From an optimization exercise on the open Yosys and OpenROAD flow, aimed at a short achievable clock period and few clock cycles; shortcuts taken in it are not production practice. Only simulation tests tie the RTL to the original design; equivalence was not proved. The series may have gaps, and a smaller design here may also do less where the tests do not look. Power is estimated from default activity; no workload was simulated.

Figure 1. Signal wires on met3 (run 1).
Scale: 1 px per um.
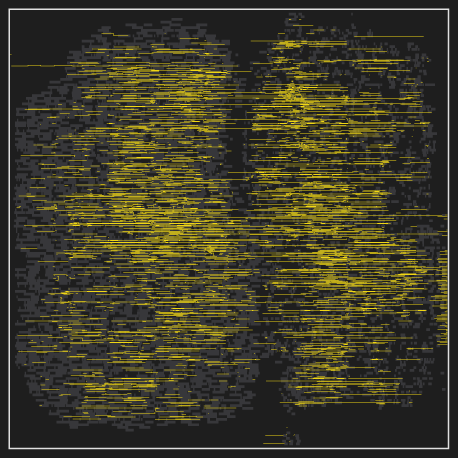
Figure 2. Metal layers overlaid (run 1).
Scale: 2 px per um. Two of the layers only.
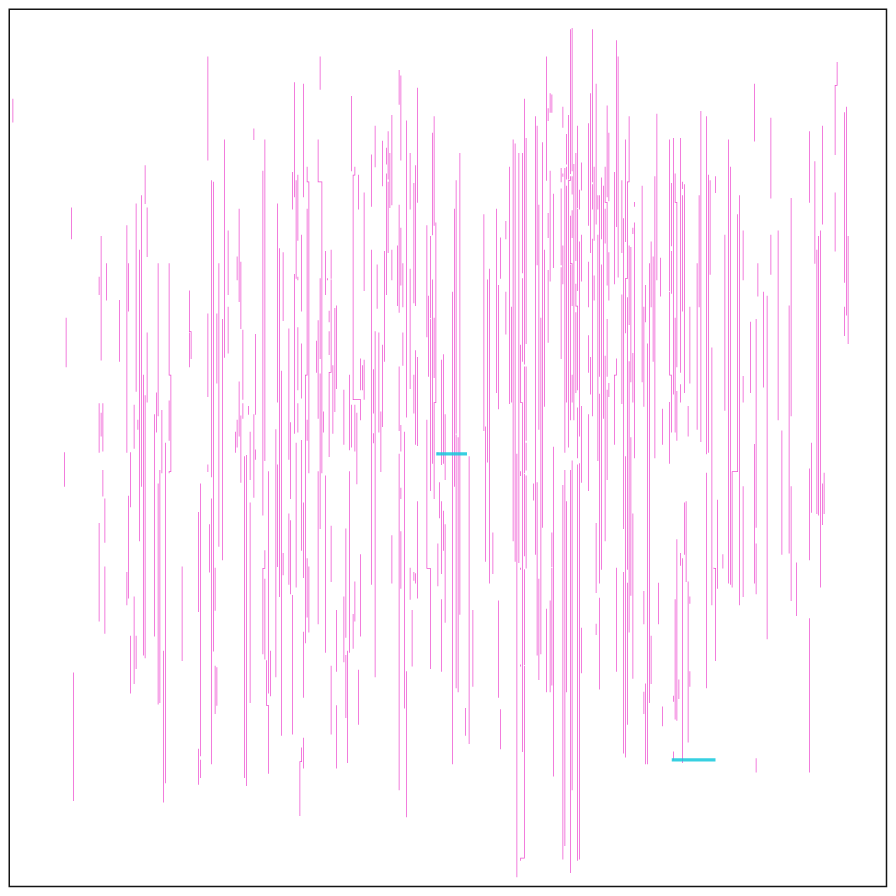
Figure 3. Sequential cells colored by netlist name (run 1).
Scale: 1 px per um.
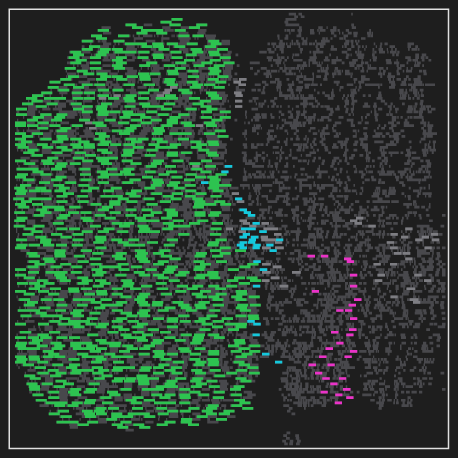
Figure 4. Layout detail (run 1).
Window x 194 to 244, y 106 to 156 um. Cells in gray, sequential cells in the stronger gray; small squares are vias.
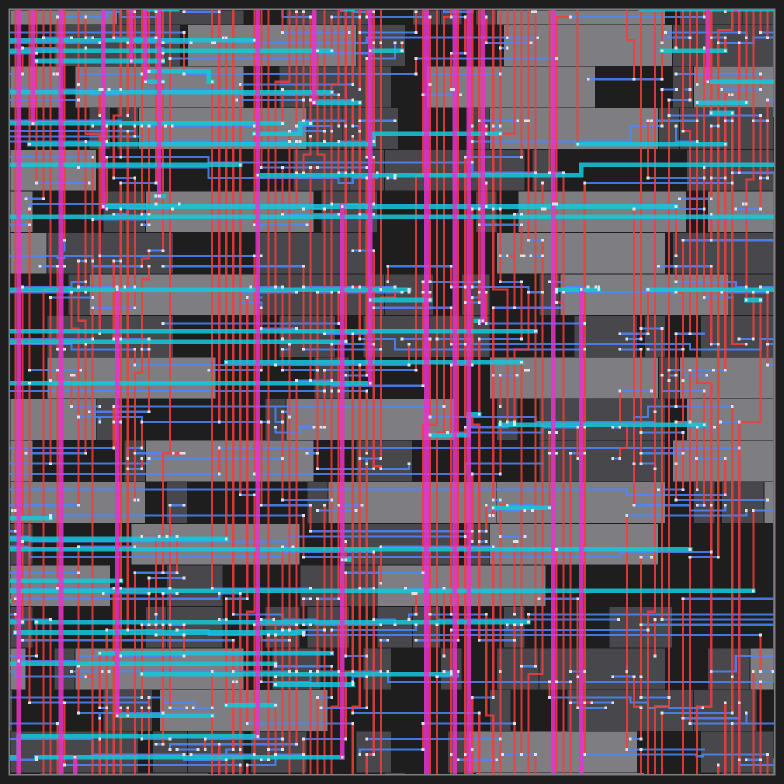
File: design.v
package rv32i_types;
    typedef enum logic [6:0] {
        op_b_lui       = 7'b0110111,  
        op_b_auipc     = 7'b0010111,  
        op_b_jal       = 7'b1101111,  
        op_b_jalr      = 7'b1100111,  
        op_b_br        = 7'b1100011,  
        op_b_load      = 7'b0000011,  
        op_b_store     = 7'b0100011,  
        op_b_imm       = 7'b0010011,  
        op_b_reg       = 7'b0110011   
    } rv32i_opcode;
    typedef enum logic [2:0] {
        arith_f3_add   = 3'b000,  
        arith_f3_sll   = 3'b001,
        arith_f3_slt   = 3'b010,
        arith_f3_sltu  = 3'b011,
        arith_f3_xor   = 3'b100,
        arith_f3_sr    = 3'b101,  
        arith_f3_or    = 3'b110,
        arith_f3_and   = 3'b111
    } arith_f3_t;
    typedef enum logic [2:0] {
        load_f3_lb     = 3'b000,
        load_f3_lh     = 3'b001,
        load_f3_lw     = 3'b010,
        load_f3_lbu    = 3'b100,
        load_f3_lhu    = 3'b101
    } load_f3_t;
    typedef enum logic [2:0] {
        store_f3_sb    = 3'b000,
        store_f3_sh    = 3'b001,
        store_f3_sw    = 3'b010
    } store_f3_t;
    typedef enum logic [2:0] {
        branch_f3_beq  = 3'b000,
        branch_f3_bne  = 3'b001,
        branch_f3_blt  = 3'b100,
        branch_f3_bge  = 3'b101,
        branch_f3_bltu = 3'b110,
        branch_f3_bgeu = 3'b111
    } branch_f3_t;
    typedef enum logic [6:0] {
        base           = 7'b0000000,
        variant        = 7'b0100000
    } funct7_t;
    typedef enum logic [2:0] {
        alu_op_add     = 3'b000,
        alu_op_sll     = 3'b001,
        alu_op_sra     = 3'b010,
        alu_op_sub     = 3'b011,
        alu_op_xor     = 3'b100,
        alu_op_srl     = 3'b101,
        alu_op_or      = 3'b110,
        alu_op_and     = 3'b111
    } alu_ops;
endpackage
module regfile
(
    input   logic           clk,
    input   logic           rst,
    input   logic           regf_we,
    input   logic   [31:0]  rd_v,
    input   logic   [4:0]   rs1_s, rs2_s, rd_s,
    output  logic   [31:0]  rs1_v, rs2_v
);
            logic   [31:0]  data [32];
    always_ff @(posedge clk) begin
        if (rst) begin
            for (int i = 0; i < 32; i++) begin
                data[i] <= '0;
            end
        end else if (regf_we && (rd_s != 5'd0)) begin
            data[rd_s] <= rd_v;
        end
    end
    always_ff @(posedge clk) begin
        if (rst) begin
            rs1_v <= '0;
            rs2_v <= '0;
        end else begin
            rs1_v <= (rs1_s != 5'd0) ? data[rs1_s] : '0;
            rs2_v <= (rs2_s != 5'd0) ? data[rs2_s] : '0;
        end
    end
endmodule
import rv32i_types::*;
module cpu
(
    input   logic           clk,
    input   logic           rst,
    output  logic   [31:0]  mem_addr,
    output  logic   [3:0]   mem_rmask,
    output  logic   [3:0]   mem_wmask,
    input   logic   [31:0]  mem_rdata,
    output  logic   [31:0]  mem_wdata,
    input   logic           mem_resp
);
    enum int unsigned {
        s_reset,
        s_halt,
        s_fetch,
        s_decode,
        s_lui,
        s_aupic,
        s_jal,
        s_jalr,
        s_br,
        s_load,
        s_store,
        s_ri,
        s_rr
    } state, state_next;
            logic   [63:0]  order;
            logic           commit;
            logic   [31:0]  pc;
            logic   [31:0]  pc_next;
            logic           load_ir;
            logic   [31:0]  inst;
            logic   [2:0]   funct3;
            logic   [6:0]   funct7;
            logic   [6:0]   opcode;
            logic   [31:0]  i_imm;
            logic   [31:0]  s_imm;
            logic   [31:0]  b_imm;
            logic   [31:0]  u_imm;
            logic   [31:0]  j_imm;
            logic   [4:0]   rs1_s;
            logic   [4:0]   rs2_s;
            logic   [4:0]   rd_s;
            logic           regf_we;
            logic   [31:0]  rs1_v;
            logic   [31:0]  rs2_v;
            logic   [31:0]  rd_v;
            logic   [31:0]  a;
            logic   [31:0]  b;
            logic   [2:0]   aluop;
            logic   [2:0]   cmpop;
            logic   [31:0]  aluout;
            logic           br_en;
    assign funct3 = inst[14:12];
    assign funct7 = inst[31:25];
    assign opcode = inst[6:0];
    assign i_imm  = {{21{inst[31]}}, inst[30:20]};
    assign s_imm  = {{21{inst[31]}}, inst[30:25], inst[11:7]};
    assign b_imm  = {{20{inst[31]}}, inst[7], inst[30:25], inst[11:8], 1'b0};
    assign u_imm  = {inst[31:12], 12'h000};
    assign j_imm  = {{12{inst[31]}}, inst[19:12], inst[20], inst[30:21], 1'b0};
    assign rs1_s  = inst[19:15];
    assign rs2_s  = inst[24:20];
    assign rd_s   = inst[11:7];
    always_ff @(posedge clk) begin
        if (rst) begin
            inst <= '0;
        end else if (load_ir) begin
            inst <= mem_rdata;
        end
    end
    logic signed   [31:0] as;
    logic signed   [31:0] bs;
    logic unsigned [31:0] au;
    logic unsigned [31:0] bu;
    assign as =   signed'(a);
    assign bs =   signed'(b);
    assign au = unsigned'(a);
    assign bu = unsigned'(b);
    always_comb begin
        unique case (aluop)
            alu_op_add: aluout = au +   bu;
            alu_op_sll: aluout = au <<  bu[4:0];
            alu_op_sra: aluout = unsigned'(as >>> bu[4:0]);
            alu_op_sub: aluout = au -   bu;
            alu_op_xor: aluout = au ^   bu;
            alu_op_srl: aluout = au >>  bu[4:0];
            alu_op_or : aluout = au |   bu;
            alu_op_and: aluout = au &   bu;
            default   : aluout = '0;
        endcase
    end
    always_comb begin
        unique case (cmpop)
            branch_f3_beq : br_en = (au == bu);
            branch_f3_bne : br_en = (au != bu);
            branch_f3_blt : br_en = (as <  bs);
            branch_f3_bge : br_en = (as >=  bs);
            branch_f3_bltu: br_en = (au <  bu);
            branch_f3_bgeu: br_en = (au >=  bu);
            default       : br_en = 1'b0;
        endcase
    end
    regfile regfile(
        .*
    );
    always_ff @(posedge clk) begin
        if (rst) begin
            state <= s_reset;
            pc    <= 32'h1eceb000;
            order <= '0;
        end else begin
            state <= state_next;
            pc    <= pc_next;
            if (commit) begin
                order <= order + 'd1;
            end
        end
    end
    always_comb begin
        state_next = state;
        commit     = 1'b0;
        pc_next    = pc;
        mem_addr   = '0;
        mem_rmask  = '0;
        mem_wmask  = '0;     
        mem_wdata  = '0;
        rd_v       = '0;
        load_ir    = 1'b0;
        regf_we    = 1'b0;
        a          = '0;
        b          = '0;
        aluop      = '0;
        cmpop      = '0;
        unique case (state)
            s_halt: begin
                pc_next = pc;
                commit = 1'b1;
            end
            s_reset: begin
                state_next = s_fetch;
            end
            s_fetch: begin
                mem_addr = pc;
                mem_rmask = '1;
                if (mem_resp) begin
                   load_ir = 1'b1;
                   state_next = s_decode;
                end
            end
            s_decode: begin
                unique case (opcode)
                    op_b_lui  : state_next = s_lui;
                    op_b_auipc: state_next = s_aupic;
                    op_b_jal  : state_next = s_jal;
                    op_b_jalr : state_next = s_jalr;
                    op_b_br   : state_next = s_br;
                    op_b_load : state_next = s_load;
                    op_b_store: state_next = s_store;
                    op_b_imm  : state_next = s_ri;
                    op_b_reg  : state_next = s_rr;
                    default   : state_next = s_halt;
                endcase
            end
            s_lui: begin
                rd_v = u_imm;
                regf_we = 1'b1;
                pc_next = pc + 'd4;
                commit = 1'b1;
                state_next = s_fetch;
            end
            s_aupic: begin
                rd_v = pc + u_imm;
                regf_we = 1'b1;
                pc_next = pc + 'd4;
                commit = 1'b1;
                state_next = s_fetch;
            end
            s_jal: begin
                rd_v = pc + 'd4;
                regf_we = 1'b1;
                pc_next = pc + j_imm;
                commit = 1'b1;
                state_next = s_fetch;
            end
            s_jalr: begin
                rd_v = pc + 'd4;
                regf_we = 1'b1;
                pc_next = (rs1_v + i_imm) & 32'hfffffffe;
                commit = 1'b1;
                state_next = s_fetch;
            end
            s_br: begin
                cmpop = funct3;
                a = rs1_v;
                b = rs2_v;
                if (br_en) begin
                    pc_next = pc + b_imm;
                end else begin
                    pc_next = pc + 'd4;
                end
                commit = 1'b1;
                state_next = s_fetch;
            end
            s_load: begin
                mem_addr = rs1_v + i_imm;    
                unique case (funct3)
                    load_f3_lb, load_f3_lbu: mem_rmask = 4'b0001 << mem_addr[1:0];
                    load_f3_lh, load_f3_lhu: mem_rmask = 4'b0011 << mem_addr[1:0];
                    load_f3_lw             : mem_rmask = 4'b1111;
                    default                : mem_rmask = '0;
                endcase
                if (mem_resp) begin
                    regf_we = 1'b1;
                    unique case (funct3)
                        load_f3_lb : rd_v = {{24{mem_rdata[7 +8 *mem_addr[1:0]]}}, mem_rdata[8 *mem_addr[1:0] +: 8 ]};
                        load_f3_lbu: rd_v = {{24{1'b0}}                          , mem_rdata[8 *mem_addr[1:0] +: 8 ]};
                        load_f3_lh : rd_v = {{16{mem_rdata[15+16*mem_addr[1]  ]}}, mem_rdata[16*mem_addr[1]   +: 16]};
                        load_f3_lhu: rd_v = {{16{1'b0}}                          , mem_rdata[16*mem_addr[1]   +: 16]};
                        load_f3_lw : rd_v = mem_rdata;
                        default    : rd_v = '0;
                    endcase
                    pc_next = pc + 'd4;
                    commit = 1'b1;
                    state_next = s_fetch;
                end
                mem_addr[1:0] = 2'd0;
            end
            s_store: begin
                mem_addr = rs1_v + s_imm;
                unique case (funct3)
                    store_f3_sb: mem_wmask = 4'b0001 << mem_addr[1:0];
                    store_f3_sh: mem_wmask = 4'b0011 << mem_addr[1:0];
                    store_f3_sw: mem_wmask = 4'b1111;
                    default    : mem_wmask = '0;
                endcase
                unique case (funct3)
                    store_f3_sb: mem_wdata[8 *mem_addr[1:0] +: 8 ] = rs2_v[7 :0];
                    store_f3_sh: mem_wdata[16*mem_addr[1]   +: 16] = rs2_v[15:0];
                    store_f3_sw: mem_wdata = rs2_v;
                    default    : mem_wdata = '0;
                endcase
                if (mem_resp) begin
                    pc_next = pc + 'd4;
                    commit = 1'b1;
                    state_next = s_fetch;
                end
                mem_addr[1:0] = 2'd0;
            end
            s_ri: begin
                a = rs1_v;
                b = i_imm;
                unique case (funct3)
                    arith_f3_slt: begin
                        cmpop = branch_f3_blt;
                        rd_v = {31'd0, br_en};
                    end
                    arith_f3_sltu: begin
                        cmpop = branch_f3_bltu;
                        rd_v = {31'd0, br_en};
                    end
                    arith_f3_sr: begin
                        if (funct7[5]) begin
                            aluop = alu_op_sra;
                        end else begin
                            aluop = alu_op_srl;
                        end
                        rd_v = aluout;
                    end
                    default: begin
                        aluop = funct3;
                        rd_v = aluout;
                    end
                endcase
                regf_we = 1'b1;
                pc_next = pc + 'd4;
                commit = 1'b1;
                state_next = s_fetch;
            end
            s_rr: begin
                a = rs1_v;
                b = rs2_v;
                unique case (funct3)
                    arith_f3_slt: begin
                        cmpop = branch_f3_blt;
                        rd_v = {31'd0, br_en};
                    end
                    arith_f3_sltu: begin
                        cmpop = branch_f3_bltu;
                        rd_v = {31'd0, br_en};
                    end
                    arith_f3_sr: begin
                        if (funct7[5]) begin
                            aluop = alu_op_sra;
                        end else begin
                            aluop = alu_op_srl;
                        end
                        rd_v = aluout;
                    end
                    arith_f3_add: begin
                        if (funct7[5]) begin
                            aluop = alu_op_sub;
                        end else begin
                            aluop = alu_op_add;
                        end
                        rd_v = aluout;
                    end
                    default: begin
                        aluop = funct3;
                        rd_v = aluout;
                    end
                endcase
                regf_we = 1'b1;
                pc_next = pc + 'd4;
                commit = 1'b1;
                state_next = s_fetch;
            end
            default: begin
                state_next = s_halt;
            end
        endcase
    end
            logic           monitor_valid;
            logic   [63:0]  monitor_order;
            logic   [31:0]  monitor_inst;
            logic   [4:0]   monitor_rs1_addr;
            logic   [4:0]   monitor_rs2_addr;
            logic   [31:0]  monitor_rs1_rdata;
            logic   [31:0]  monitor_rs2_rdata;
            logic           monitor_regf_we;
            logic   [4:0]   monitor_rd_addr;
            logic   [31:0]  monitor_rd_wdata;
            logic   [31:0]  monitor_pc_rdata;
            logic   [31:0]  monitor_pc_wdata;
            logic   [31:0]  monitor_mem_addr;
            logic   [3:0]   monitor_mem_rmask;
            logic   [3:0]   monitor_mem_wmask;
            logic   [31:0]  monitor_mem_rdata;
            logic   [31:0]  monitor_mem_wdata;
    assign monitor_valid     = commit;
    assign monitor_order     = order;
    assign monitor_inst      = inst;
    assign monitor_rs1_addr  = rs1_s;
    assign monitor_rs2_addr  = rs2_s;
    assign monitor_rs1_rdata = rs1_v;
    assign monitor_rs2_rdata = rs2_v;
    assign monitor_rd_addr   = regf_we ? rd_s : 5'd0;
    assign monitor_rd_wdata  = rd_v;
    assign monitor_pc_rdata  = pc;
    assign monitor_pc_wdata  = pc_next;
    assign monitor_mem_addr  = mem_addr;
    assign monitor_mem_rmask = state != s_fetch ? mem_rmask : 4'd0;
    assign monitor_mem_wmask = mem_wmask;
    assign monitor_mem_rdata = mem_rdata;
    assign monitor_mem_wdata = mem_wdata;
endmodule
File: run.sh
#!/bin/bash
# synth_recipe.tcl (not shown) runs the flow's synth.tcl, then flattens the netlist and writes it again
# the make line also repeats each setting of config.mk as NAME=value (left out here)
make -C /OpenROAD-flow-scripts/flow DESIGN_CONFIG=/design/flow/config.mk WORK_HOME=/design/flow/orfs CLKGATE_MAP_FILE= SYNTH_SCRIPT=/design/flow/synth_recipe.tcl finish
File: config.mk
export PLATFORM = sky130hd
export DESIGN_NAME = cpu
export DESIGN_NICKNAME = cpu
export VERILOG_FILES = /design/flow/design.v
export SDC_FILE = /design/flow/constraint.sdc
export NUM_CORES = 4
export LEC_CHECK = 0
export CAP_MARGIN = 20
export CORE_MARGIN = 2
export CORE_UTILIZATION = 40
export SLEW_MARGIN = 20
File: constraint.sdc
create_clock -name core_clock -period 8.0 [get_ports {clk}]
set_input_delay 1.6000 -clock core_clock [delete_from_list [all_inputs] [get_ports {clk}]]
set_output_delay 1.6000 -clock core_clock [all_outputs]
set_load 0.01 [all_outputs]
==> impl_results.md, run 1 <==
- Max incr delay on CP: 950 ps
- Gpl congestion: 1.05
- Via count: 64600
- Fmax: 0.138 GHz
- Met3 GRT Util: 9.23%
- Worst setup path class: register to output port
- Synth Cell Area: 75300 um2
- Top Layer Used: met5
- Clock latency (worst-skew pair): 820 ps
- Power Density: 179 nW/um2
- WL met2: 153 mm
- Wirelength, routed: 354 mm
- R2r startpoint: state[3]
- Layout overhead on the synthesized area: 12.1%
- Global-route met2 utilization: 53.3%
- Hold Buf Count CTS: 0
- Largest family of logic cells by synthesized area: multiplexers
- Rel. slew slack: 15.1%
- Most numerous cell in the Yosys netlist: nor2_1
- Core area: 187000 um2
- Setup slack, reg-to-reg: 1080 ps
- CP Depth: 9
- Die height: 438 um
- Top post-synthesis cells by count: 1331 x nor2_1, 1024 x edfxtp_1, 491 x mux4_2
- Worst setup path endpoint: mem_wdata[2]
- Status: timing/DRC/antenna clean
- Startpoint Class: register
- R2R cell count: 16
- CTS Root Cell: clkbuf_16
- Sequential area share after synthesis: 44.3%
- Die W: 438 um
- Grt met1 use: 46.2%
- Global-route wire length before repair: 488 mm
- Yosys warnings: 2
- Dominant cell type by area after synthesis: edfxtp_1
- # rows: 159
- HP Class: register to register
- CTS Buf Count: 130
- Setup_tns: 0 ps
- # clock sinks: 1155
- Synthesized instance count: 6949
- TritonCTS clock tree: yes
- Largest net degree at the start of global routing: 109
- Leading cell type in the layout, fill and taps excluded: nor2_1
- Via density: 6.83
- Worst IR Drop VDD: 0.215 mV
- Layout cells sized above 1: 17.6%
Testbench counts for the RTL of run 1, summed over its fixed seeds: cycles 152,715.
Notes on Figure 1 above:
share of all routed wire	12%
longest straight run	204 um
main direction	horizontal
nets with wire on the layer	1181

Notes on Figure 2 above:
layer	color	wire length
met5	cyan	34.0 um
met4	magenta	30.0 mm

Notes on Figure 3 above:
netlist name	color	sequential cells
regfile.rs1_v	cyan	32
regfile.data	green	1024
pc	magenta	31
not colored	68

Notes on Figure 4 above:
layer	color
met4	magenta
met3	cyan
met2	red
met1	blue
netlist names of flops here include	regfile.data (29), regfile.rs1_v (1)
most frequent	edfxtp_1 (29), nor2_1 (22), mux4_2 (14)
cells with their middle in the window	109
sequential cells in the window	30

[run 1: worst min-delay path, cell delays in order (launching register included)]
cell and delay (ps):
dfxtp_1 350, nand2_1 70, a21oi_1 50
[run 1: where the power goes]
group / internal (mW) / leakage [nW] / switching [mW]
combinational: 0.663 / 14.6 / 1.15
clock: 3.56 / 2.16 / 2.73
sequential: 6.77 / 11.6 / 0.248
total: 11.0 / 28.4 / 4.12
[run 1: layout make-up]
cell class                 instances  area, um2
inverter                         142        533
antenna                           11       27.5
sequential                      1155      33400
clock inverter                    67        838
tap                             2495       3120
multi-input combinational       5026      39600
fill                           17400     103000
clock buffer                     168       3590
timing repair buffer             395       3320
[run 1: sequential cells by signal, summed over array words and instances, names as in the netlist]
register,flops
pc,31
state,4
regfile.rs1_v,32
inst,32
regfile.data,1024
regfile.rs2_v,32
[run 1: metrics by stage]
step	std cells	total power [mW]	setup WS, ps	area [um2]
2_1_floorplan	6981	8.04	2630	75400
3_3_place_gp	9208	8.83	1340	79900
3_5_place_dp	9210	8.86	1500	79900
4_1_cts	9445	15.1	1010	84300
5_1_grt	9448	15.4	703	84400
6_report	9459	15.1	735	84400
Figure 5. Routing congestion map (run 1).
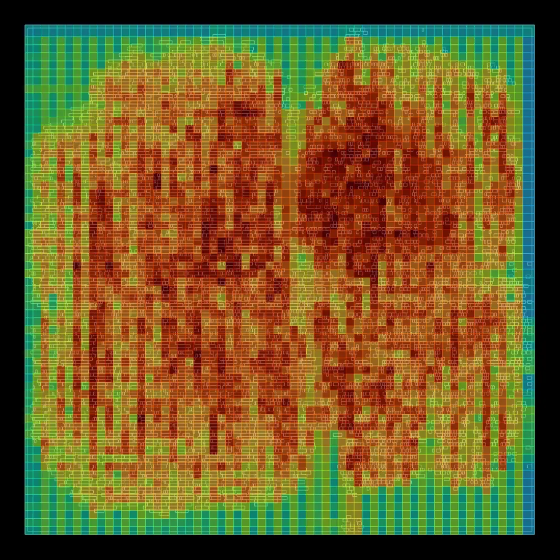

## Run 2: files that changed since run 1, shown whole
==> design.v <==
package rv32i_types;
    typedef enum logic [6:0] {
        op_b_lui       = 7'b0110111,  
        op_b_auipc     = 7'b0010111,  
        op_b_jal       = 7'b1101111,  
        op_b_jalr      = 7'b1100111,  
        op_b_br        = 7'b1100011,  
        op_b_load      = 7'b0000011,  
        op_b_store     = 7'b0100011,  
        op_b_imm       = 7'b0010011,  
        op_b_reg       = 7'b0110011   
    } rv32i_opcode;
    typedef enum logic [2:0] {
        arith_f3_add   = 3'b000,  
        arith_f3_sll   = 3'b001,
        arith_f3_slt   = 3'b010,
        arith_f3_sltu  = 3'b011,
        arith_f3_xor   = 3'b100,
        arith_f3_sr    = 3'b101,  
        arith_f3_or    = 3'b110,
        arith_f3_and   = 3'b111
    } arith_f3_t;
    typedef enum logic [2:0] {
        load_f3_lb     = 3'b000,
        load_f3_lh     = 3'b001,
        load_f3_lw     = 3'b010,
        load_f3_lbu    = 3'b100,
        load_f3_lhu    = 3'b101
    } load_f3_t;
    typedef enum logic [2:0] {
        store_f3_sb    = 3'b000,
        store_f3_sh    = 3'b001,
        store_f3_sw    = 3'b010
    } store_f3_t;
    typedef enum logic [2:0] {
        branch_f3_beq  = 3'b000,
        branch_f3_bne  = 3'b001,
        branch_f3_blt  = 3'b100,
        branch_f3_bge  = 3'b101,
        branch_f3_bltu = 3'b110,
        branch_f3_bgeu = 3'b111
    } branch_f3_t;
    typedef enum logic [6:0] {
        base           = 7'b0000000,
        variant        = 7'b0100000
    } funct7_t;
    typedef enum logic [2:0] {
        alu_op_add     = 3'b000,
        alu_op_sll     = 3'b001,
        alu_op_sra     = 3'b010,
        alu_op_sub     = 3'b011,
        alu_op_xor     = 3'b100,
        alu_op_srl     = 3'b101,
        alu_op_or      = 3'b110,
        alu_op_and     = 3'b111
    } alu_ops;
endpackage
module regfile
(
    input   logic           clk,
    input   logic           rst,
    input   logic           regf_we,
    input   logic   [31:0]  rd_v,
    input   logic   [4:0]   rs1_s, rs2_s, rd_s,
    output  logic   [31:0]  rs1_v, rs2_v
);
            logic   [31:0]  data [32];
    always_ff @(posedge clk) begin
        if (rst) begin
            for (int i = 0; i < 32; i++) begin
                data[i] <= '0;
            end
        end else if (regf_we && (rd_s != 5'd0)) begin
            data[rd_s] <= rd_v;
        end
    end
    assign rs1_v = (rs1_s != 5'd0) ? data[rs1_s] : '0;
    assign rs2_v = (rs2_s != 5'd0) ? data[rs2_s] : '0;
endmodule
import rv32i_types::*;
module cpu
(
    input   logic           clk,
    input   logic           rst,
    output  logic   [31:0]  mem_addr,
    output  logic   [3:0]   mem_rmask,
    output  logic   [3:0]   mem_wmask,
    input   logic   [31:0]  mem_rdata,
    output  logic   [31:0]  mem_wdata,
    input   logic           mem_resp
);
    localparam logic [2:0] K_ALU  = 3'd0;
    localparam logic [2:0] K_LD   = 3'd1;
    localparam logic [2:0] K_ST   = 3'd2;
    localparam logic [2:0] K_BR   = 3'd3;
    localparam logic [2:0] K_JAL  = 3'd4;
    localparam logic [2:0] K_JALR = 3'd5;
    localparam logic [2:0] K_PRE  = 3'd6;
    localparam logic [2:0] K_NOP  = 3'd7;
            logic   [29:0]  q_addr;
            logic   [3:0]   q_rmask;
            logic   [3:0]   q_wmask;
            logic   [31:0]  q_wdata;
            logic           q_data;      
            logic   [29:0]  nfpc;        
    assign mem_addr  = {q_addr, 2'b00};
    assign mem_rmask = q_rmask;
    assign mem_wmask = q_wmask;
    assign mem_wdata = q_wdata;
            logic           ir_valid;
            logic   [31:0]  ir;
            logic   [29:0]  ir_pc;
            logic           ex_valid;
            logic   [2:0]   ex_kind;
            logic   [2:0]   ex_f3;
            logic           ex_alt;
            logic   [31:0]  ex_a;
            logic   [31:0]  ex_b;
            logic   [31:0]  ex_sd;
            logic   [31:0]  ex_pre;
            logic   [29:0]  ex_tgt;
            logic   [4:0]   ex_rd;
            logic           ex_wr;
            logic           wb_en;
            logic   [4:0]   wb_rd;
            logic   [31:0]  wb_raw;
            logic           wb_ld;
            logic   [2:0]   wb_f3;
            logic   [1:0]   wb_off;
            logic   [31:0]  wb_val;
            logic   [7:0]   wb_byte;
            logic   [15:0]  wb_half;
    always_comb begin
        unique case (wb_off)
            2'd0: wb_byte = wb_raw[7:0];
            2'd1: wb_byte = wb_raw[15:8];
            2'd2: wb_byte = wb_raw[23:16];
            default: wb_byte = wb_raw[31:24];
        endcase
        wb_half = wb_off[1] ? wb_raw[31:16] : wb_raw[15:0];
        if (!wb_ld) begin
            wb_val = wb_raw;
        end else begin
            unique case (wb_f3)
                load_f3_lb : wb_val = {{24{wb_byte[7]}}, wb_byte};
                load_f3_lbu: wb_val = {24'd0, wb_byte};
                load_f3_lh : wb_val = {{16{wb_half[15]}}, wb_half};
                load_f3_lhu: wb_val = {16'd0, wb_half};
                default    : wb_val = wb_raw;
            endcase
        end
    end
            logic   [6:0]   opcode;
            logic   [2:0]   funct3;
            logic   [4:0]   rs1_s, rs2_s, rd_s;
            logic   [31:0]  i_imm, s_imm, b_imm, u_imm, j_imm;
            logic   [31:0]  rf_rs1, rf_rs2, rs1_v, rs2_v;
            logic   [31:0]  pc_full, pc_imm, pc_sum, pc_4;
    assign opcode = ir[6:0];
    assign funct3 = ir[14:12];
    assign rs1_s  = ir[19:15];
    assign rs2_s  = ir[24:20];
    assign rd_s   = ir[11:7];
    assign i_imm  = {{21{ir[31]}}, ir[30:20]};
    assign s_imm  = {{21{ir[31]}}, ir[30:25], ir[11:7]};
    assign b_imm  = {{20{ir[31]}}, ir[7], ir[30:25], ir[11:8], 1'b0};
    assign u_imm  = {ir[31:12], 12'h000};
    assign j_imm  = {{12{ir[31]}}, ir[19:12], ir[20], ir[30:21], 1'b0};
    regfile regfile (
        .clk    (clk),
        .rst    (rst),
        .regf_we(wb_en),
        .rd_v   (wb_val),
        .rs1_s  (rs1_s),
        .rs2_s  (rs2_s),
        .rd_s   (wb_rd),
        .rs1_v  (rf_rs1),
        .rs2_v  (rf_rs2)
    );
    assign rs1_v = (wb_en && wb_rd == rs1_s) ? wb_val : rf_rs1;
    assign rs2_v = (wb_en && wb_rd == rs2_s) ? wb_val : rf_rs2;
    assign pc_full = {ir_pc, 2'b00};
    assign pc_imm  = (opcode == op_b_jal) ? j_imm : (opcode == op_b_br) ? b_imm : u_imm;
    assign pc_sum  = pc_full + pc_imm;
    assign pc_4    = pc_full + 32'd4;
            logic   [2:0]   d_kind;
            logic           d_alt;
            logic   [31:0]  d_b;
            logic   [31:0]  d_sd;
            logic   [31:0]  d_pre;
            logic           d_wr;
    always_comb begin
        d_kind = K_NOP;
        d_alt  = 1'b0;
        d_b    = i_imm;
        d_pre  = pc_4;
        d_wr   = 1'b0;
        unique case (opcode)
            op_b_lui  : begin d_kind = K_PRE;  d_pre = u_imm;  d_wr = 1'b1; end
            op_b_auipc: begin d_kind = K_PRE;  d_pre = pc_sum; d_wr = 1'b1; end
            op_b_jal  : begin d_kind = K_JAL;  d_wr = 1'b1; end
            op_b_jalr : begin d_kind = K_JALR; d_wr = 1'b1; end
            op_b_br   : begin d_kind = K_BR;   d_b = rs2_v; end
            op_b_load : begin d_kind = K_LD;   d_wr = 1'b1; end
            op_b_store: begin d_kind = K_ST;   d_b = s_imm; end
            op_b_imm  : begin
                d_kind = K_ALU; d_wr = 1'b1;
                d_alt  = (funct3 == arith_f3_sr) && ir[30];
            end
            op_b_reg  : begin
                d_kind = K_ALU; d_wr = 1'b1; d_b = rs2_v;
                d_alt  = ((funct3 == arith_f3_sr) || (funct3 == arith_f3_add)) && ir[30];
            end
            default   : ;
        endcase
        unique case (funct3)
            store_f3_sb: d_sd = {4{rs2_v[7:0]}};
            store_f3_sh: d_sd = {2{rs2_v[15:0]}};
            default    : d_sd = rs2_v;
        endcase
    end
            logic   [31:0]  sum;
            logic   [32:0]  diff;
            logic           eq, lt, ltu, taken;
            logic   [31:0]  alu, result;
            logic           redirect;
            logic   [29:0]  target;
            logic   [3:0]   st_mask;
    assign sum  = ex_a + ex_b;
    assign diff = {1'b0, ex_a} - {1'b0, ex_b};
    assign eq   = (ex_a == ex_b);
    assign ltu  = diff[32];
    assign lt   = (ex_a[31] ^ ex_b[31]) ? ex_a[31] : diff[31];
    always_comb begin
        unique case (ex_f3)
            arith_f3_add : alu = ex_alt ? diff[31:0] : sum;
            arith_f3_sll : alu = ex_a << ex_b[4:0];
            arith_f3_slt : alu = {31'd0, lt};
            arith_f3_sltu: alu = {31'd0, ltu};
            arith_f3_xor : alu = ex_a ^ ex_b;
            arith_f3_sr  : alu = ex_alt ? unsigned'(signed'(ex_a) >>> ex_b[4:0]) : ex_a >> ex_b[4:0];
            arith_f3_or  : alu = ex_a | ex_b;
            default      : alu = ex_a & ex_b;
        endcase
        unique case (ex_f3)
            branch_f3_beq : taken = eq;
            branch_f3_bne : taken = !eq;
            branch_f3_blt : taken = lt;
            branch_f3_bge : taken = !lt;
            branch_f3_bltu: taken = ltu;
            branch_f3_bgeu: taken = !ltu;
            default       : taken = 1'b0;
        endcase
        unique case (ex_f3)
            store_f3_sb: st_mask = 4'b0001 << sum[1:0];
            store_f3_sh: st_mask = sum[1] ? 4'b1100 : 4'b0011;
            default    : st_mask = 4'b1111;
        endcase
    end
    assign result   = (ex_kind == K_ALU) ? alu : ex_pre;
    assign redirect = (ex_kind == K_JAL) || (ex_kind == K_JALR) || ((ex_kind == K_BR) && taken);
    assign target   = (ex_kind == K_JALR) ? sum[31:2] : ex_tgt;
            logic           ex_mem;
    assign ex_mem = (ex_kind == K_LD) || (ex_kind == K_ST);
    always_ff @(posedge clk) begin
        if (rst) begin
            q_addr   <= 30'h1eceb000 >> 2;
            q_rmask  <= 4'b1111;
            q_wmask  <= 4'b0000;
            q_wdata  <= '0;
            q_data   <= 1'b0;
            nfpc     <= '0;
            ir_valid <= 1'b0;
            ir       <= '0;
            ir_pc    <= '0;
            ex_valid <= 1'b0;
            ex_kind  <= K_NOP;
            ex_f3    <= '0;
            ex_alt   <= 1'b0;
            ex_a     <= '0;
            ex_b     <= '0;
            ex_sd    <= '0;
            ex_pre   <= '0;
            ex_tgt   <= '0;
            ex_rd    <= '0;
            ex_wr    <= 1'b0;
            wb_en    <= 1'b0;
            wb_rd    <= '0;
            wb_raw   <= '0;
            wb_ld    <= 1'b0;
            wb_f3    <= '0;
            wb_off   <= '0;
        end else begin
            if (ir_valid && !ex_valid) begin
                ir_valid <= 1'b0;
                ex_valid <= 1'b1;
                ex_kind  <= d_kind;
                ex_f3    <= funct3;
                ex_alt   <= d_alt;
                ex_a     <= rs1_v;
                ex_b     <= d_b;
                ex_sd    <= d_sd;
                ex_pre   <= d_pre;
                ex_tgt   <= pc_sum[31:2];
                ex_rd    <= rd_s;
                ex_wr    <= d_wr && (rd_s != 5'd0);
            end
            if (mem_resp) begin
                if (q_data) begin
                    ex_valid <= 1'b0;
                    if ((ex_kind == K_LD) && ex_wr) begin
                        wb_en  <= 1'b1;
                        wb_rd  <= ex_rd;
                        wb_raw <= mem_rdata;
                        wb_ld  <= 1'b1;
                        wb_f3  <= ex_f3;
                        wb_off <= sum[1:0];
                    end
                    q_addr  <= nfpc;
                    q_rmask <= 4'b1111;
                    q_wmask <= 4'b0000;
                    q_data  <= 1'b0;
                end else if (ex_valid && ex_mem) begin
                    ir       <= mem_rdata;
                    ir_valid <= 1'b1;
                    ir_pc    <= q_addr;
                    nfpc     <= q_addr + 30'd1;
                    q_addr   <= sum[31:2];
                    q_rmask  <= (ex_kind == K_LD) ? 4'b1111 : 4'b0000;
                    q_wmask  <= (ex_kind == K_ST) ? st_mask : 4'b0000;
                    q_wdata  <= ex_sd;
                    q_data   <= 1'b1;
                end else begin
                    ex_valid <= 1'b0;
                    if (ex_valid && ex_wr) begin
                        wb_en  <= 1'b1;
                        wb_rd  <= ex_rd;
                        wb_raw <= result;
                        wb_ld  <= 1'b0;
                    end
                    if (ex_valid && redirect) begin
                        ir_valid <= 1'b0;
                        q_addr   <= target;
                    end else begin
                        ir       <= mem_rdata;
                        ir_valid <= 1'b1;
                        ir_pc    <= q_addr;
                        q_addr   <= q_addr + 30'd1;
                    end
                    q_rmask <= 4'b1111;
                    q_wmask <= 4'b0000;
                    q_data  <= 1'b0;
                end
            end
        end
    end
endmodule
Figure 6. Routing congestion map (run 2).
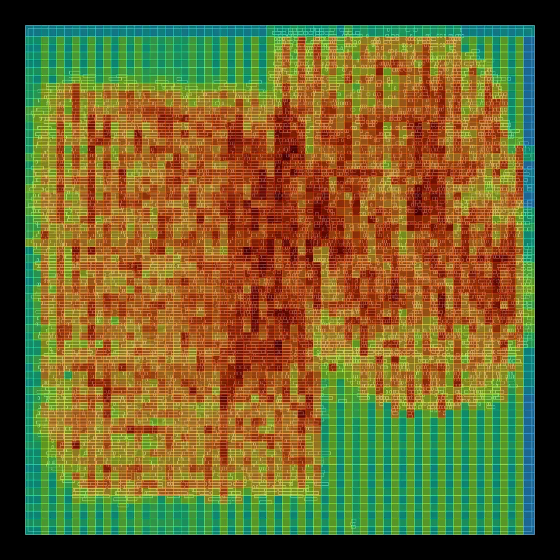
overall routing resource usage: 32.2%
met3 GRT Util: 9.74%
wire length per cell: 34.8 um
Top Usage Layer GRT: met2

Figure 7. Metal layers overlaid (run 2).
Scale: 1.5 px per um. Two of the layers only.
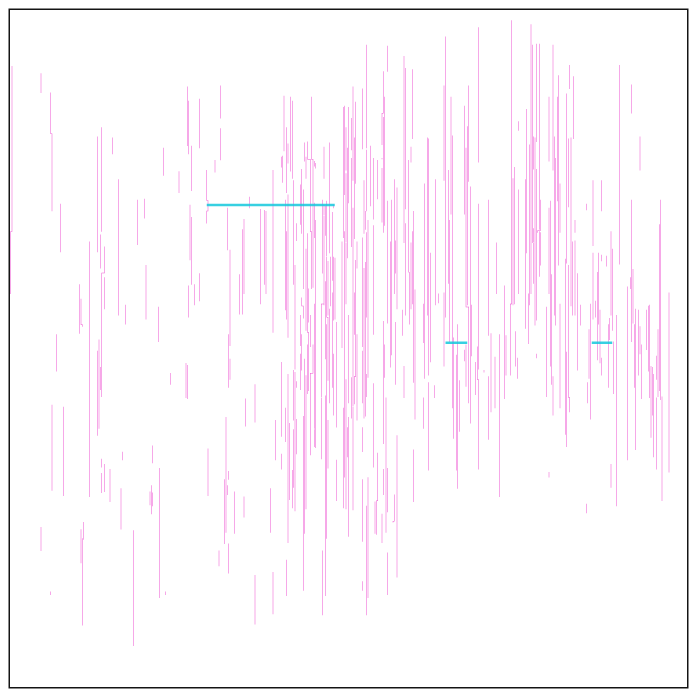
layer	color	wire length
met5	cyan	109 um
met4	magenta	20.5 mm

==> run 2 against run 1 <==
  * Largest power group unchanged
  * Critical path depth grew 13
  * Maximum frequency is 15% higher
  * Hold slack got worse by 57 ps
  * Combinational power grew 43%
  * Cell area grew 5.8%
  * Critical path type is now register to register
  * Clock skew is 14 ps higher
==> impl_results.md, run 2 <==
- Die W: 451 um
- WL met2: 148 mm
- Clk pwr share: 40.6%
- Hold Buf Count CTS: 0
- Synthesized instance count: 7037
- Largest reg by FF count: regfile.data
- Dominant cell type by area after synthesis: edfxtp_1
- Gpl congestion: 1.03
- P_comb: 2.58 mW
- Switching Power: 5.15 mW
- Finished Layout Cells: 9630
- Status: timing/DRC/antenna clean
- Worst setup path class: register to register
- Rel. slew slack: 17.9%
- Via density: 6.65
- Seq. pwr: 8.31 mW
- Most numerous cell in the Yosys netlist: nor2_1
- Pwr top: sequential cells
- Synth Cell Area: 80000 um2
- Filler cells: 18100
- # clock sinks: 1410
- Placement Cell Area: 84100 um2
- Total power: 18.3 mW
- Layout cells sized above 1: 18.6%
- Fmax: 0.159 GHz
- Grt met1 use: 42.2%
- Startpoint Class: register
- DP Cell Count: 9341
- Setup_tns: 0 ps
- Clock-net power: 7.45 mW
- Largest net degree at the start of global routing: 126
- Yosys warnings: 2
- Combinational power share: 14.1%
- Place WS: 1980 ps
- Wirelength, routed: 335 mm
- TritonCTS clock tree: yes
- Global-route wire length before repair: 468 mm
- Top post-synthesis cells by count: 1340 x nor2_1, 1024 x edfxtp_1, 688 x mux4_2
- HP Class: register to register
Testbench counts for the RTL of run 2, summed over its fixed seeds: cycles 101,496.
run 2: area by class of cell:
cell class                      count  area, um2  share of cell area, %
Timing Repair Buffer              291       2610                   2.92
Sequential cell                  1410      38500                   43.1
Tap cell                         2656       3320                   3.72
Inverter                          121        455                  0.510
Clock inverter                     89        901                   1.01
Multi-Input combinational cell   4864      39200                   43.9
Clock buffer                      196       4290                   4.81
Antenna cell                        3       7.51                0.00841
run 2: path summary, 6_finish.rpt:
kind	from	endpoint	slack, ps	cells past startpoint
max	ex_b[1]	q_addr[5]	1710	22
min	ex_sd[11]	ex_sd[11]	450	2
max reg2reg	ex_b[1]	q_addr[5]	1710	22
min reg2reg	ex_sd[11]	ex_sd[11]	450	2
run 2: cells by family (layout without fill, tap and decap cells):
family / Yosys count / in the layout / share of synthesized area [%]
AND/OR/NAND/NOR: 2380 / 2380 / 12.4
flip-flops: 1410 / 1410 / 48.1
AO/OA/AOI/OAI: 1339 / 1339 / 10.7
multiplexers: 835 / 835 / 21.2
buffers and inverters: 796 / 697 / 3.88
XOR/XNOR: 144 / 144 / 1.58
adder cells (fa/ha/maj): 132 / 132 / 2.10
other: 1 / 37 / 0.00469
--- run 3 (changed files replaced; the others as in run 2) ---
removed: run.sh
==> design.v <==
package rv32i_types;
    typedef enum logic [6:0] {
        op_b_lui       = 7'b0110111,  
        op_b_auipc     = 7'b0010111,  
        op_b_jal       = 7'b1101111,  
        op_b_jalr      = 7'b1100111,  
        op_b_br        = 7'b1100011,  
        op_b_load      = 7'b0000011,  
        op_b_store     = 7'b0100011,  
        op_b_imm       = 7'b0010011,  
        op_b_reg       = 7'b0110011   
    } rv32i_opcode;
    typedef enum logic [2:0] {
        arith_f3_add   = 3'b000,  
        arith_f3_sll   = 3'b001,
        arith_f3_slt   = 3'b010,
        arith_f3_sltu  = 3'b011,
        arith_f3_xor   = 3'b100,
        arith_f3_sr    = 3'b101,  
        arith_f3_or    = 3'b110,
        arith_f3_and   = 3'b111
    } arith_f3_t;
    typedef enum logic [2:0] {
        load_f3_lb     = 3'b000,
        load_f3_lh     = 3'b001,
        load_f3_lw     = 3'b010,
        load_f3_lbu    = 3'b100,
        load_f3_lhu    = 3'b101
    } load_f3_t;
    typedef enum logic [2:0] {
        store_f3_sb    = 3'b000,
        store_f3_sh    = 3'b001,
        store_f3_sw    = 3'b010
    } store_f3_t;
    typedef enum logic [2:0] {
        branch_f3_beq  = 3'b000,
        branch_f3_bne  = 3'b001,
        branch_f3_blt  = 3'b100,
        branch_f3_bge  = 3'b101,
        branch_f3_bltu = 3'b110,
        branch_f3_bgeu = 3'b111
    } branch_f3_t;
    typedef enum logic [6:0] {
        base           = 7'b0000000,
        variant        = 7'b0100000
    } funct7_t;
    typedef enum logic [2:0] {
        alu_op_add     = 3'b000,
        alu_op_sll     = 3'b001,
        alu_op_sra     = 3'b010,
        alu_op_sub     = 3'b011,
        alu_op_xor     = 3'b100,
        alu_op_srl     = 3'b101,
        alu_op_or      = 3'b110,
        alu_op_and     = 3'b111
    } alu_ops;
endpackage
module regfile
(
    input   logic           clk,
    input   logic           rst,
    input   logic           we_a,
    input   logic   [4:0]   wa_a,
    input   logic   [31:0]  wd_a,
    input   logic           we_b,
    input   logic   [4:0]   wa_b,
    input   logic   [31:0]  wd_b,
    input   logic   [4:0]   rs1_s, rs2_s,
    output  logic   [31:0]  rs1_v, rs2_v
);
            logic   [31:0]  data [32];
    always_ff @(posedge clk) begin
        if (rst) begin
            for (int i = 0; i < 32; i++) begin
                data[i] <= '0;
            end
        end else begin
            for (int i = 1; i < 32; i++) begin
                if (we_a && (wa_a == 5'(i))) begin
                    data[i] <= wd_a;
                end else if (we_b && (wa_b == 5'(i))) begin
                    data[i] <= wd_b;
                end
            end
        end
    end
    assign rs1_v = (rs1_s != 5'd0) ? data[rs1_s] : '0;
    assign rs2_v = (rs2_s != 5'd0) ? data[rs2_s] : '0;
endmodule
import rv32i_types::*;
module cpu
(
    input   logic           clk,
    input   logic           rst,
    output  logic   [31:0]  mem_addr,
    output  logic   [3:0]   mem_rmask,
    output  logic   [3:0]   mem_wmask,
    input   logic   [31:0]  mem_rdata,
    output  logic   [31:0]  mem_wdata,
    input   logic           mem_resp
);
    localparam logic [29:0] RESET_W = 30'h1eceb000 >> 2;
    localparam int          PF_AHEAD = 4;
    localparam int          CB = 4;
    localparam int          NL = 1 << CB;
    localparam logic [2:0] K_ALU  = 3'd0;
    localparam logic [2:0] K_LD   = 3'd1;
    localparam logic [2:0] K_ST   = 3'd2;
    localparam logic [2:0] K_BR   = 3'd3;
    localparam logic [2:0] K_JAL  = 3'd4;
    localparam logic [2:0] K_JALR = 3'd5;
    localparam logic [2:0] K_PRE  = 3'd6;
    localparam logic [2:0] K_NOP  = 3'd7;
    localparam logic [1:0] R_FETCH = 2'd0;
    localparam logic [1:0] R_LOAD  = 2'd1;
    localparam logic [1:0] R_STORE = 2'd2;
            logic           q_pend;
            logic   [29:0]  q_addr;
            logic   [3:0]   q_rmask;
            logic   [3:0]   q_wmask;
            logic   [31:0]  q_wdata;
            logic   [1:0]   q_kind;
            logic           nq_valid;
            logic   [29:0]  nq_addr;
            logic   [3:0]   nq_rmask;
            logic   [3:0]   nq_wmask;
            logic   [31:0]  nq_wdata;
            logic   [1:0]   nq_kind;
    assign mem_addr  = {q_addr, 2'b00};
    assign mem_rmask = q_rmask;
    assign mem_wmask = q_wmask;
    assign mem_wdata = q_wdata;
            logic           port_free;
    assign port_free = !q_pend || mem_resp;
            logic           c_valid [NL];
            logic   [13-CB:0] c_tag [NL];    
            logic   [15:0]  c_hi;                
            logic           f_hi_ok, p_hi_ok;
    assign f_hi_ok = (fpc[29:14] == c_hi);
    assign p_hi_ok = (ppc[29:14] == c_hi);
            logic   [31:0]  c_data  [NL];
            logic           c_pt    [NL];    
            logic   [29:0]  c_pn    [NL];    
            logic   [29:0]  fpc;
            logic   [29:0]  ppc;
            logic           ir_valid;
            logic           ir_fpred;    
            logic   [31:0]  ir;
            logic   [29:0]  ir_pc;
            logic           x_valid;
            logic   [2:0]   x_kind;
            logic   [2:0]   x_f3;
            logic           x_alt;
            logic           x_pred;
            logic   [31:0]  x_a;
            logic   [31:0]  x_b;
            logic   [31:0]  x_sd;
            logic   [31:0]  x_pre;
            logic   [29:0]  x_tgt;
            logic   [29:0]  x_pn;
            logic   [4:0]   x_rd;
            logic           x_wr;
            logic           x_fa, x_fb, x_fs;    
            logic           x_mark;              
            logic   [CB-1:0] x_idx;
            logic   [10:0]  x_sel;               
            logic           wb_en;
            logic   [4:0]   wb_rd;
            logic   [31:0]  wb_val;
            logic           lu_pend;
            logic           lu_wr;
            logic   [4:0]   lu_rd;
            logic   [2:0]   lu_f3;
            logic   [1:0]   lu_off;
            logic           ld_en;
            logic   [4:0]   ld_rd;
            logic   [31:0]  ld_raw;
            logic   [2:0]   ld_f3;
            logic   [1:0]   ld_off;
            logic   [31:0]  ld_val;
            logic   [7:0]   ld_byte;
            logic   [15:0]  ld_half;
    always_comb begin
        unique case (ld_off)
            2'd0: ld_byte = ld_raw[7:0];
            2'd1: ld_byte = ld_raw[15:8];
            2'd2: ld_byte = ld_raw[23:16];
            default: ld_byte = ld_raw[31:24];
        endcase
        ld_half = ld_off[1] ? ld_raw[31:16] : ld_raw[15:0];
        unique case (ld_f3)
            load_f3_lb : ld_val = {{24{ld_byte[7]}}, ld_byte};
            load_f3_lbu: ld_val = {24'd0, ld_byte};
            load_f3_lh : ld_val = {{16{ld_half[15]}}, ld_half};
            load_f3_lhu: ld_val = {16'd0, ld_half};
            default    : ld_val = ld_raw;
        endcase
    end
            logic   [31:0]  sum;
            logic   [32:0]  diff;
            logic           eq, lt, ltu, taken;
            logic   [31:0]  alu, x_res;
            logic   [3:0]   st_mask;
            logic           x_mem;
            logic           x_redir;
            logic           b_redir;     
            logic   [29:0]  b_target;
            logic   [31:0]  x_addr;      
            logic   [29:0]  x_target;
            logic           x_res_wr;    
            logic   [31:0]  xa, xb, xsd;
    assign xa   = x_fa ? wb_val : x_a;
    assign xb   = x_fb ? wb_val : x_b;
    always_comb begin
        if (!x_fs)                    xsd = x_sd;
        else if (x_f3 == store_f3_sb) xsd = {4{wb_val[7:0]}};
        else if (x_f3 == store_f3_sh) xsd = {2{wb_val[15:0]}};
        else                          xsd = wb_val;
    end
    assign sum  = xa + xb;
    assign diff = {1'b0, xa} - {1'b0, xb};
    assign eq   = (xa == xb);
    assign ltu  = diff[32];
    assign lt   = (xa[31] ^ xb[31]) ? xa[31] : diff[31];
    always_comb begin
        alu = ({32{x_sel[0]}}  & sum)
            | ({32{x_sel[1]}}  & diff[31:0])
            | ({32{x_sel[2]}}  & (xa << xb[4:0]))
            | ({32{x_sel[3]}}  & {31'd0, lt})
            | ({32{x_sel[4]}}  & {31'd0, ltu})
            | ({32{x_sel[5]}}  & (xa ^ xb))
            | ({32{x_sel[6]}}  & (xa >> xb[4:0]))
            | ({32{x_sel[7]}}  & unsigned'(signed'(xa) >>> xb[4:0]))
            | ({32{x_sel[8]}}  & (xa | xb))
            | ({32{x_sel[9]}}  & (xa & xb))
            | ({32{x_sel[10]}} & x_pre);
        unique case (x_f3)
            branch_f3_beq : taken = eq;
            branch_f3_bne : taken = !eq;
            branch_f3_blt : taken = lt;
            branch_f3_bge : taken = !lt;
            branch_f3_bltu: taken = ltu;
            branch_f3_bgeu: taken = !ltu;
            default       : taken = 1'b0;
        endcase
        unique case (x_f3)
            store_f3_sb: st_mask = 4'b0001 << x_addr[1:0];
            store_f3_sh: st_mask = x_addr[1] ? 4'b1100 : 4'b0011;
            default    : st_mask = 4'b1111;
        endcase
    end
    assign x_res    = alu;
    assign x_mem    = (x_kind == K_LD) || (x_kind == K_ST);
    assign x_res_wr = x_valid && x_wr && !x_mem && !b_redir;
    assign x_redir  = x_valid && !b_redir && ((x_kind == K_JALR) || ((x_kind == K_BR) && (taken != x_pred)));
    assign x_target = (x_kind == K_JALR) ? sum[31:2] : (taken ? x_tgt : x_pn);
            logic           xr_ok;
            logic           xr_valid;
            logic           x_done;
    assign xr_ok    = (!nq_valid || (nq_kind == R_FETCH)) && ((x_kind != K_LD) || !lu_pend);
    assign xr_valid = x_valid && x_mem && xr_ok && !b_redir;
    assign x_done   = !x_mem || xr_ok;
            logic   [6:0]   opcode;
            logic   [2:0]   funct3;
            logic   [4:0]   rs1_s, rs2_s, rd_s;
            logic   [31:0]  i_imm, s_imm, b_imm, u_imm, j_imm;
            logic   [31:0]  rf_rs1, rf_rs2, rs1_v, rs2_v;
            logic   [31:0]  pc_imm, pc_sum;
            logic   [29:0]  pc_n;
    assign opcode = ir[6:0];
    assign funct3 = ir[14:12];
    assign rs1_s  = ir[19:15];
    assign rs2_s  = ir[24:20];
    assign rd_s   = ir[11:7];
    assign i_imm  = {{21{ir[31]}}, ir[30:20]};
    assign s_imm  = {{21{ir[31]}}, ir[30:25], ir[11:7]};
    assign b_imm  = {{20{ir[31]}}, ir[7], ir[30:25], ir[11:8], 1'b0};
    assign u_imm  = {ir[31:12], 12'h000};
    assign j_imm  = {{12{ir[31]}}, ir[19:12], ir[20], ir[30:21], 1'b0};
    regfile regfile (
        .clk    (clk),
        .rst    (rst),
        .we_a   (wb_en),
        .wa_a   (wb_rd),
        .wd_a   (wb_val),
        .we_b   (ld_en),
        .wa_b   (ld_rd),
        .wd_b   (ld_val),
        .rs1_s  (rs1_s),
        .rs2_s  (rs2_s),
        .rs1_v  (rf_rs1),
        .rs2_v  (rf_rs2)
    );
    always_comb begin
        if (wb_en && (wb_rd == rs1_s))         rs1_v = wb_val;
        else if (ld_en && (ld_rd == rs1_s))    rs1_v = ld_val;
        else                                   rs1_v = rf_rs1;
        if (wb_en && (wb_rd == rs2_s))         rs2_v = wb_val;
        else if (ld_en && (ld_rd == rs2_s))    rs2_v = ld_val;
        else                                   rs2_v = rf_rs2;
    end
            logic   [31:0]  pc_j, pc_b, pc_u;
    assign pc_j   = {ir_pc, 2'b00} + j_imm;
    assign pc_b   = {ir_pc, 2'b00} + b_imm;
    assign pc_u   = {ir_pc, 2'b00} + u_imm;
    assign pc_sum = (opcode == op_b_jal) ? pc_j : pc_b;    
    assign pc_n   = ir_pc + 30'd1;
            logic   [2:0]   d_kind;
            logic           d_alt;
            logic   [31:0]  d_b;
            logic   [31:0]  d_sd;
            logic   [31:0]  d_pre;
            logic           d_wr;
            logic           d_use1, d_use2;
            logic           d_ptaken;
            logic   [10:0]  d_sel;
            logic           d_breg;
    always_comb begin
        d_kind = K_NOP;
        d_alt  = 1'b0;
        d_b    = i_imm;
        d_pre  = {pc_n, 2'b00};
        d_wr   = 1'b0;
        d_use1 = 1'b0;
        d_use2 = 1'b0;
        unique case (opcode)
            op_b_lui  : begin d_kind = K_PRE;  d_pre = u_imm;  d_wr = 1'b1; end
            op_b_auipc: begin d_kind = K_PRE;  d_pre = pc_u;   d_wr = 1'b1; end
            op_b_jal  : begin d_kind = K_JAL;  d_wr = 1'b1; end
            op_b_jalr : begin d_kind = K_JALR; d_wr = 1'b1; d_use1 = 1'b1; end
            op_b_br   : begin d_kind = K_BR;   d_b = rs2_v; d_use1 = 1'b1; d_use2 = 1'b1; end
            op_b_load : begin d_kind = K_LD;   d_wr = 1'b1; d_use1 = 1'b1; end
            op_b_store: begin d_kind = K_ST;   d_b = s_imm; d_use1 = 1'b1; d_use2 = 1'b1; end
            op_b_imm  : begin
                d_kind = K_ALU; d_wr = 1'b1; d_use1 = 1'b1;
                d_alt  = (funct3 == arith_f3_sr) && ir[30];
            end
            op_b_reg  : begin
                d_kind = K_ALU; d_wr = 1'b1; d_b = rs2_v; d_use1 = 1'b1; d_use2 = 1'b1;
                d_alt  = ((funct3 == arith_f3_sr) || (funct3 == arith_f3_add)) && ir[30];
            end
            default   : ;
        endcase
        unique case (funct3)
            store_f3_sb: d_sd = {4{rs2_v[7:0]}};
            store_f3_sh: d_sd = {2{rs2_v[15:0]}};
            default    : d_sd = rs2_v;
        endcase
        d_ptaken = (opcode == op_b_jal) || ((opcode == op_b_br) && ir[31]);
        d_breg   = (opcode == op_b_br) || (opcode == op_b_reg);
        d_sel    = '0;
        if (d_kind == K_ALU) begin
            unique case (funct3)
                arith_f3_add : d_sel[d_alt ? 1 : 0] = 1'b1;
                arith_f3_sll : d_sel[2] = 1'b1;
                arith_f3_slt : d_sel[3] = 1'b1;
                arith_f3_sltu: d_sel[4] = 1'b1;
                arith_f3_xor : d_sel[5] = 1'b1;
                arith_f3_sr  : d_sel[d_alt ? 7 : 6] = 1'b1;
                arith_f3_or  : d_sel[8] = 1'b1;
                default      : d_sel[9] = 1'b1;
            endcase
        end else begin
            d_sel[10] = 1'b1;
        end
    end
            logic           haz_x, haz_l, d_hazard;
    assign haz_x = x_valid && (x_kind == K_LD) && x_wr &&
                   ((d_use1 && (rs1_s == x_rd)) || (d_use2 && (rs2_s == x_rd)) || (d_wr && (rd_s == x_rd)));
    assign haz_l = lu_pend && lu_wr &&
                   ((d_use1 && (rs1_s == lu_rd)) || (d_use2 && (rs2_s == lu_rd)) || (d_wr && (rd_s == lu_rd)));
            logic           haz_a;
    assign haz_a = ((opcode == op_b_load) || (opcode == op_b_store)) && x_res_wr && (x_rd == rs1_s);
    assign d_hazard = haz_x || haz_l || haz_a;
            logic   [31:0]  d_addr;
    assign d_addr = rs1_v + ((opcode == op_b_store) ? s_imm : i_imm);
            logic           d_adv;
    assign d_adv = ir_valid && (!x_valid || x_done) && !d_hazard;
            logic   [CB-1:0] f_idx;
            logic           f_hit_c, f_hit_r, f_avail, f_adv;
            logic   [31:0]  f_inst;
            logic           f_inflight;
    assign f_idx   = fpc[CB-1:0];
    assign f_hit_c = c_valid[f_idx] && (c_tag[f_idx] == fpc[13:CB]) && f_hi_ok;
    assign f_hit_r = mem_resp && (q_kind == R_FETCH) && (q_addr == fpc);
    assign f_inst  = f_hit_r ? mem_rdata : c_data[f_idx];
            logic           f_pt;
    assign f_pt    = f_hit_c && c_pt[f_idx];
    assign f_avail = f_hit_c || f_hit_r;
    assign f_adv   = f_avail && (!ir_valid || d_adv);
    assign f_inflight = (q_pend && (q_kind == R_FETCH) && (q_addr == fpc)) ||
                        (nq_valid && (nq_kind == R_FETCH) && (nq_addr == fpc));
            logic   [29:0]  pdiff;
            logic           p_room, p_behind;
            logic   [CB-1:0] p_idx;
            logic           p_hit, p_inflight, pf_want, pf_valid;
            logic   [2:0]   pd;
    assign pd       = ppc[2:0] - fpc[2:0];
    assign pdiff    = '0;
    assign p_behind = (pd >= 3'd5);
    assign p_room   = (pd < 3'(PF_AHEAD));
    assign p_idx    = ppc[CB-1:0];
    assign p_hit    = c_valid[p_idx] && (c_tag[p_idx] == ppc[13:CB]) && p_hi_ok;
    assign p_inflight = (q_pend && (q_kind == R_FETCH) && (q_addr == ppc)) ||
                        (nq_valid && (nq_kind == R_FETCH) && (nq_addr == ppc));
    assign pf_want  = p_room && !p_hit && !p_inflight;
    assign pf_valid = pf_want && !nq_valid && !xr_valid;
            logic           new_valid;
            logic   [29:0]  new_addr;
            logic   [3:0]   new_rmask, new_wmask;
            logic   [31:0]  new_wdata;
            logic   [1:0]   new_kind;
    always_comb begin
        new_valid = xr_valid || pf_valid;
        if (xr_valid) begin
            new_addr  = x_addr[31:2];
            new_rmask = (x_kind == K_LD) ? 4'b1111 : 4'b0000;
            new_wmask = (x_kind == K_ST) ? st_mask : 4'b0000;
            new_wdata = xsd;
            new_kind  = (x_kind == K_LD) ? R_LOAD : R_STORE;
        end else begin
            new_addr  = ppc;
            new_rmask = 4'b1111;
            new_wmask = 4'b0000;
            new_wdata = xsd;
            new_kind  = R_FETCH;
        end
    end
            logic           pf_drop;
    assign pf_drop = nq_valid && xr_valid;
    always_ff @(posedge clk) begin
        if (rst) begin
            q_pend   <= 1'b0;
            q_addr   <= '0;
            q_rmask  <= '0;
            q_wmask  <= '0;
            q_wdata  <= '0;
            q_kind   <= R_FETCH;
            nq_valid <= 1'b0;
            nq_addr  <= '0;
            nq_rmask <= '0;
            nq_wmask <= '0;
            nq_wdata <= '0;
            nq_kind  <= R_FETCH;
            for (int i = 0; i < NL; i++) c_valid[i] <= 1'b0;
            c_hi     <= '0;
            fpc      <= RESET_W;
            ppc      <= RESET_W;
            ir_valid <= 1'b0;
            ir_fpred <= 1'b0;
            ir       <= '0;
            ir_pc    <= '0;
            x_valid  <= 1'b0;
            b_redir  <= 1'b0;
            b_target <= '0;
            x_addr   <= '0;
            x_kind   <= K_NOP;
            x_f3     <= '0;
            x_alt    <= 1'b0;
            x_pred   <= 1'b0;
            x_a      <= '0;
            x_b      <= '0;
            x_sd     <= '0;
            x_pre    <= '0;
            x_tgt    <= '0;
            x_pn     <= '0;
            x_rd     <= '0;
            x_wr     <= 1'b0;
            x_fa     <= 1'b0;
            x_fb     <= 1'b0;
            x_fs     <= 1'b0;
            x_sel    <= '0;
            x_mark   <= 1'b0;
            x_idx    <= '0;
            wb_en    <= 1'b0;
            wb_rd    <= '0;
            wb_val   <= '0;
            lu_pend  <= 1'b0;
            lu_wr    <= 1'b0;
            lu_rd    <= '0;
            lu_f3    <= '0;
            lu_off   <= '0;
            ld_en    <= 1'b0;
            ld_rd    <= '0;
            ld_raw   <= '0;
            ld_f3    <= '0;
            ld_off   <= '0;
        end else begin
            if (port_free) begin
                if (nq_valid) begin
                    q_pend   <= 1'b1;
                    q_addr   <= nq_addr;
                    q_rmask  <= nq_rmask;
                    q_wmask  <= nq_wmask;
                    q_wdata  <= nq_wdata;
                    q_kind   <= nq_kind;
                    nq_valid <= new_valid;
                end else if (new_valid) begin
                    q_pend   <= 1'b1;
                    q_addr   <= new_addr;
                    q_rmask  <= new_rmask;
                    q_wmask  <= new_wmask;
                    q_wdata  <= new_wdata;
                    q_kind   <= new_kind;
                end else begin
                    q_pend   <= 1'b0;
                    q_rmask  <= 4'b0000;
                    q_wmask  <= 4'b0000;
                end
            end else if (new_valid) begin
                nq_valid <= 1'b1;
            end
            if (new_valid && (nq_valid || !port_free)) begin
                nq_addr  <= new_addr;
                nq_rmask <= new_rmask;
                nq_wmask <= new_wmask;
                nq_wdata <= new_wdata;
                nq_kind  <= new_kind;
            end
            ld_en <= 1'b0;
            if (mem_resp && (q_kind == R_FETCH)) begin
                if (q_addr[29:14] != c_hi) begin
                    for (int i = 0; i < NL; i++) c_valid[i] <= 1'b0;
                    c_hi <= q_addr[29:14];
                end
                c_valid[q_addr[CB-1:0]] <= 1'b1;
                c_tag[q_addr[CB-1:0]]   <= q_addr[13:CB];
                c_data[q_addr[CB-1:0]]  <= mem_rdata;
                c_pt[q_addr[CB-1:0]]    <= 1'b0;
            end
            if (x_valid && x_mark && !b_redir && !(mem_resp && (q_kind == R_FETCH) && (q_addr[CB-1:0] == x_idx))) begin
                c_pt[x_idx]          <= 1'b1;
                c_pn[x_idx]          <= x_tgt;
            end
            if (mem_resp && (q_kind == R_LOAD)) begin
                lu_pend <= 1'b0;
                ld_en   <= lu_wr;
                ld_rd   <= lu_rd;
                ld_raw  <= mem_rdata;
                ld_f3   <= lu_f3;
                ld_off  <= lu_off;
            end
            wb_en  <= x_res_wr;
            if (x_res_wr) begin
                wb_rd  <= x_rd;
                wb_val <= x_res;
            end
            if (xr_valid && (x_kind == K_LD)) begin
                lu_pend <= 1'b1;
                lu_wr   <= x_wr;
                lu_rd   <= x_rd;
                lu_f3   <= x_f3;
                lu_off  <= x_addr[1:0];
            end
            if (d_adv) begin
                x_valid  <= !b_redir;
                x_addr   <= d_addr;
                x_kind   <= d_kind;
                x_sel    <= d_sel;
                x_idx    <= ir_pc[CB-1:0];
                x_mark   <= d_ptaken && !ir_fpred && c_valid[ir_pc[CB-1:0]] && (c_tag[ir_pc[CB-1:0]] == ir_pc[13:CB]) && (ir_pc[29:14] == c_hi) &&
                            !(mem_resp && (q_kind == R_FETCH) && (q_addr[CB-1:0] == ir_pc[CB-1:0]));
                x_fa     <= x_res_wr && (x_rd == rs1_s);
                x_fb     <= x_res_wr && (x_rd == rs2_s) && d_breg;
                x_fs     <= x_res_wr && (x_rd == rs2_s) && (opcode == op_b_store);
                x_f3     <= funct3;
                x_alt    <= d_alt;
                x_pred   <= d_ptaken;
                x_a      <= rs1_v;
                x_b      <= d_b;
                x_sd     <= d_sd;
                x_pre    <= d_pre;
                x_tgt    <= pc_sum[31:2];
                x_pn     <= pc_n;
                x_rd     <= rd_s;
                x_wr     <= d_wr && (rd_s != 5'd0);
            end else if (x_done || b_redir) begin
                x_valid  <= 1'b0;
            end
            if (!ir_valid || d_adv) begin
                ir       <= f_inst;
                ir_pc    <= fpc;
                ir_fpred <= f_pt;
            end
            b_redir  <= x_redir;
            b_target <= x_target;
            if (b_redir) begin
                fpc      <= b_target;
                ppc      <= b_target;
                ir_valid <= 1'b0;
            end else if (d_adv && d_ptaken && !ir_fpred) begin
                fpc      <= pc_sum[31:2];
                ppc      <= pc_sum[31:2];
                ir_valid <= 1'b0;
            end else begin
                if (f_adv) begin
                    ir_valid <= 1'b1;
                    fpc      <= f_pt ? c_pn[f_idx] : fpc + 30'd1;
                end else if (d_adv) begin
                    ir_valid <= 1'b0;
                end
                if (f_adv && f_pt) begin
                    ppc <= c_pn[f_idx];
                end else if (pf_drop) begin
                    ppc <= nq_addr;
                end else if ((p_behind || (!f_hit_c && !f_inflight)) && (ppc != fpc)) begin
                    ppc <= fpc;
                end else if (p_room && (p_hit || p_inflight || pf_valid)) begin
                    ppc <= ppc + 30'd1;
                end
            end
        end
    end
endmodule
==> flow/run.sh <==
#!/bin/bash
set -euo pipefail
bash standard.sh ADDER_MAP_FILE= synth > synth.log 2>&1
bash standard.sh ADDER_MAP_FILE= finish > layout.log 2>&1
==> standard.sh <==
#!/bin/bash
# synth_recipe.tcl (not shown) runs the flow's synth.tcl, then flattens the netlist and writes it again
# the make line also repeats each setting of config.mk as NAME=value (left out here)
make -C /OpenROAD-flow-scripts/flow DESIGN_CONFIG=/design/flow/config.mk WORK_HOME=/design/flow/orfs CLKGATE_MAP_FILE= SYNTH_SCRIPT=/design/flow/synth_recipe.tcl "${@:-finish}"
==> config.mk <==
export PLATFORM = sky130hd
export DESIGN_NAME = cpu
export DESIGN_NICKNAME = cpu
export VERILOG_FILES = /design/flow/design.v
export SDC_FILE = /design/flow/constraint.sdc
export NUM_CORES = 4
export LEC_CHECK = 0
export ABC_CLOCK_PERIOD_IN_PS = 2500
export CAP_MARGIN = 20
export CORE_MARGIN = 2
export CORE_UTILIZATION = 30
export MIN_ROUTING_LAYER = met2
export PLACE_DENSITY = 0.4
export SETUP_SLACK_MARGIN = 3.8
export SLEW_MARGIN = 20
export TNS_END_PERCENT = 100
==> run 3 against run 2 <==
  * The run now fails in global routing (5_1_grt)
  * Synthesized cell count up 130%
  * Area after synthesis grew 87%
==> impl_results.md, run 3 <==
- Status: did not finish
- Fail Step: global routing (5_1_grt)
- Tool error: [ERROR GRT-0232] Routing congestion too high. Check the congestion heatmap in the GUI.
- Overall routing resource usage: 61.2%
- Die W: 711 um
- Most numerous cell in the Yosys netlist: nor2_1
- I/O Buffers: 104
- Die height: 711 um
- Gpl congestion: 1.11
- Post-synth EDFFs: 1152
- # rows: 259
- Synthesis-stage register bit count: 2843
- # clock sinks: 2843
- Dominant cell type by area after synthesis: edfxtp_1
- Ranking of synthesized cells by area: edfxtp_1 23%, dfxtp_1 23%, mux4_2 7.1%, nor2_1 6.5%, a211oi_1 5.6%
- Asr flop ratio synth: 0%
- DP Cell Count: 21800
- Largest net degree at the start of global routing: 171
- IO Pins: 107
- Grt total ovfl: 4
- Place WS: 1440 ps
- DP HPWL: 644 mm
- Yosys warnings: 3
- Hold Buf Count CTS: 0
- CTS Root Cell: clkbuf_16
- Unique masters post-synth: 103
- H-Tree Depth: 5
- Synth Cell Area: 150000 um2
- CTS Buffer Depth: 4
- Top post-synthesis cells by count: 2617 x nor2_1, 1691 x dfxtp_1, 1439 x clkbuf_1
- Starting density of the core: 30.1%
- Yosys top cell area share: 23.1%
- Top_reg_cell synth: dfxtp_1
- Mean Syn Cell Area: 9.35 um2
- Sequential area share after synthesis: 45.6%
- Synthesized instance count: 16000
- CTS Buf Count: 353
Testbench counts for the RTL of run 3, summed over its fixed seeds: cycles 75,020.
-- run 3: metal layers --
layer,GRT overflow,global-route usage (%)
met1,-,-
met2,2,61.2
met3,2,76.1
met4,0,36.8
met5,0,59.6
-- run 3: timing repair --
action | 4_1_cts
pin swaps | 206
endpoints found under the setup margin | 743
setup buffers | 344
resized for setup | 732
cloned | 19
-- run 3: worst max-delay path by stage --
stage,startpoint,slack [ps],to,cells after the start
2_1_floorplan,mem_resp,3120,c_data[12][0],4
3_3_place_gp,ir[16],1320,x_addr[27],19
3_5_place_dp,ir[18],1440,x_addr[27],15
4_1_cts,ir[17],2980,x_addr[26],18
-- run 3: cell families after synthesis --
logic type,after synthesis,share of synthesized area [%]
compound gates,4644,20.7
xor+xnor,623,3.65
fa+ha+maj,56,0.375
buf+inv,1748,4.48
flops,2843,45.6
mux,972,10.5
other cells,1,0.00250
simple gates,5153,14.7
-- run 3: metrics by stage --
step | utilization [%] | area, um2
after floorplan | - | 150000
after global placement | 32.2 | 160000
after detailed placement | 32.3 | 161000
after CTS | 36.0 | 179000
==> run 4: changes to the inputs <==
--- a/design.v
+++ b/design.v
@@ -132,15 +132,15 @@
     assign mem_wdata = q_wdata;
             logic           port_free;
     assign port_free = !q_pend || mem_resp;
-            logic           c_valid [NL];
-            logic   [13-CB:0] c_tag [NL];    
+            logic   [NL-1:0]        c_valid;
+            logic   [NL-1:0][13-CB:0] c_tag;    
             logic   [15:0]  c_hi;                
             logic           f_hi_ok, p_hi_ok;
     assign f_hi_ok = (fpc[29:14] == c_hi);
     assign p_hi_ok = (ppc[29:14] == c_hi);
-            logic   [31:0]  c_data  [NL];
-            logic           c_pt    [NL];    
-            logic   [29:0]  c_pn    [NL];    
+            logic   [NL-1:0][31:0]  c_data;
+            logic   [NL-1:0]        c_pt;    
+            logic   [NL-1:0][9:0]   c_pn;    
             logic   [29:0]  fpc;
             logic   [29:0]  ppc;
             logic           ir_valid;
@@ -205,35 +205,41 @@
             logic           x_redir;
             logic           b_redir;     
             logic   [29:0]  b_target;
+            logic           b_jalr, b_taken;
+            logic   [29:0]  b_sum, b_tgt, b_pn;
+    assign b_target = b_jalr ? b_sum : (b_taken ? b_tgt : b_pn);
             logic   [31:0]  x_addr;      
+            logic   [12:0]  x_alo;       
+            logic   [19:0]  x_ahi;       
+            logic           x_aneg;      
+            logic   [19:0]  x_ahi_p, x_ahi_m;
             logic   [29:0]  x_target;
             logic           x_res_wr;    
-            logic   [31:0]  xa, xb, xsd;
-    assign xa   = x_fa ? wb_val : x_a;
-    assign xb   = x_fb ? wb_val : x_b;
+            logic   [31:0]  xsd;
     always_comb begin
         if (!x_fs)                    xsd = x_sd;
         else if (x_f3 == store_f3_sb) xsd = {4{wb_val[7:0]}};
         else if (x_f3 == store_f3_sh) xsd = {2{wb_val[15:0]}};
         else                          xsd = wb_val;
     end
-    assign sum  = xa + xb;
-    assign diff = {1'b0, xa} - {1'b0, xb};
-    assign eq   = (xa == xb);
-    assign ltu  = diff[32];
-    assign lt   = (xa[31] ^ xb[31]) ? xa[31] : diff[31];
+            logic   [31:0]  res_n, res_a, res_b, sum_n, sum_a, sum_b;
+            logic           eq_n, eq_a, eq_b, lt_n, lt_a, lt_b, ltu_n, ltu_a, ltu_b;
+    xalu alu_n (.a(x_a),    .b(x_b),    .pre(x_pre), .sel(x_sel), .res(res_n), .sum(sum_n), .eq(eq_n), .lt(lt_n), .ltu(ltu_n));
+    xalu alu_a (.a(wb_val), .b(x_b),    .pre(x_pre), .sel(x_sel), .res(res_a), .sum(sum_a), .eq(eq_a), .lt(lt_a), .ltu(ltu_a));
+    xalu alu_b (.a(x_a),    .b(wb_val), .pre(x_pre), .sel(x_sel), .res(res_b), .sum(sum_b), .eq(eq_b), .lt(lt_b), .ltu(ltu_b));
+    always_comb begin
+        if (x_fa && x_fb) begin
+            alu = res_a;  sum = sum_a;  eq = 1'b1; lt = 1'b0; ltu = 1'b0;
+        end else if (x_fa) begin
+            alu = res_a;  sum = sum_a;  eq = eq_a; lt = lt_a; ltu = ltu_a;
+        end else if (x_fb) begin
+            alu = res_b;  sum = sum_b;  eq = eq_b; lt = lt_b; ltu = ltu_b;
+        end else begin
+            alu = res_n;  sum = sum_n;  eq = eq_n; lt = lt_n; ltu = ltu_n;
+        end
+    end
+    assign diff = '0;
     always_comb begin
-        alu = ({32{x_sel[0]}}  & sum)
-            | ({32{x_sel[1]}}  & diff[31:0])
-            | ({32{x_sel[2]}}  & (xa << xb[4:0]))
-            | ({32{x_sel[3]}}  & {31'd0, lt})
-            | ({32{x_sel[4]}}  & {31'd0, ltu})
-            | ({32{x_sel[5]}}  & (xa ^ xb))
-            | ({32{x_sel[6]}}  & (xa >> xb[4:0]))
-            | ({32{x_sel[7]}}  & unsigned'(signed'(xa) >>> xb[4:0]))
-            | ({32{x_sel[8]}}  & (xa | xb))
-            | ({32{x_sel[9]}}  & (xa & xb))
-            | ({32{x_sel[10]}} & x_pre);
         unique case (x_f3)
             branch_f3_beq : taken = eq;
             branch_f3_bne : taken = !eq;
@@ -251,6 +257,14 @@
     end
     assign x_res    = alu;
     assign x_mem    = (x_kind == K_LD) || (x_kind == K_ST);
+    assign x_ahi_p = x_ahi + 20'd1;
+    assign x_ahi_m = x_ahi - 20'd1;
+    always_comb begin
+        x_addr[11:0] = x_alo[11:0];
+        if (x_alo[12] && !x_aneg)      x_addr[31:12] = x_ahi_p;
+        else if (!x_alo[12] && x_aneg) x_addr[31:12] = x_ahi_m;
+        else                           x_addr[31:12] = x_ahi;
+    end
     assign x_res_wr = x_valid && x_wr && !x_mem && !b_redir;
     assign x_redir  = x_valid && !b_redir && ((x_kind == K_JALR) || ((x_kind == K_BR) && (taken != x_pred)));
     assign x_target = (x_kind == K_JALR) ? sum[31:2] : (taken ? x_tgt : x_pn);
@@ -371,11 +385,15 @@
                    ((d_use1 && (rs1_s == lu_rd)) || (d_use2 && (rs2_s == lu_rd)) || (d_wr && (rd_s == lu_rd)));
             logic           haz_a;
     assign haz_a = ((opcode == op_b_load) || (opcode == op_b_store)) && x_res_wr && (x_rd == rs1_s);
-    assign d_hazard = haz_x || haz_l || haz_a;
+            logic           haz_f;
+    assign haz_f = (opcode == op_b_reg) && x_res_wr && (x_rd == rs1_s) && (x_rd == rs2_s);
+    assign d_hazard = haz_x || haz_l || haz_a || haz_f;
             logic   [31:0]  d_addr;
-    assign d_addr = rs1_v + ((opcode == op_b_store) ? s_imm : i_imm);
+    assign d_addr = (opcode == op_b_store) ? s_imm : i_imm;    
             logic           d_adv;
-    assign d_adv = ir_valid && (!x_valid || x_done) && !d_hazard;
+            logic           d_rq;
+            logic   [29:0]  d_rtgt;
+    assign d_adv = ir_valid && (!x_valid || x_done) && !d_hazard && !d_rq;
             logic   [CB-1:0] f_idx;
             logic           f_hit_c, f_hit_r, f_avail, f_adv;
             logic   [31:0]  f_inst;
@@ -404,7 +422,8 @@
     assign p_inflight = (q_pend && (q_kind == R_FETCH) && (q_addr == ppc)) ||
                         (nq_valid && (nq_kind == R_FETCH) && (nq_addr == ppc));
     assign pf_want  = p_room && !p_hit && !p_inflight;
-    assign pf_valid = pf_want && !nq_valid && !xr_valid;
+            logic           fp_q, stuck_q;
+    assign pf_valid = pf_want && !nq_valid && !xr_valid && !fp_q;
             logic           new_valid;
             logic   [29:0]  new_addr;
             logic   [3:0]   new_rmask, new_wmask;
@@ -442,7 +461,13 @@
             nq_wmask <= '0;
             nq_wdata <= '0;
             nq_kind  <= R_FETCH;
-            for (int i = 0; i < NL; i++) c_valid[i] <= 1'b0;
+            for (int i = 0; i < NL; i++) begin
+                c_valid[i] <= 1'b0;
+                c_tag[i]   <= '0;
+                c_data[i]  <= '0;
+                c_pt[i]    <= 1'b0;
+                c_pn[i]    <= '0;
+            end
             c_hi     <= '0;
             fpc      <= RESET_W;
             ppc      <= RESET_W;
@@ -452,8 +477,18 @@
             ir_pc    <= '0;
             x_valid  <= 1'b0;
             b_redir  <= 1'b0;
-            b_target <= '0;
-            x_addr   <= '0;
+            d_rq     <= 1'b0;
+            d_rtgt   <= '0;
+            fp_q     <= 1'b0;
+            stuck_q  <= 1'b0;
+            b_jalr   <= 1'b0;
+            b_taken  <= 1'b0;
+            b_sum    <= '0;
+            b_tgt    <= '0;
+            b_pn     <= '0;
+            x_alo    <= '0;
+            x_ahi    <= '0;
+            x_aneg   <= 1'b0;
             x_kind   <= K_NOP;
             x_f3     <= '0;
             x_alt    <= 1'b0;
@@ -495,22 +530,18 @@
                     q_wdata  <= nq_wdata;
                     q_kind   <= nq_kind;
                     nq_valid <= new_valid;
-                end else if (new_valid) begin
-                    q_pend   <= 1'b1;
+                end else begin
+                    q_pend   <= new_valid;
                     q_addr   <= new_addr;
-                    q_rmask  <= new_rmask;
-                    q_wmask  <= new_wmask;
+                    q_rmask  <= new_valid ? new_rmask : 4'b0000;
+                    q_wmask  <= new_valid ? new_wmask : 4'b0000;
                     q_wdata  <= new_wdata;
                     q_kind   <= new_kind;
-                end else begin
-                    q_pend   <= 1'b0;
-                    q_rmask  <= 4'b0000;
-                    q_wmask  <= 4'b0000;
                 end
             end else if (new_valid) begin
                 nq_valid <= 1'b1;
             end
-            if (new_valid && (nq_valid || !port_free)) begin
+            if ((nq_valid && xr_valid) || (!nq_valid && !port_free)) begin
                 nq_addr  <= new_addr;
                 nq_rmask <= new_rmask;
                 nq_wmask <= new_wmask;
@@ -530,7 +561,7 @@
             end
             if (x_valid && x_mark && !b_redir && !(mem_resp && (q_kind == R_FETCH) && (q_addr[CB-1:0] == x_idx))) begin
                 c_pt[x_idx]          <= 1'b1;
-                c_pn[x_idx]          <= x_tgt;
+                c_pn[x_idx]          <= x_tgt[9:0];
             end
             if (mem_resp && (q_kind == R_LOAD)) begin
                 lu_pend <= 1'b0;
@@ -554,11 +585,13 @@
             end
             if (d_adv) begin
                 x_valid  <= !b_redir;
-                x_addr   <= d_addr;
+                x_alo    <= {1'b0, rs1_v[11:0]} + {1'b0, d_addr[11:0]};
+                x_ahi    <= rs1_v[31:12];
+                x_aneg   <= d_addr[31];
                 x_kind   <= d_kind;
                 x_sel    <= d_sel;
                 x_idx    <= ir_pc[CB-1:0];
-                x_mark   <= d_ptaken && !ir_fpred && c_valid[ir_pc[CB-1:0]] && (c_tag[ir_pc[CB-1:0]] == ir_pc[13:CB]) && (ir_pc[29:14] == c_hi) &&
+                x_mark   <= d_ptaken && !ir_fpred && (pc_sum[31:12] == {ir_pc[29:10]}) && c_valid[ir_pc[CB-1:0]] && (c_tag[ir_pc[CB-1:0]] == ir_pc[13:CB]) && (ir_pc[29:14] == c_hi) &&
                             !(mem_resp && (q_kind == R_FETCH) && (q_addr[CB-1:0] == ir_pc[CB-1:0]));
                 x_fa     <= x_res_wr && (x_rd == rs1_s);
                 x_fb     <= x_res_wr && (x_rd == rs2_s) && d_breg;
@@ -577,33 +610,42 @@
             end else if (x_done || b_redir) begin
                 x_valid  <= 1'b0;
             end
+            fp_q    <= 1'b0;
+            stuck_q <= !f_hit_c && !f_inflight && (ppc != fpc);
             if (!ir_valid || d_adv) begin
                 ir       <= f_inst;
                 ir_pc    <= fpc;
                 ir_fpred <= f_pt;
             end
             b_redir  <= x_redir;
-            b_target <= x_target;
+            b_jalr   <= (x_kind == K_JALR);
+            b_taken  <= taken;
+            b_sum    <= sum[31:2];
+            b_tgt    <= x_tgt;
+            b_pn     <= x_pn;
+            d_rq     <= d_adv && d_ptaken && !ir_fpred && !b_redir;
+            d_rtgt   <= pc_sum[31:2];
             if (b_redir) begin
                 fpc      <= b_target;
                 ppc      <= b_target;
                 ir_valid <= 1'b0;
-            end else if (d_adv && d_ptaken && !ir_fpred) begin
-                fpc      <= pc_sum[31:2];
-                ppc      <= pc_sum[31:2];
+            end else if (d_rq) begin
+                fpc      <= d_rtgt;
+                ppc      <= d_rtgt;
                 ir_valid <= 1'b0;
             end else begin
                 if (f_adv) begin
+                    fp_q     <= f_pt;
                     ir_valid <= 1'b1;
-                    fpc      <= f_pt ? c_pn[f_idx] : fpc + 30'd1;
+                    fpc      <= f_pt ? {fpc[29:10], c_pn[f_idx]} : fpc + 30'd1;
                 end else if (d_adv) begin
                     ir_valid <= 1'b0;
                 end
-                if (f_adv && f_pt) begin
-                    ppc <= c_pn[f_idx];
+                if (fp_q) begin
+                    ppc <= fpc;
                 end else if (pf_drop) begin
                     ppc <= nq_addr;
-                end else if ((p_behind || (!f_hit_c && !f_inflight)) && (ppc != fpc)) begin
+                end else if ((p_behind || stuck_q) && (ppc != fpc)) begin
                     ppc <= fpc;
                 end else if (p_room && (p_hit || p_inflight || pf_valid)) begin
                     ppc <= ppc + 30'd1;
@@ -612,3 +654,35 @@
         end
     end
 endmodule
+module xalu
+(
+    input   logic   [31:0]  a,
+    input   logic   [31:0]  b,
+    input   logic   [31:0]  pre,
+    input   logic   [10:0]  sel,
+    output  logic   [31:0]  res,
+    output  logic   [31:0]  sum,
+    output  logic           eq,
+    output  logic           lt,
+    output  logic           ltu
+);
+            logic   [32:0]  diff;
+    assign sum  = a + b;
+    assign diff = {1'b0, a} - {1'b0, b};
+    assign eq   = (a == b);
+    assign ltu  = diff[32];
+    assign lt   = (a[31] ^ b[31]) ? a[31] : diff[31];
+    always_comb begin
+        res = ({32{sel[0]}}  & sum)
+            | ({32{sel[1]}}  & diff[31:0])
+            | ({32{sel[2]}}  & (a << b[4:0]))
+            | ({32{sel[3]}}  & {31'd0, lt})
+            | ({32{sel[4]}}  & {31'd0, ltu})
+            | ({32{sel[5]}}  & (a ^ b))
+            | ({32{sel[6]}}  & (a >> b[4:0]))
+            | ({32{sel[7]}}  & unsigned'(signed'(a) >>> b[4:0]))
+            | ({32{sel[8]}}  & (a | b))
+            | ({32{sel[9]}}  & (a & b))
+            | ({32{sel[10]}} & pre);
+    end
+endmodule
--- a/config.mk
+++ b/config.mk
@@ -9,8 +9,7 @@
 export CAP_MARGIN = 20
 export CORE_MARGIN = 2
 export CORE_UTILIZATION = 30
-export MIN_ROUTING_LAYER = met2
 export PLACE_DENSITY = 0.4
-export SETUP_SLACK_MARGIN = 3.8
+export SETUP_SLACK_MARGIN = 4.5
 export SLEW_MARGIN = 20
 export TNS_END_PERCENT = 100
Figure 8. Layout detail (run 4).
Window x 340 to 390, y 194 to 244 um. Cells in gray, sequential cells in the stronger gray; small squares are vias.
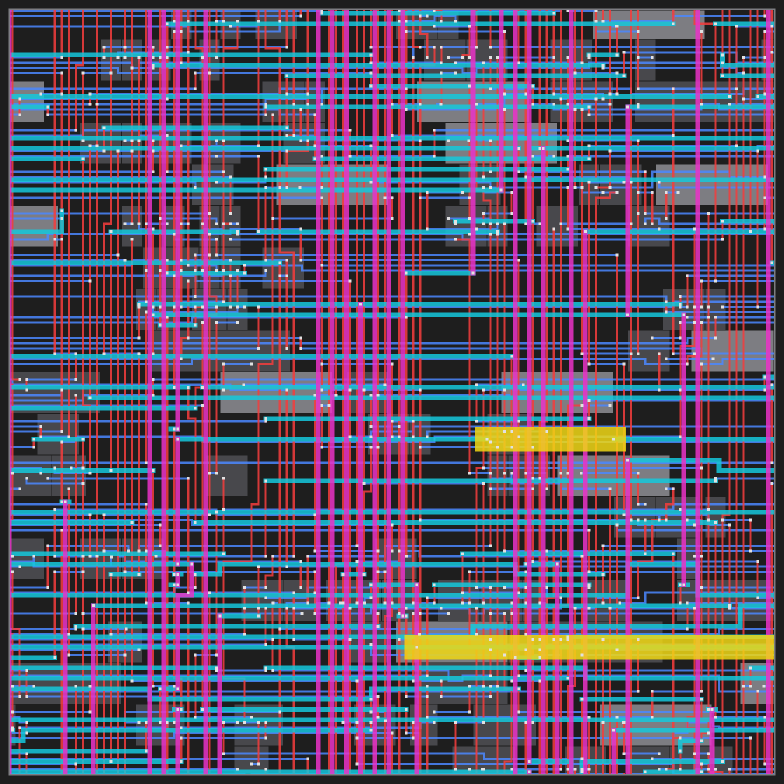
layer	color
met1	blue
met3	cyan
met4	magenta
met2	red
met5	yellow
most frequent	a211oi_1 (22), nand2_1 (17)
cells with their middle in the window	103
netlist names of flops here include	regfile.data (11)
sequential cells in the window	11

Figure 9. Routing congestion map (run 4).
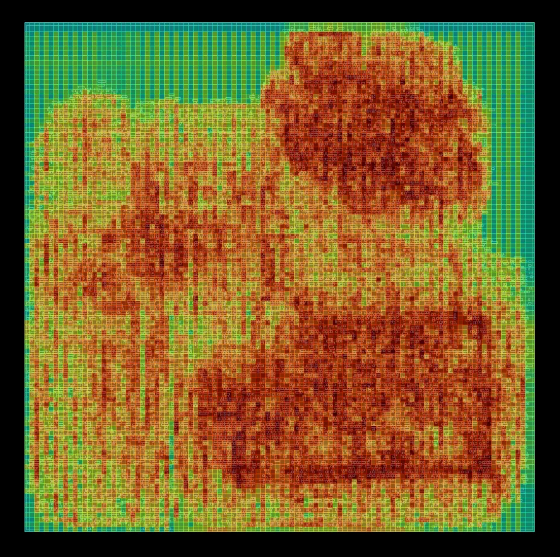
met3 GRT Util: 11.7%
global-route met2 utilization: 55.4%
final core utilization: 38.0%

==> run 4 against run 3 <==
  * The run now finishes clean
  * Synthesized cell count rose by 30%
  * Area after synthesis rose by 5.6%
==> impl_results.md, run 4 <==
- Core area: 525000 um2
- CTS Buf Count: 333
- Mean Syn Cell Area: 7.58 um2
- Top post-synthesis cells by count: 3591 x nor2_1, 2588 x dfxtp_1, 2407 x nand2_1
- IO Pins: 107
- Sequential share of power: 39.4%
- Ranking of synthesized cells by area: dfxtp_1 33%, nor2_1 8.5%, a21oi_1 7.1%, a211oi_1 7.0%, mux4_2 6.7%
- Gpl congestion: 1.05
- Clock latency (worst-skew pair): 1040 ps
- I/O Buffers: 104
- Internal cell power: 24.0 mW
- # rows: 266
- Max FFs per register: 992
- Place WS: 2120 ps
- WL met2: 445 mm
- Post-route cell area: 200000 um2
- Synth Cell Area: 158000 um2
- Layout overhead on the synthesized area: 26.1%
- Power Density: 174 nW/um2
- DP HPWL: 684 mm
- Setup_tns: 0 ps
- Overall routing resource usage: 38.7%
- Layout cells sized above 1: 20.8%
- CTS Root Cell: clkbuf_16
- Wirelength, routed: 1100 mm
- Asr flop ratio synth: 0%
- Worst setup path class: register to register
- Rel. slew slack: 14.8%
- Starting density of the core: 30.2%
- Yosys top cell area share: 32.7%
- Total power: 34.8 mW
- Combinational power share: 15.5%
- Global-route wire length before repair: 1450 mm
- Largest net degree at the start of global routing: 166
- Die height: 731 um
- Grt total ovfl: 0
- Yosys warnings: 4
- Max incr delay on CP: 490 ps
- Finished Layout Cells: 28000
- Synthesis-stage register bit count: 2588
- Clock-net power: 15.7 mW
- Status: timing/DRC/antenna clean
- CTS Buffer Depth: 4
- Placement Cell Area: 167000 um2
- Largest reg by FF count: regfile.data
- HP Class: register to register
- Unique masters post-synth: 109
- Grt met1 use: 49.7%
Testbench counts for the RTL of run 4, summed over its fixed seeds: cycles 76,011.
## run 4: layout make-up
cell class	instances	area, um2	share of cell area, %
Multi-Input combinational cell	15800	107000	53.4
Antenna cell	72	180	0.0902
Inverter	160	752	0.377
Tap cell	6968	8720	4.37
Clock inverter	112	1230	0.618
Timing Repair Buffer	1753	20100	10.1
Sequential cell	2588	52400	26.2
Clock buffer	486	9710	4.86
## run 4: cells by family after synthesis
kind of cell | share of synthesized area (%)
other cells | 0.00237
mux | 9.37
xor+xnor | 4.07
fa+ha+maj | 0.839
buf+inv | 6.07
simple gates | 19.9
flops | 32.7
compound gates | 27.0
## run 4: final timing paths
kind                                from        to  slack (ps)  cells past startpoint
worst min register to register  x_pn[25]  b_pn[25]         430                      1
worst max-delay path              ir[18]  x_alo[6]        3770                     18
worst min-delay path            x_pn[25]  b_pn[25]         430                      1
worst max register to register    ir[18]  x_alo[6]        3770                     18
## run 4: what timing repair did
item                       4_1_cts  5_1_grt
setup endpoints to repair     1148      764
gates resized for setup       1900      940
pin swaps                      381      474
setup buffers                  575      320
cloned                          74       44

-- re-timing with driven ports --
The flow's constraints put no driver on any port. The routed layouts listed below were extracted and timed again, unchanged, in two steps.
Step 1: set_driving_cell puts a clkbuf_16 on clk and a buf_2 on each other input, an assumption about the parent block.
Step 2 times the ports against the registers' clock, not the clock port: input delays grow and output delays shrink by t, the midpoint of the rising clock arrivals with the driver on.
Slacks: ideal ports / drivers / drivers and shift; pairs: ideal ports / drivers.
run | shift t [ns] | setup WS [ns] | worst setup path at the end | latest minus earliest clock arrival (ns) | worst slew at a driven data input, ns
run 1 | 0.875 | 0.735 / 0.650 / 1.084 | register to register | 0.056 / 0.055 | 0.05
run 2 | 0.899 | 1.710 / 1.710 / 1.710 | register to register | 0.073 / 0.073 | 0.06
run 4 | 1.125 | 3.774 / 3.774 / 3.493 | input to register | 0.085 / 0.085 | 0.36
After both steps every run listed still meets setup and hold. The setup slack of run 4, which loses most, moves by 0.000 ns with the drivers and by -0.281 ns with both steps.
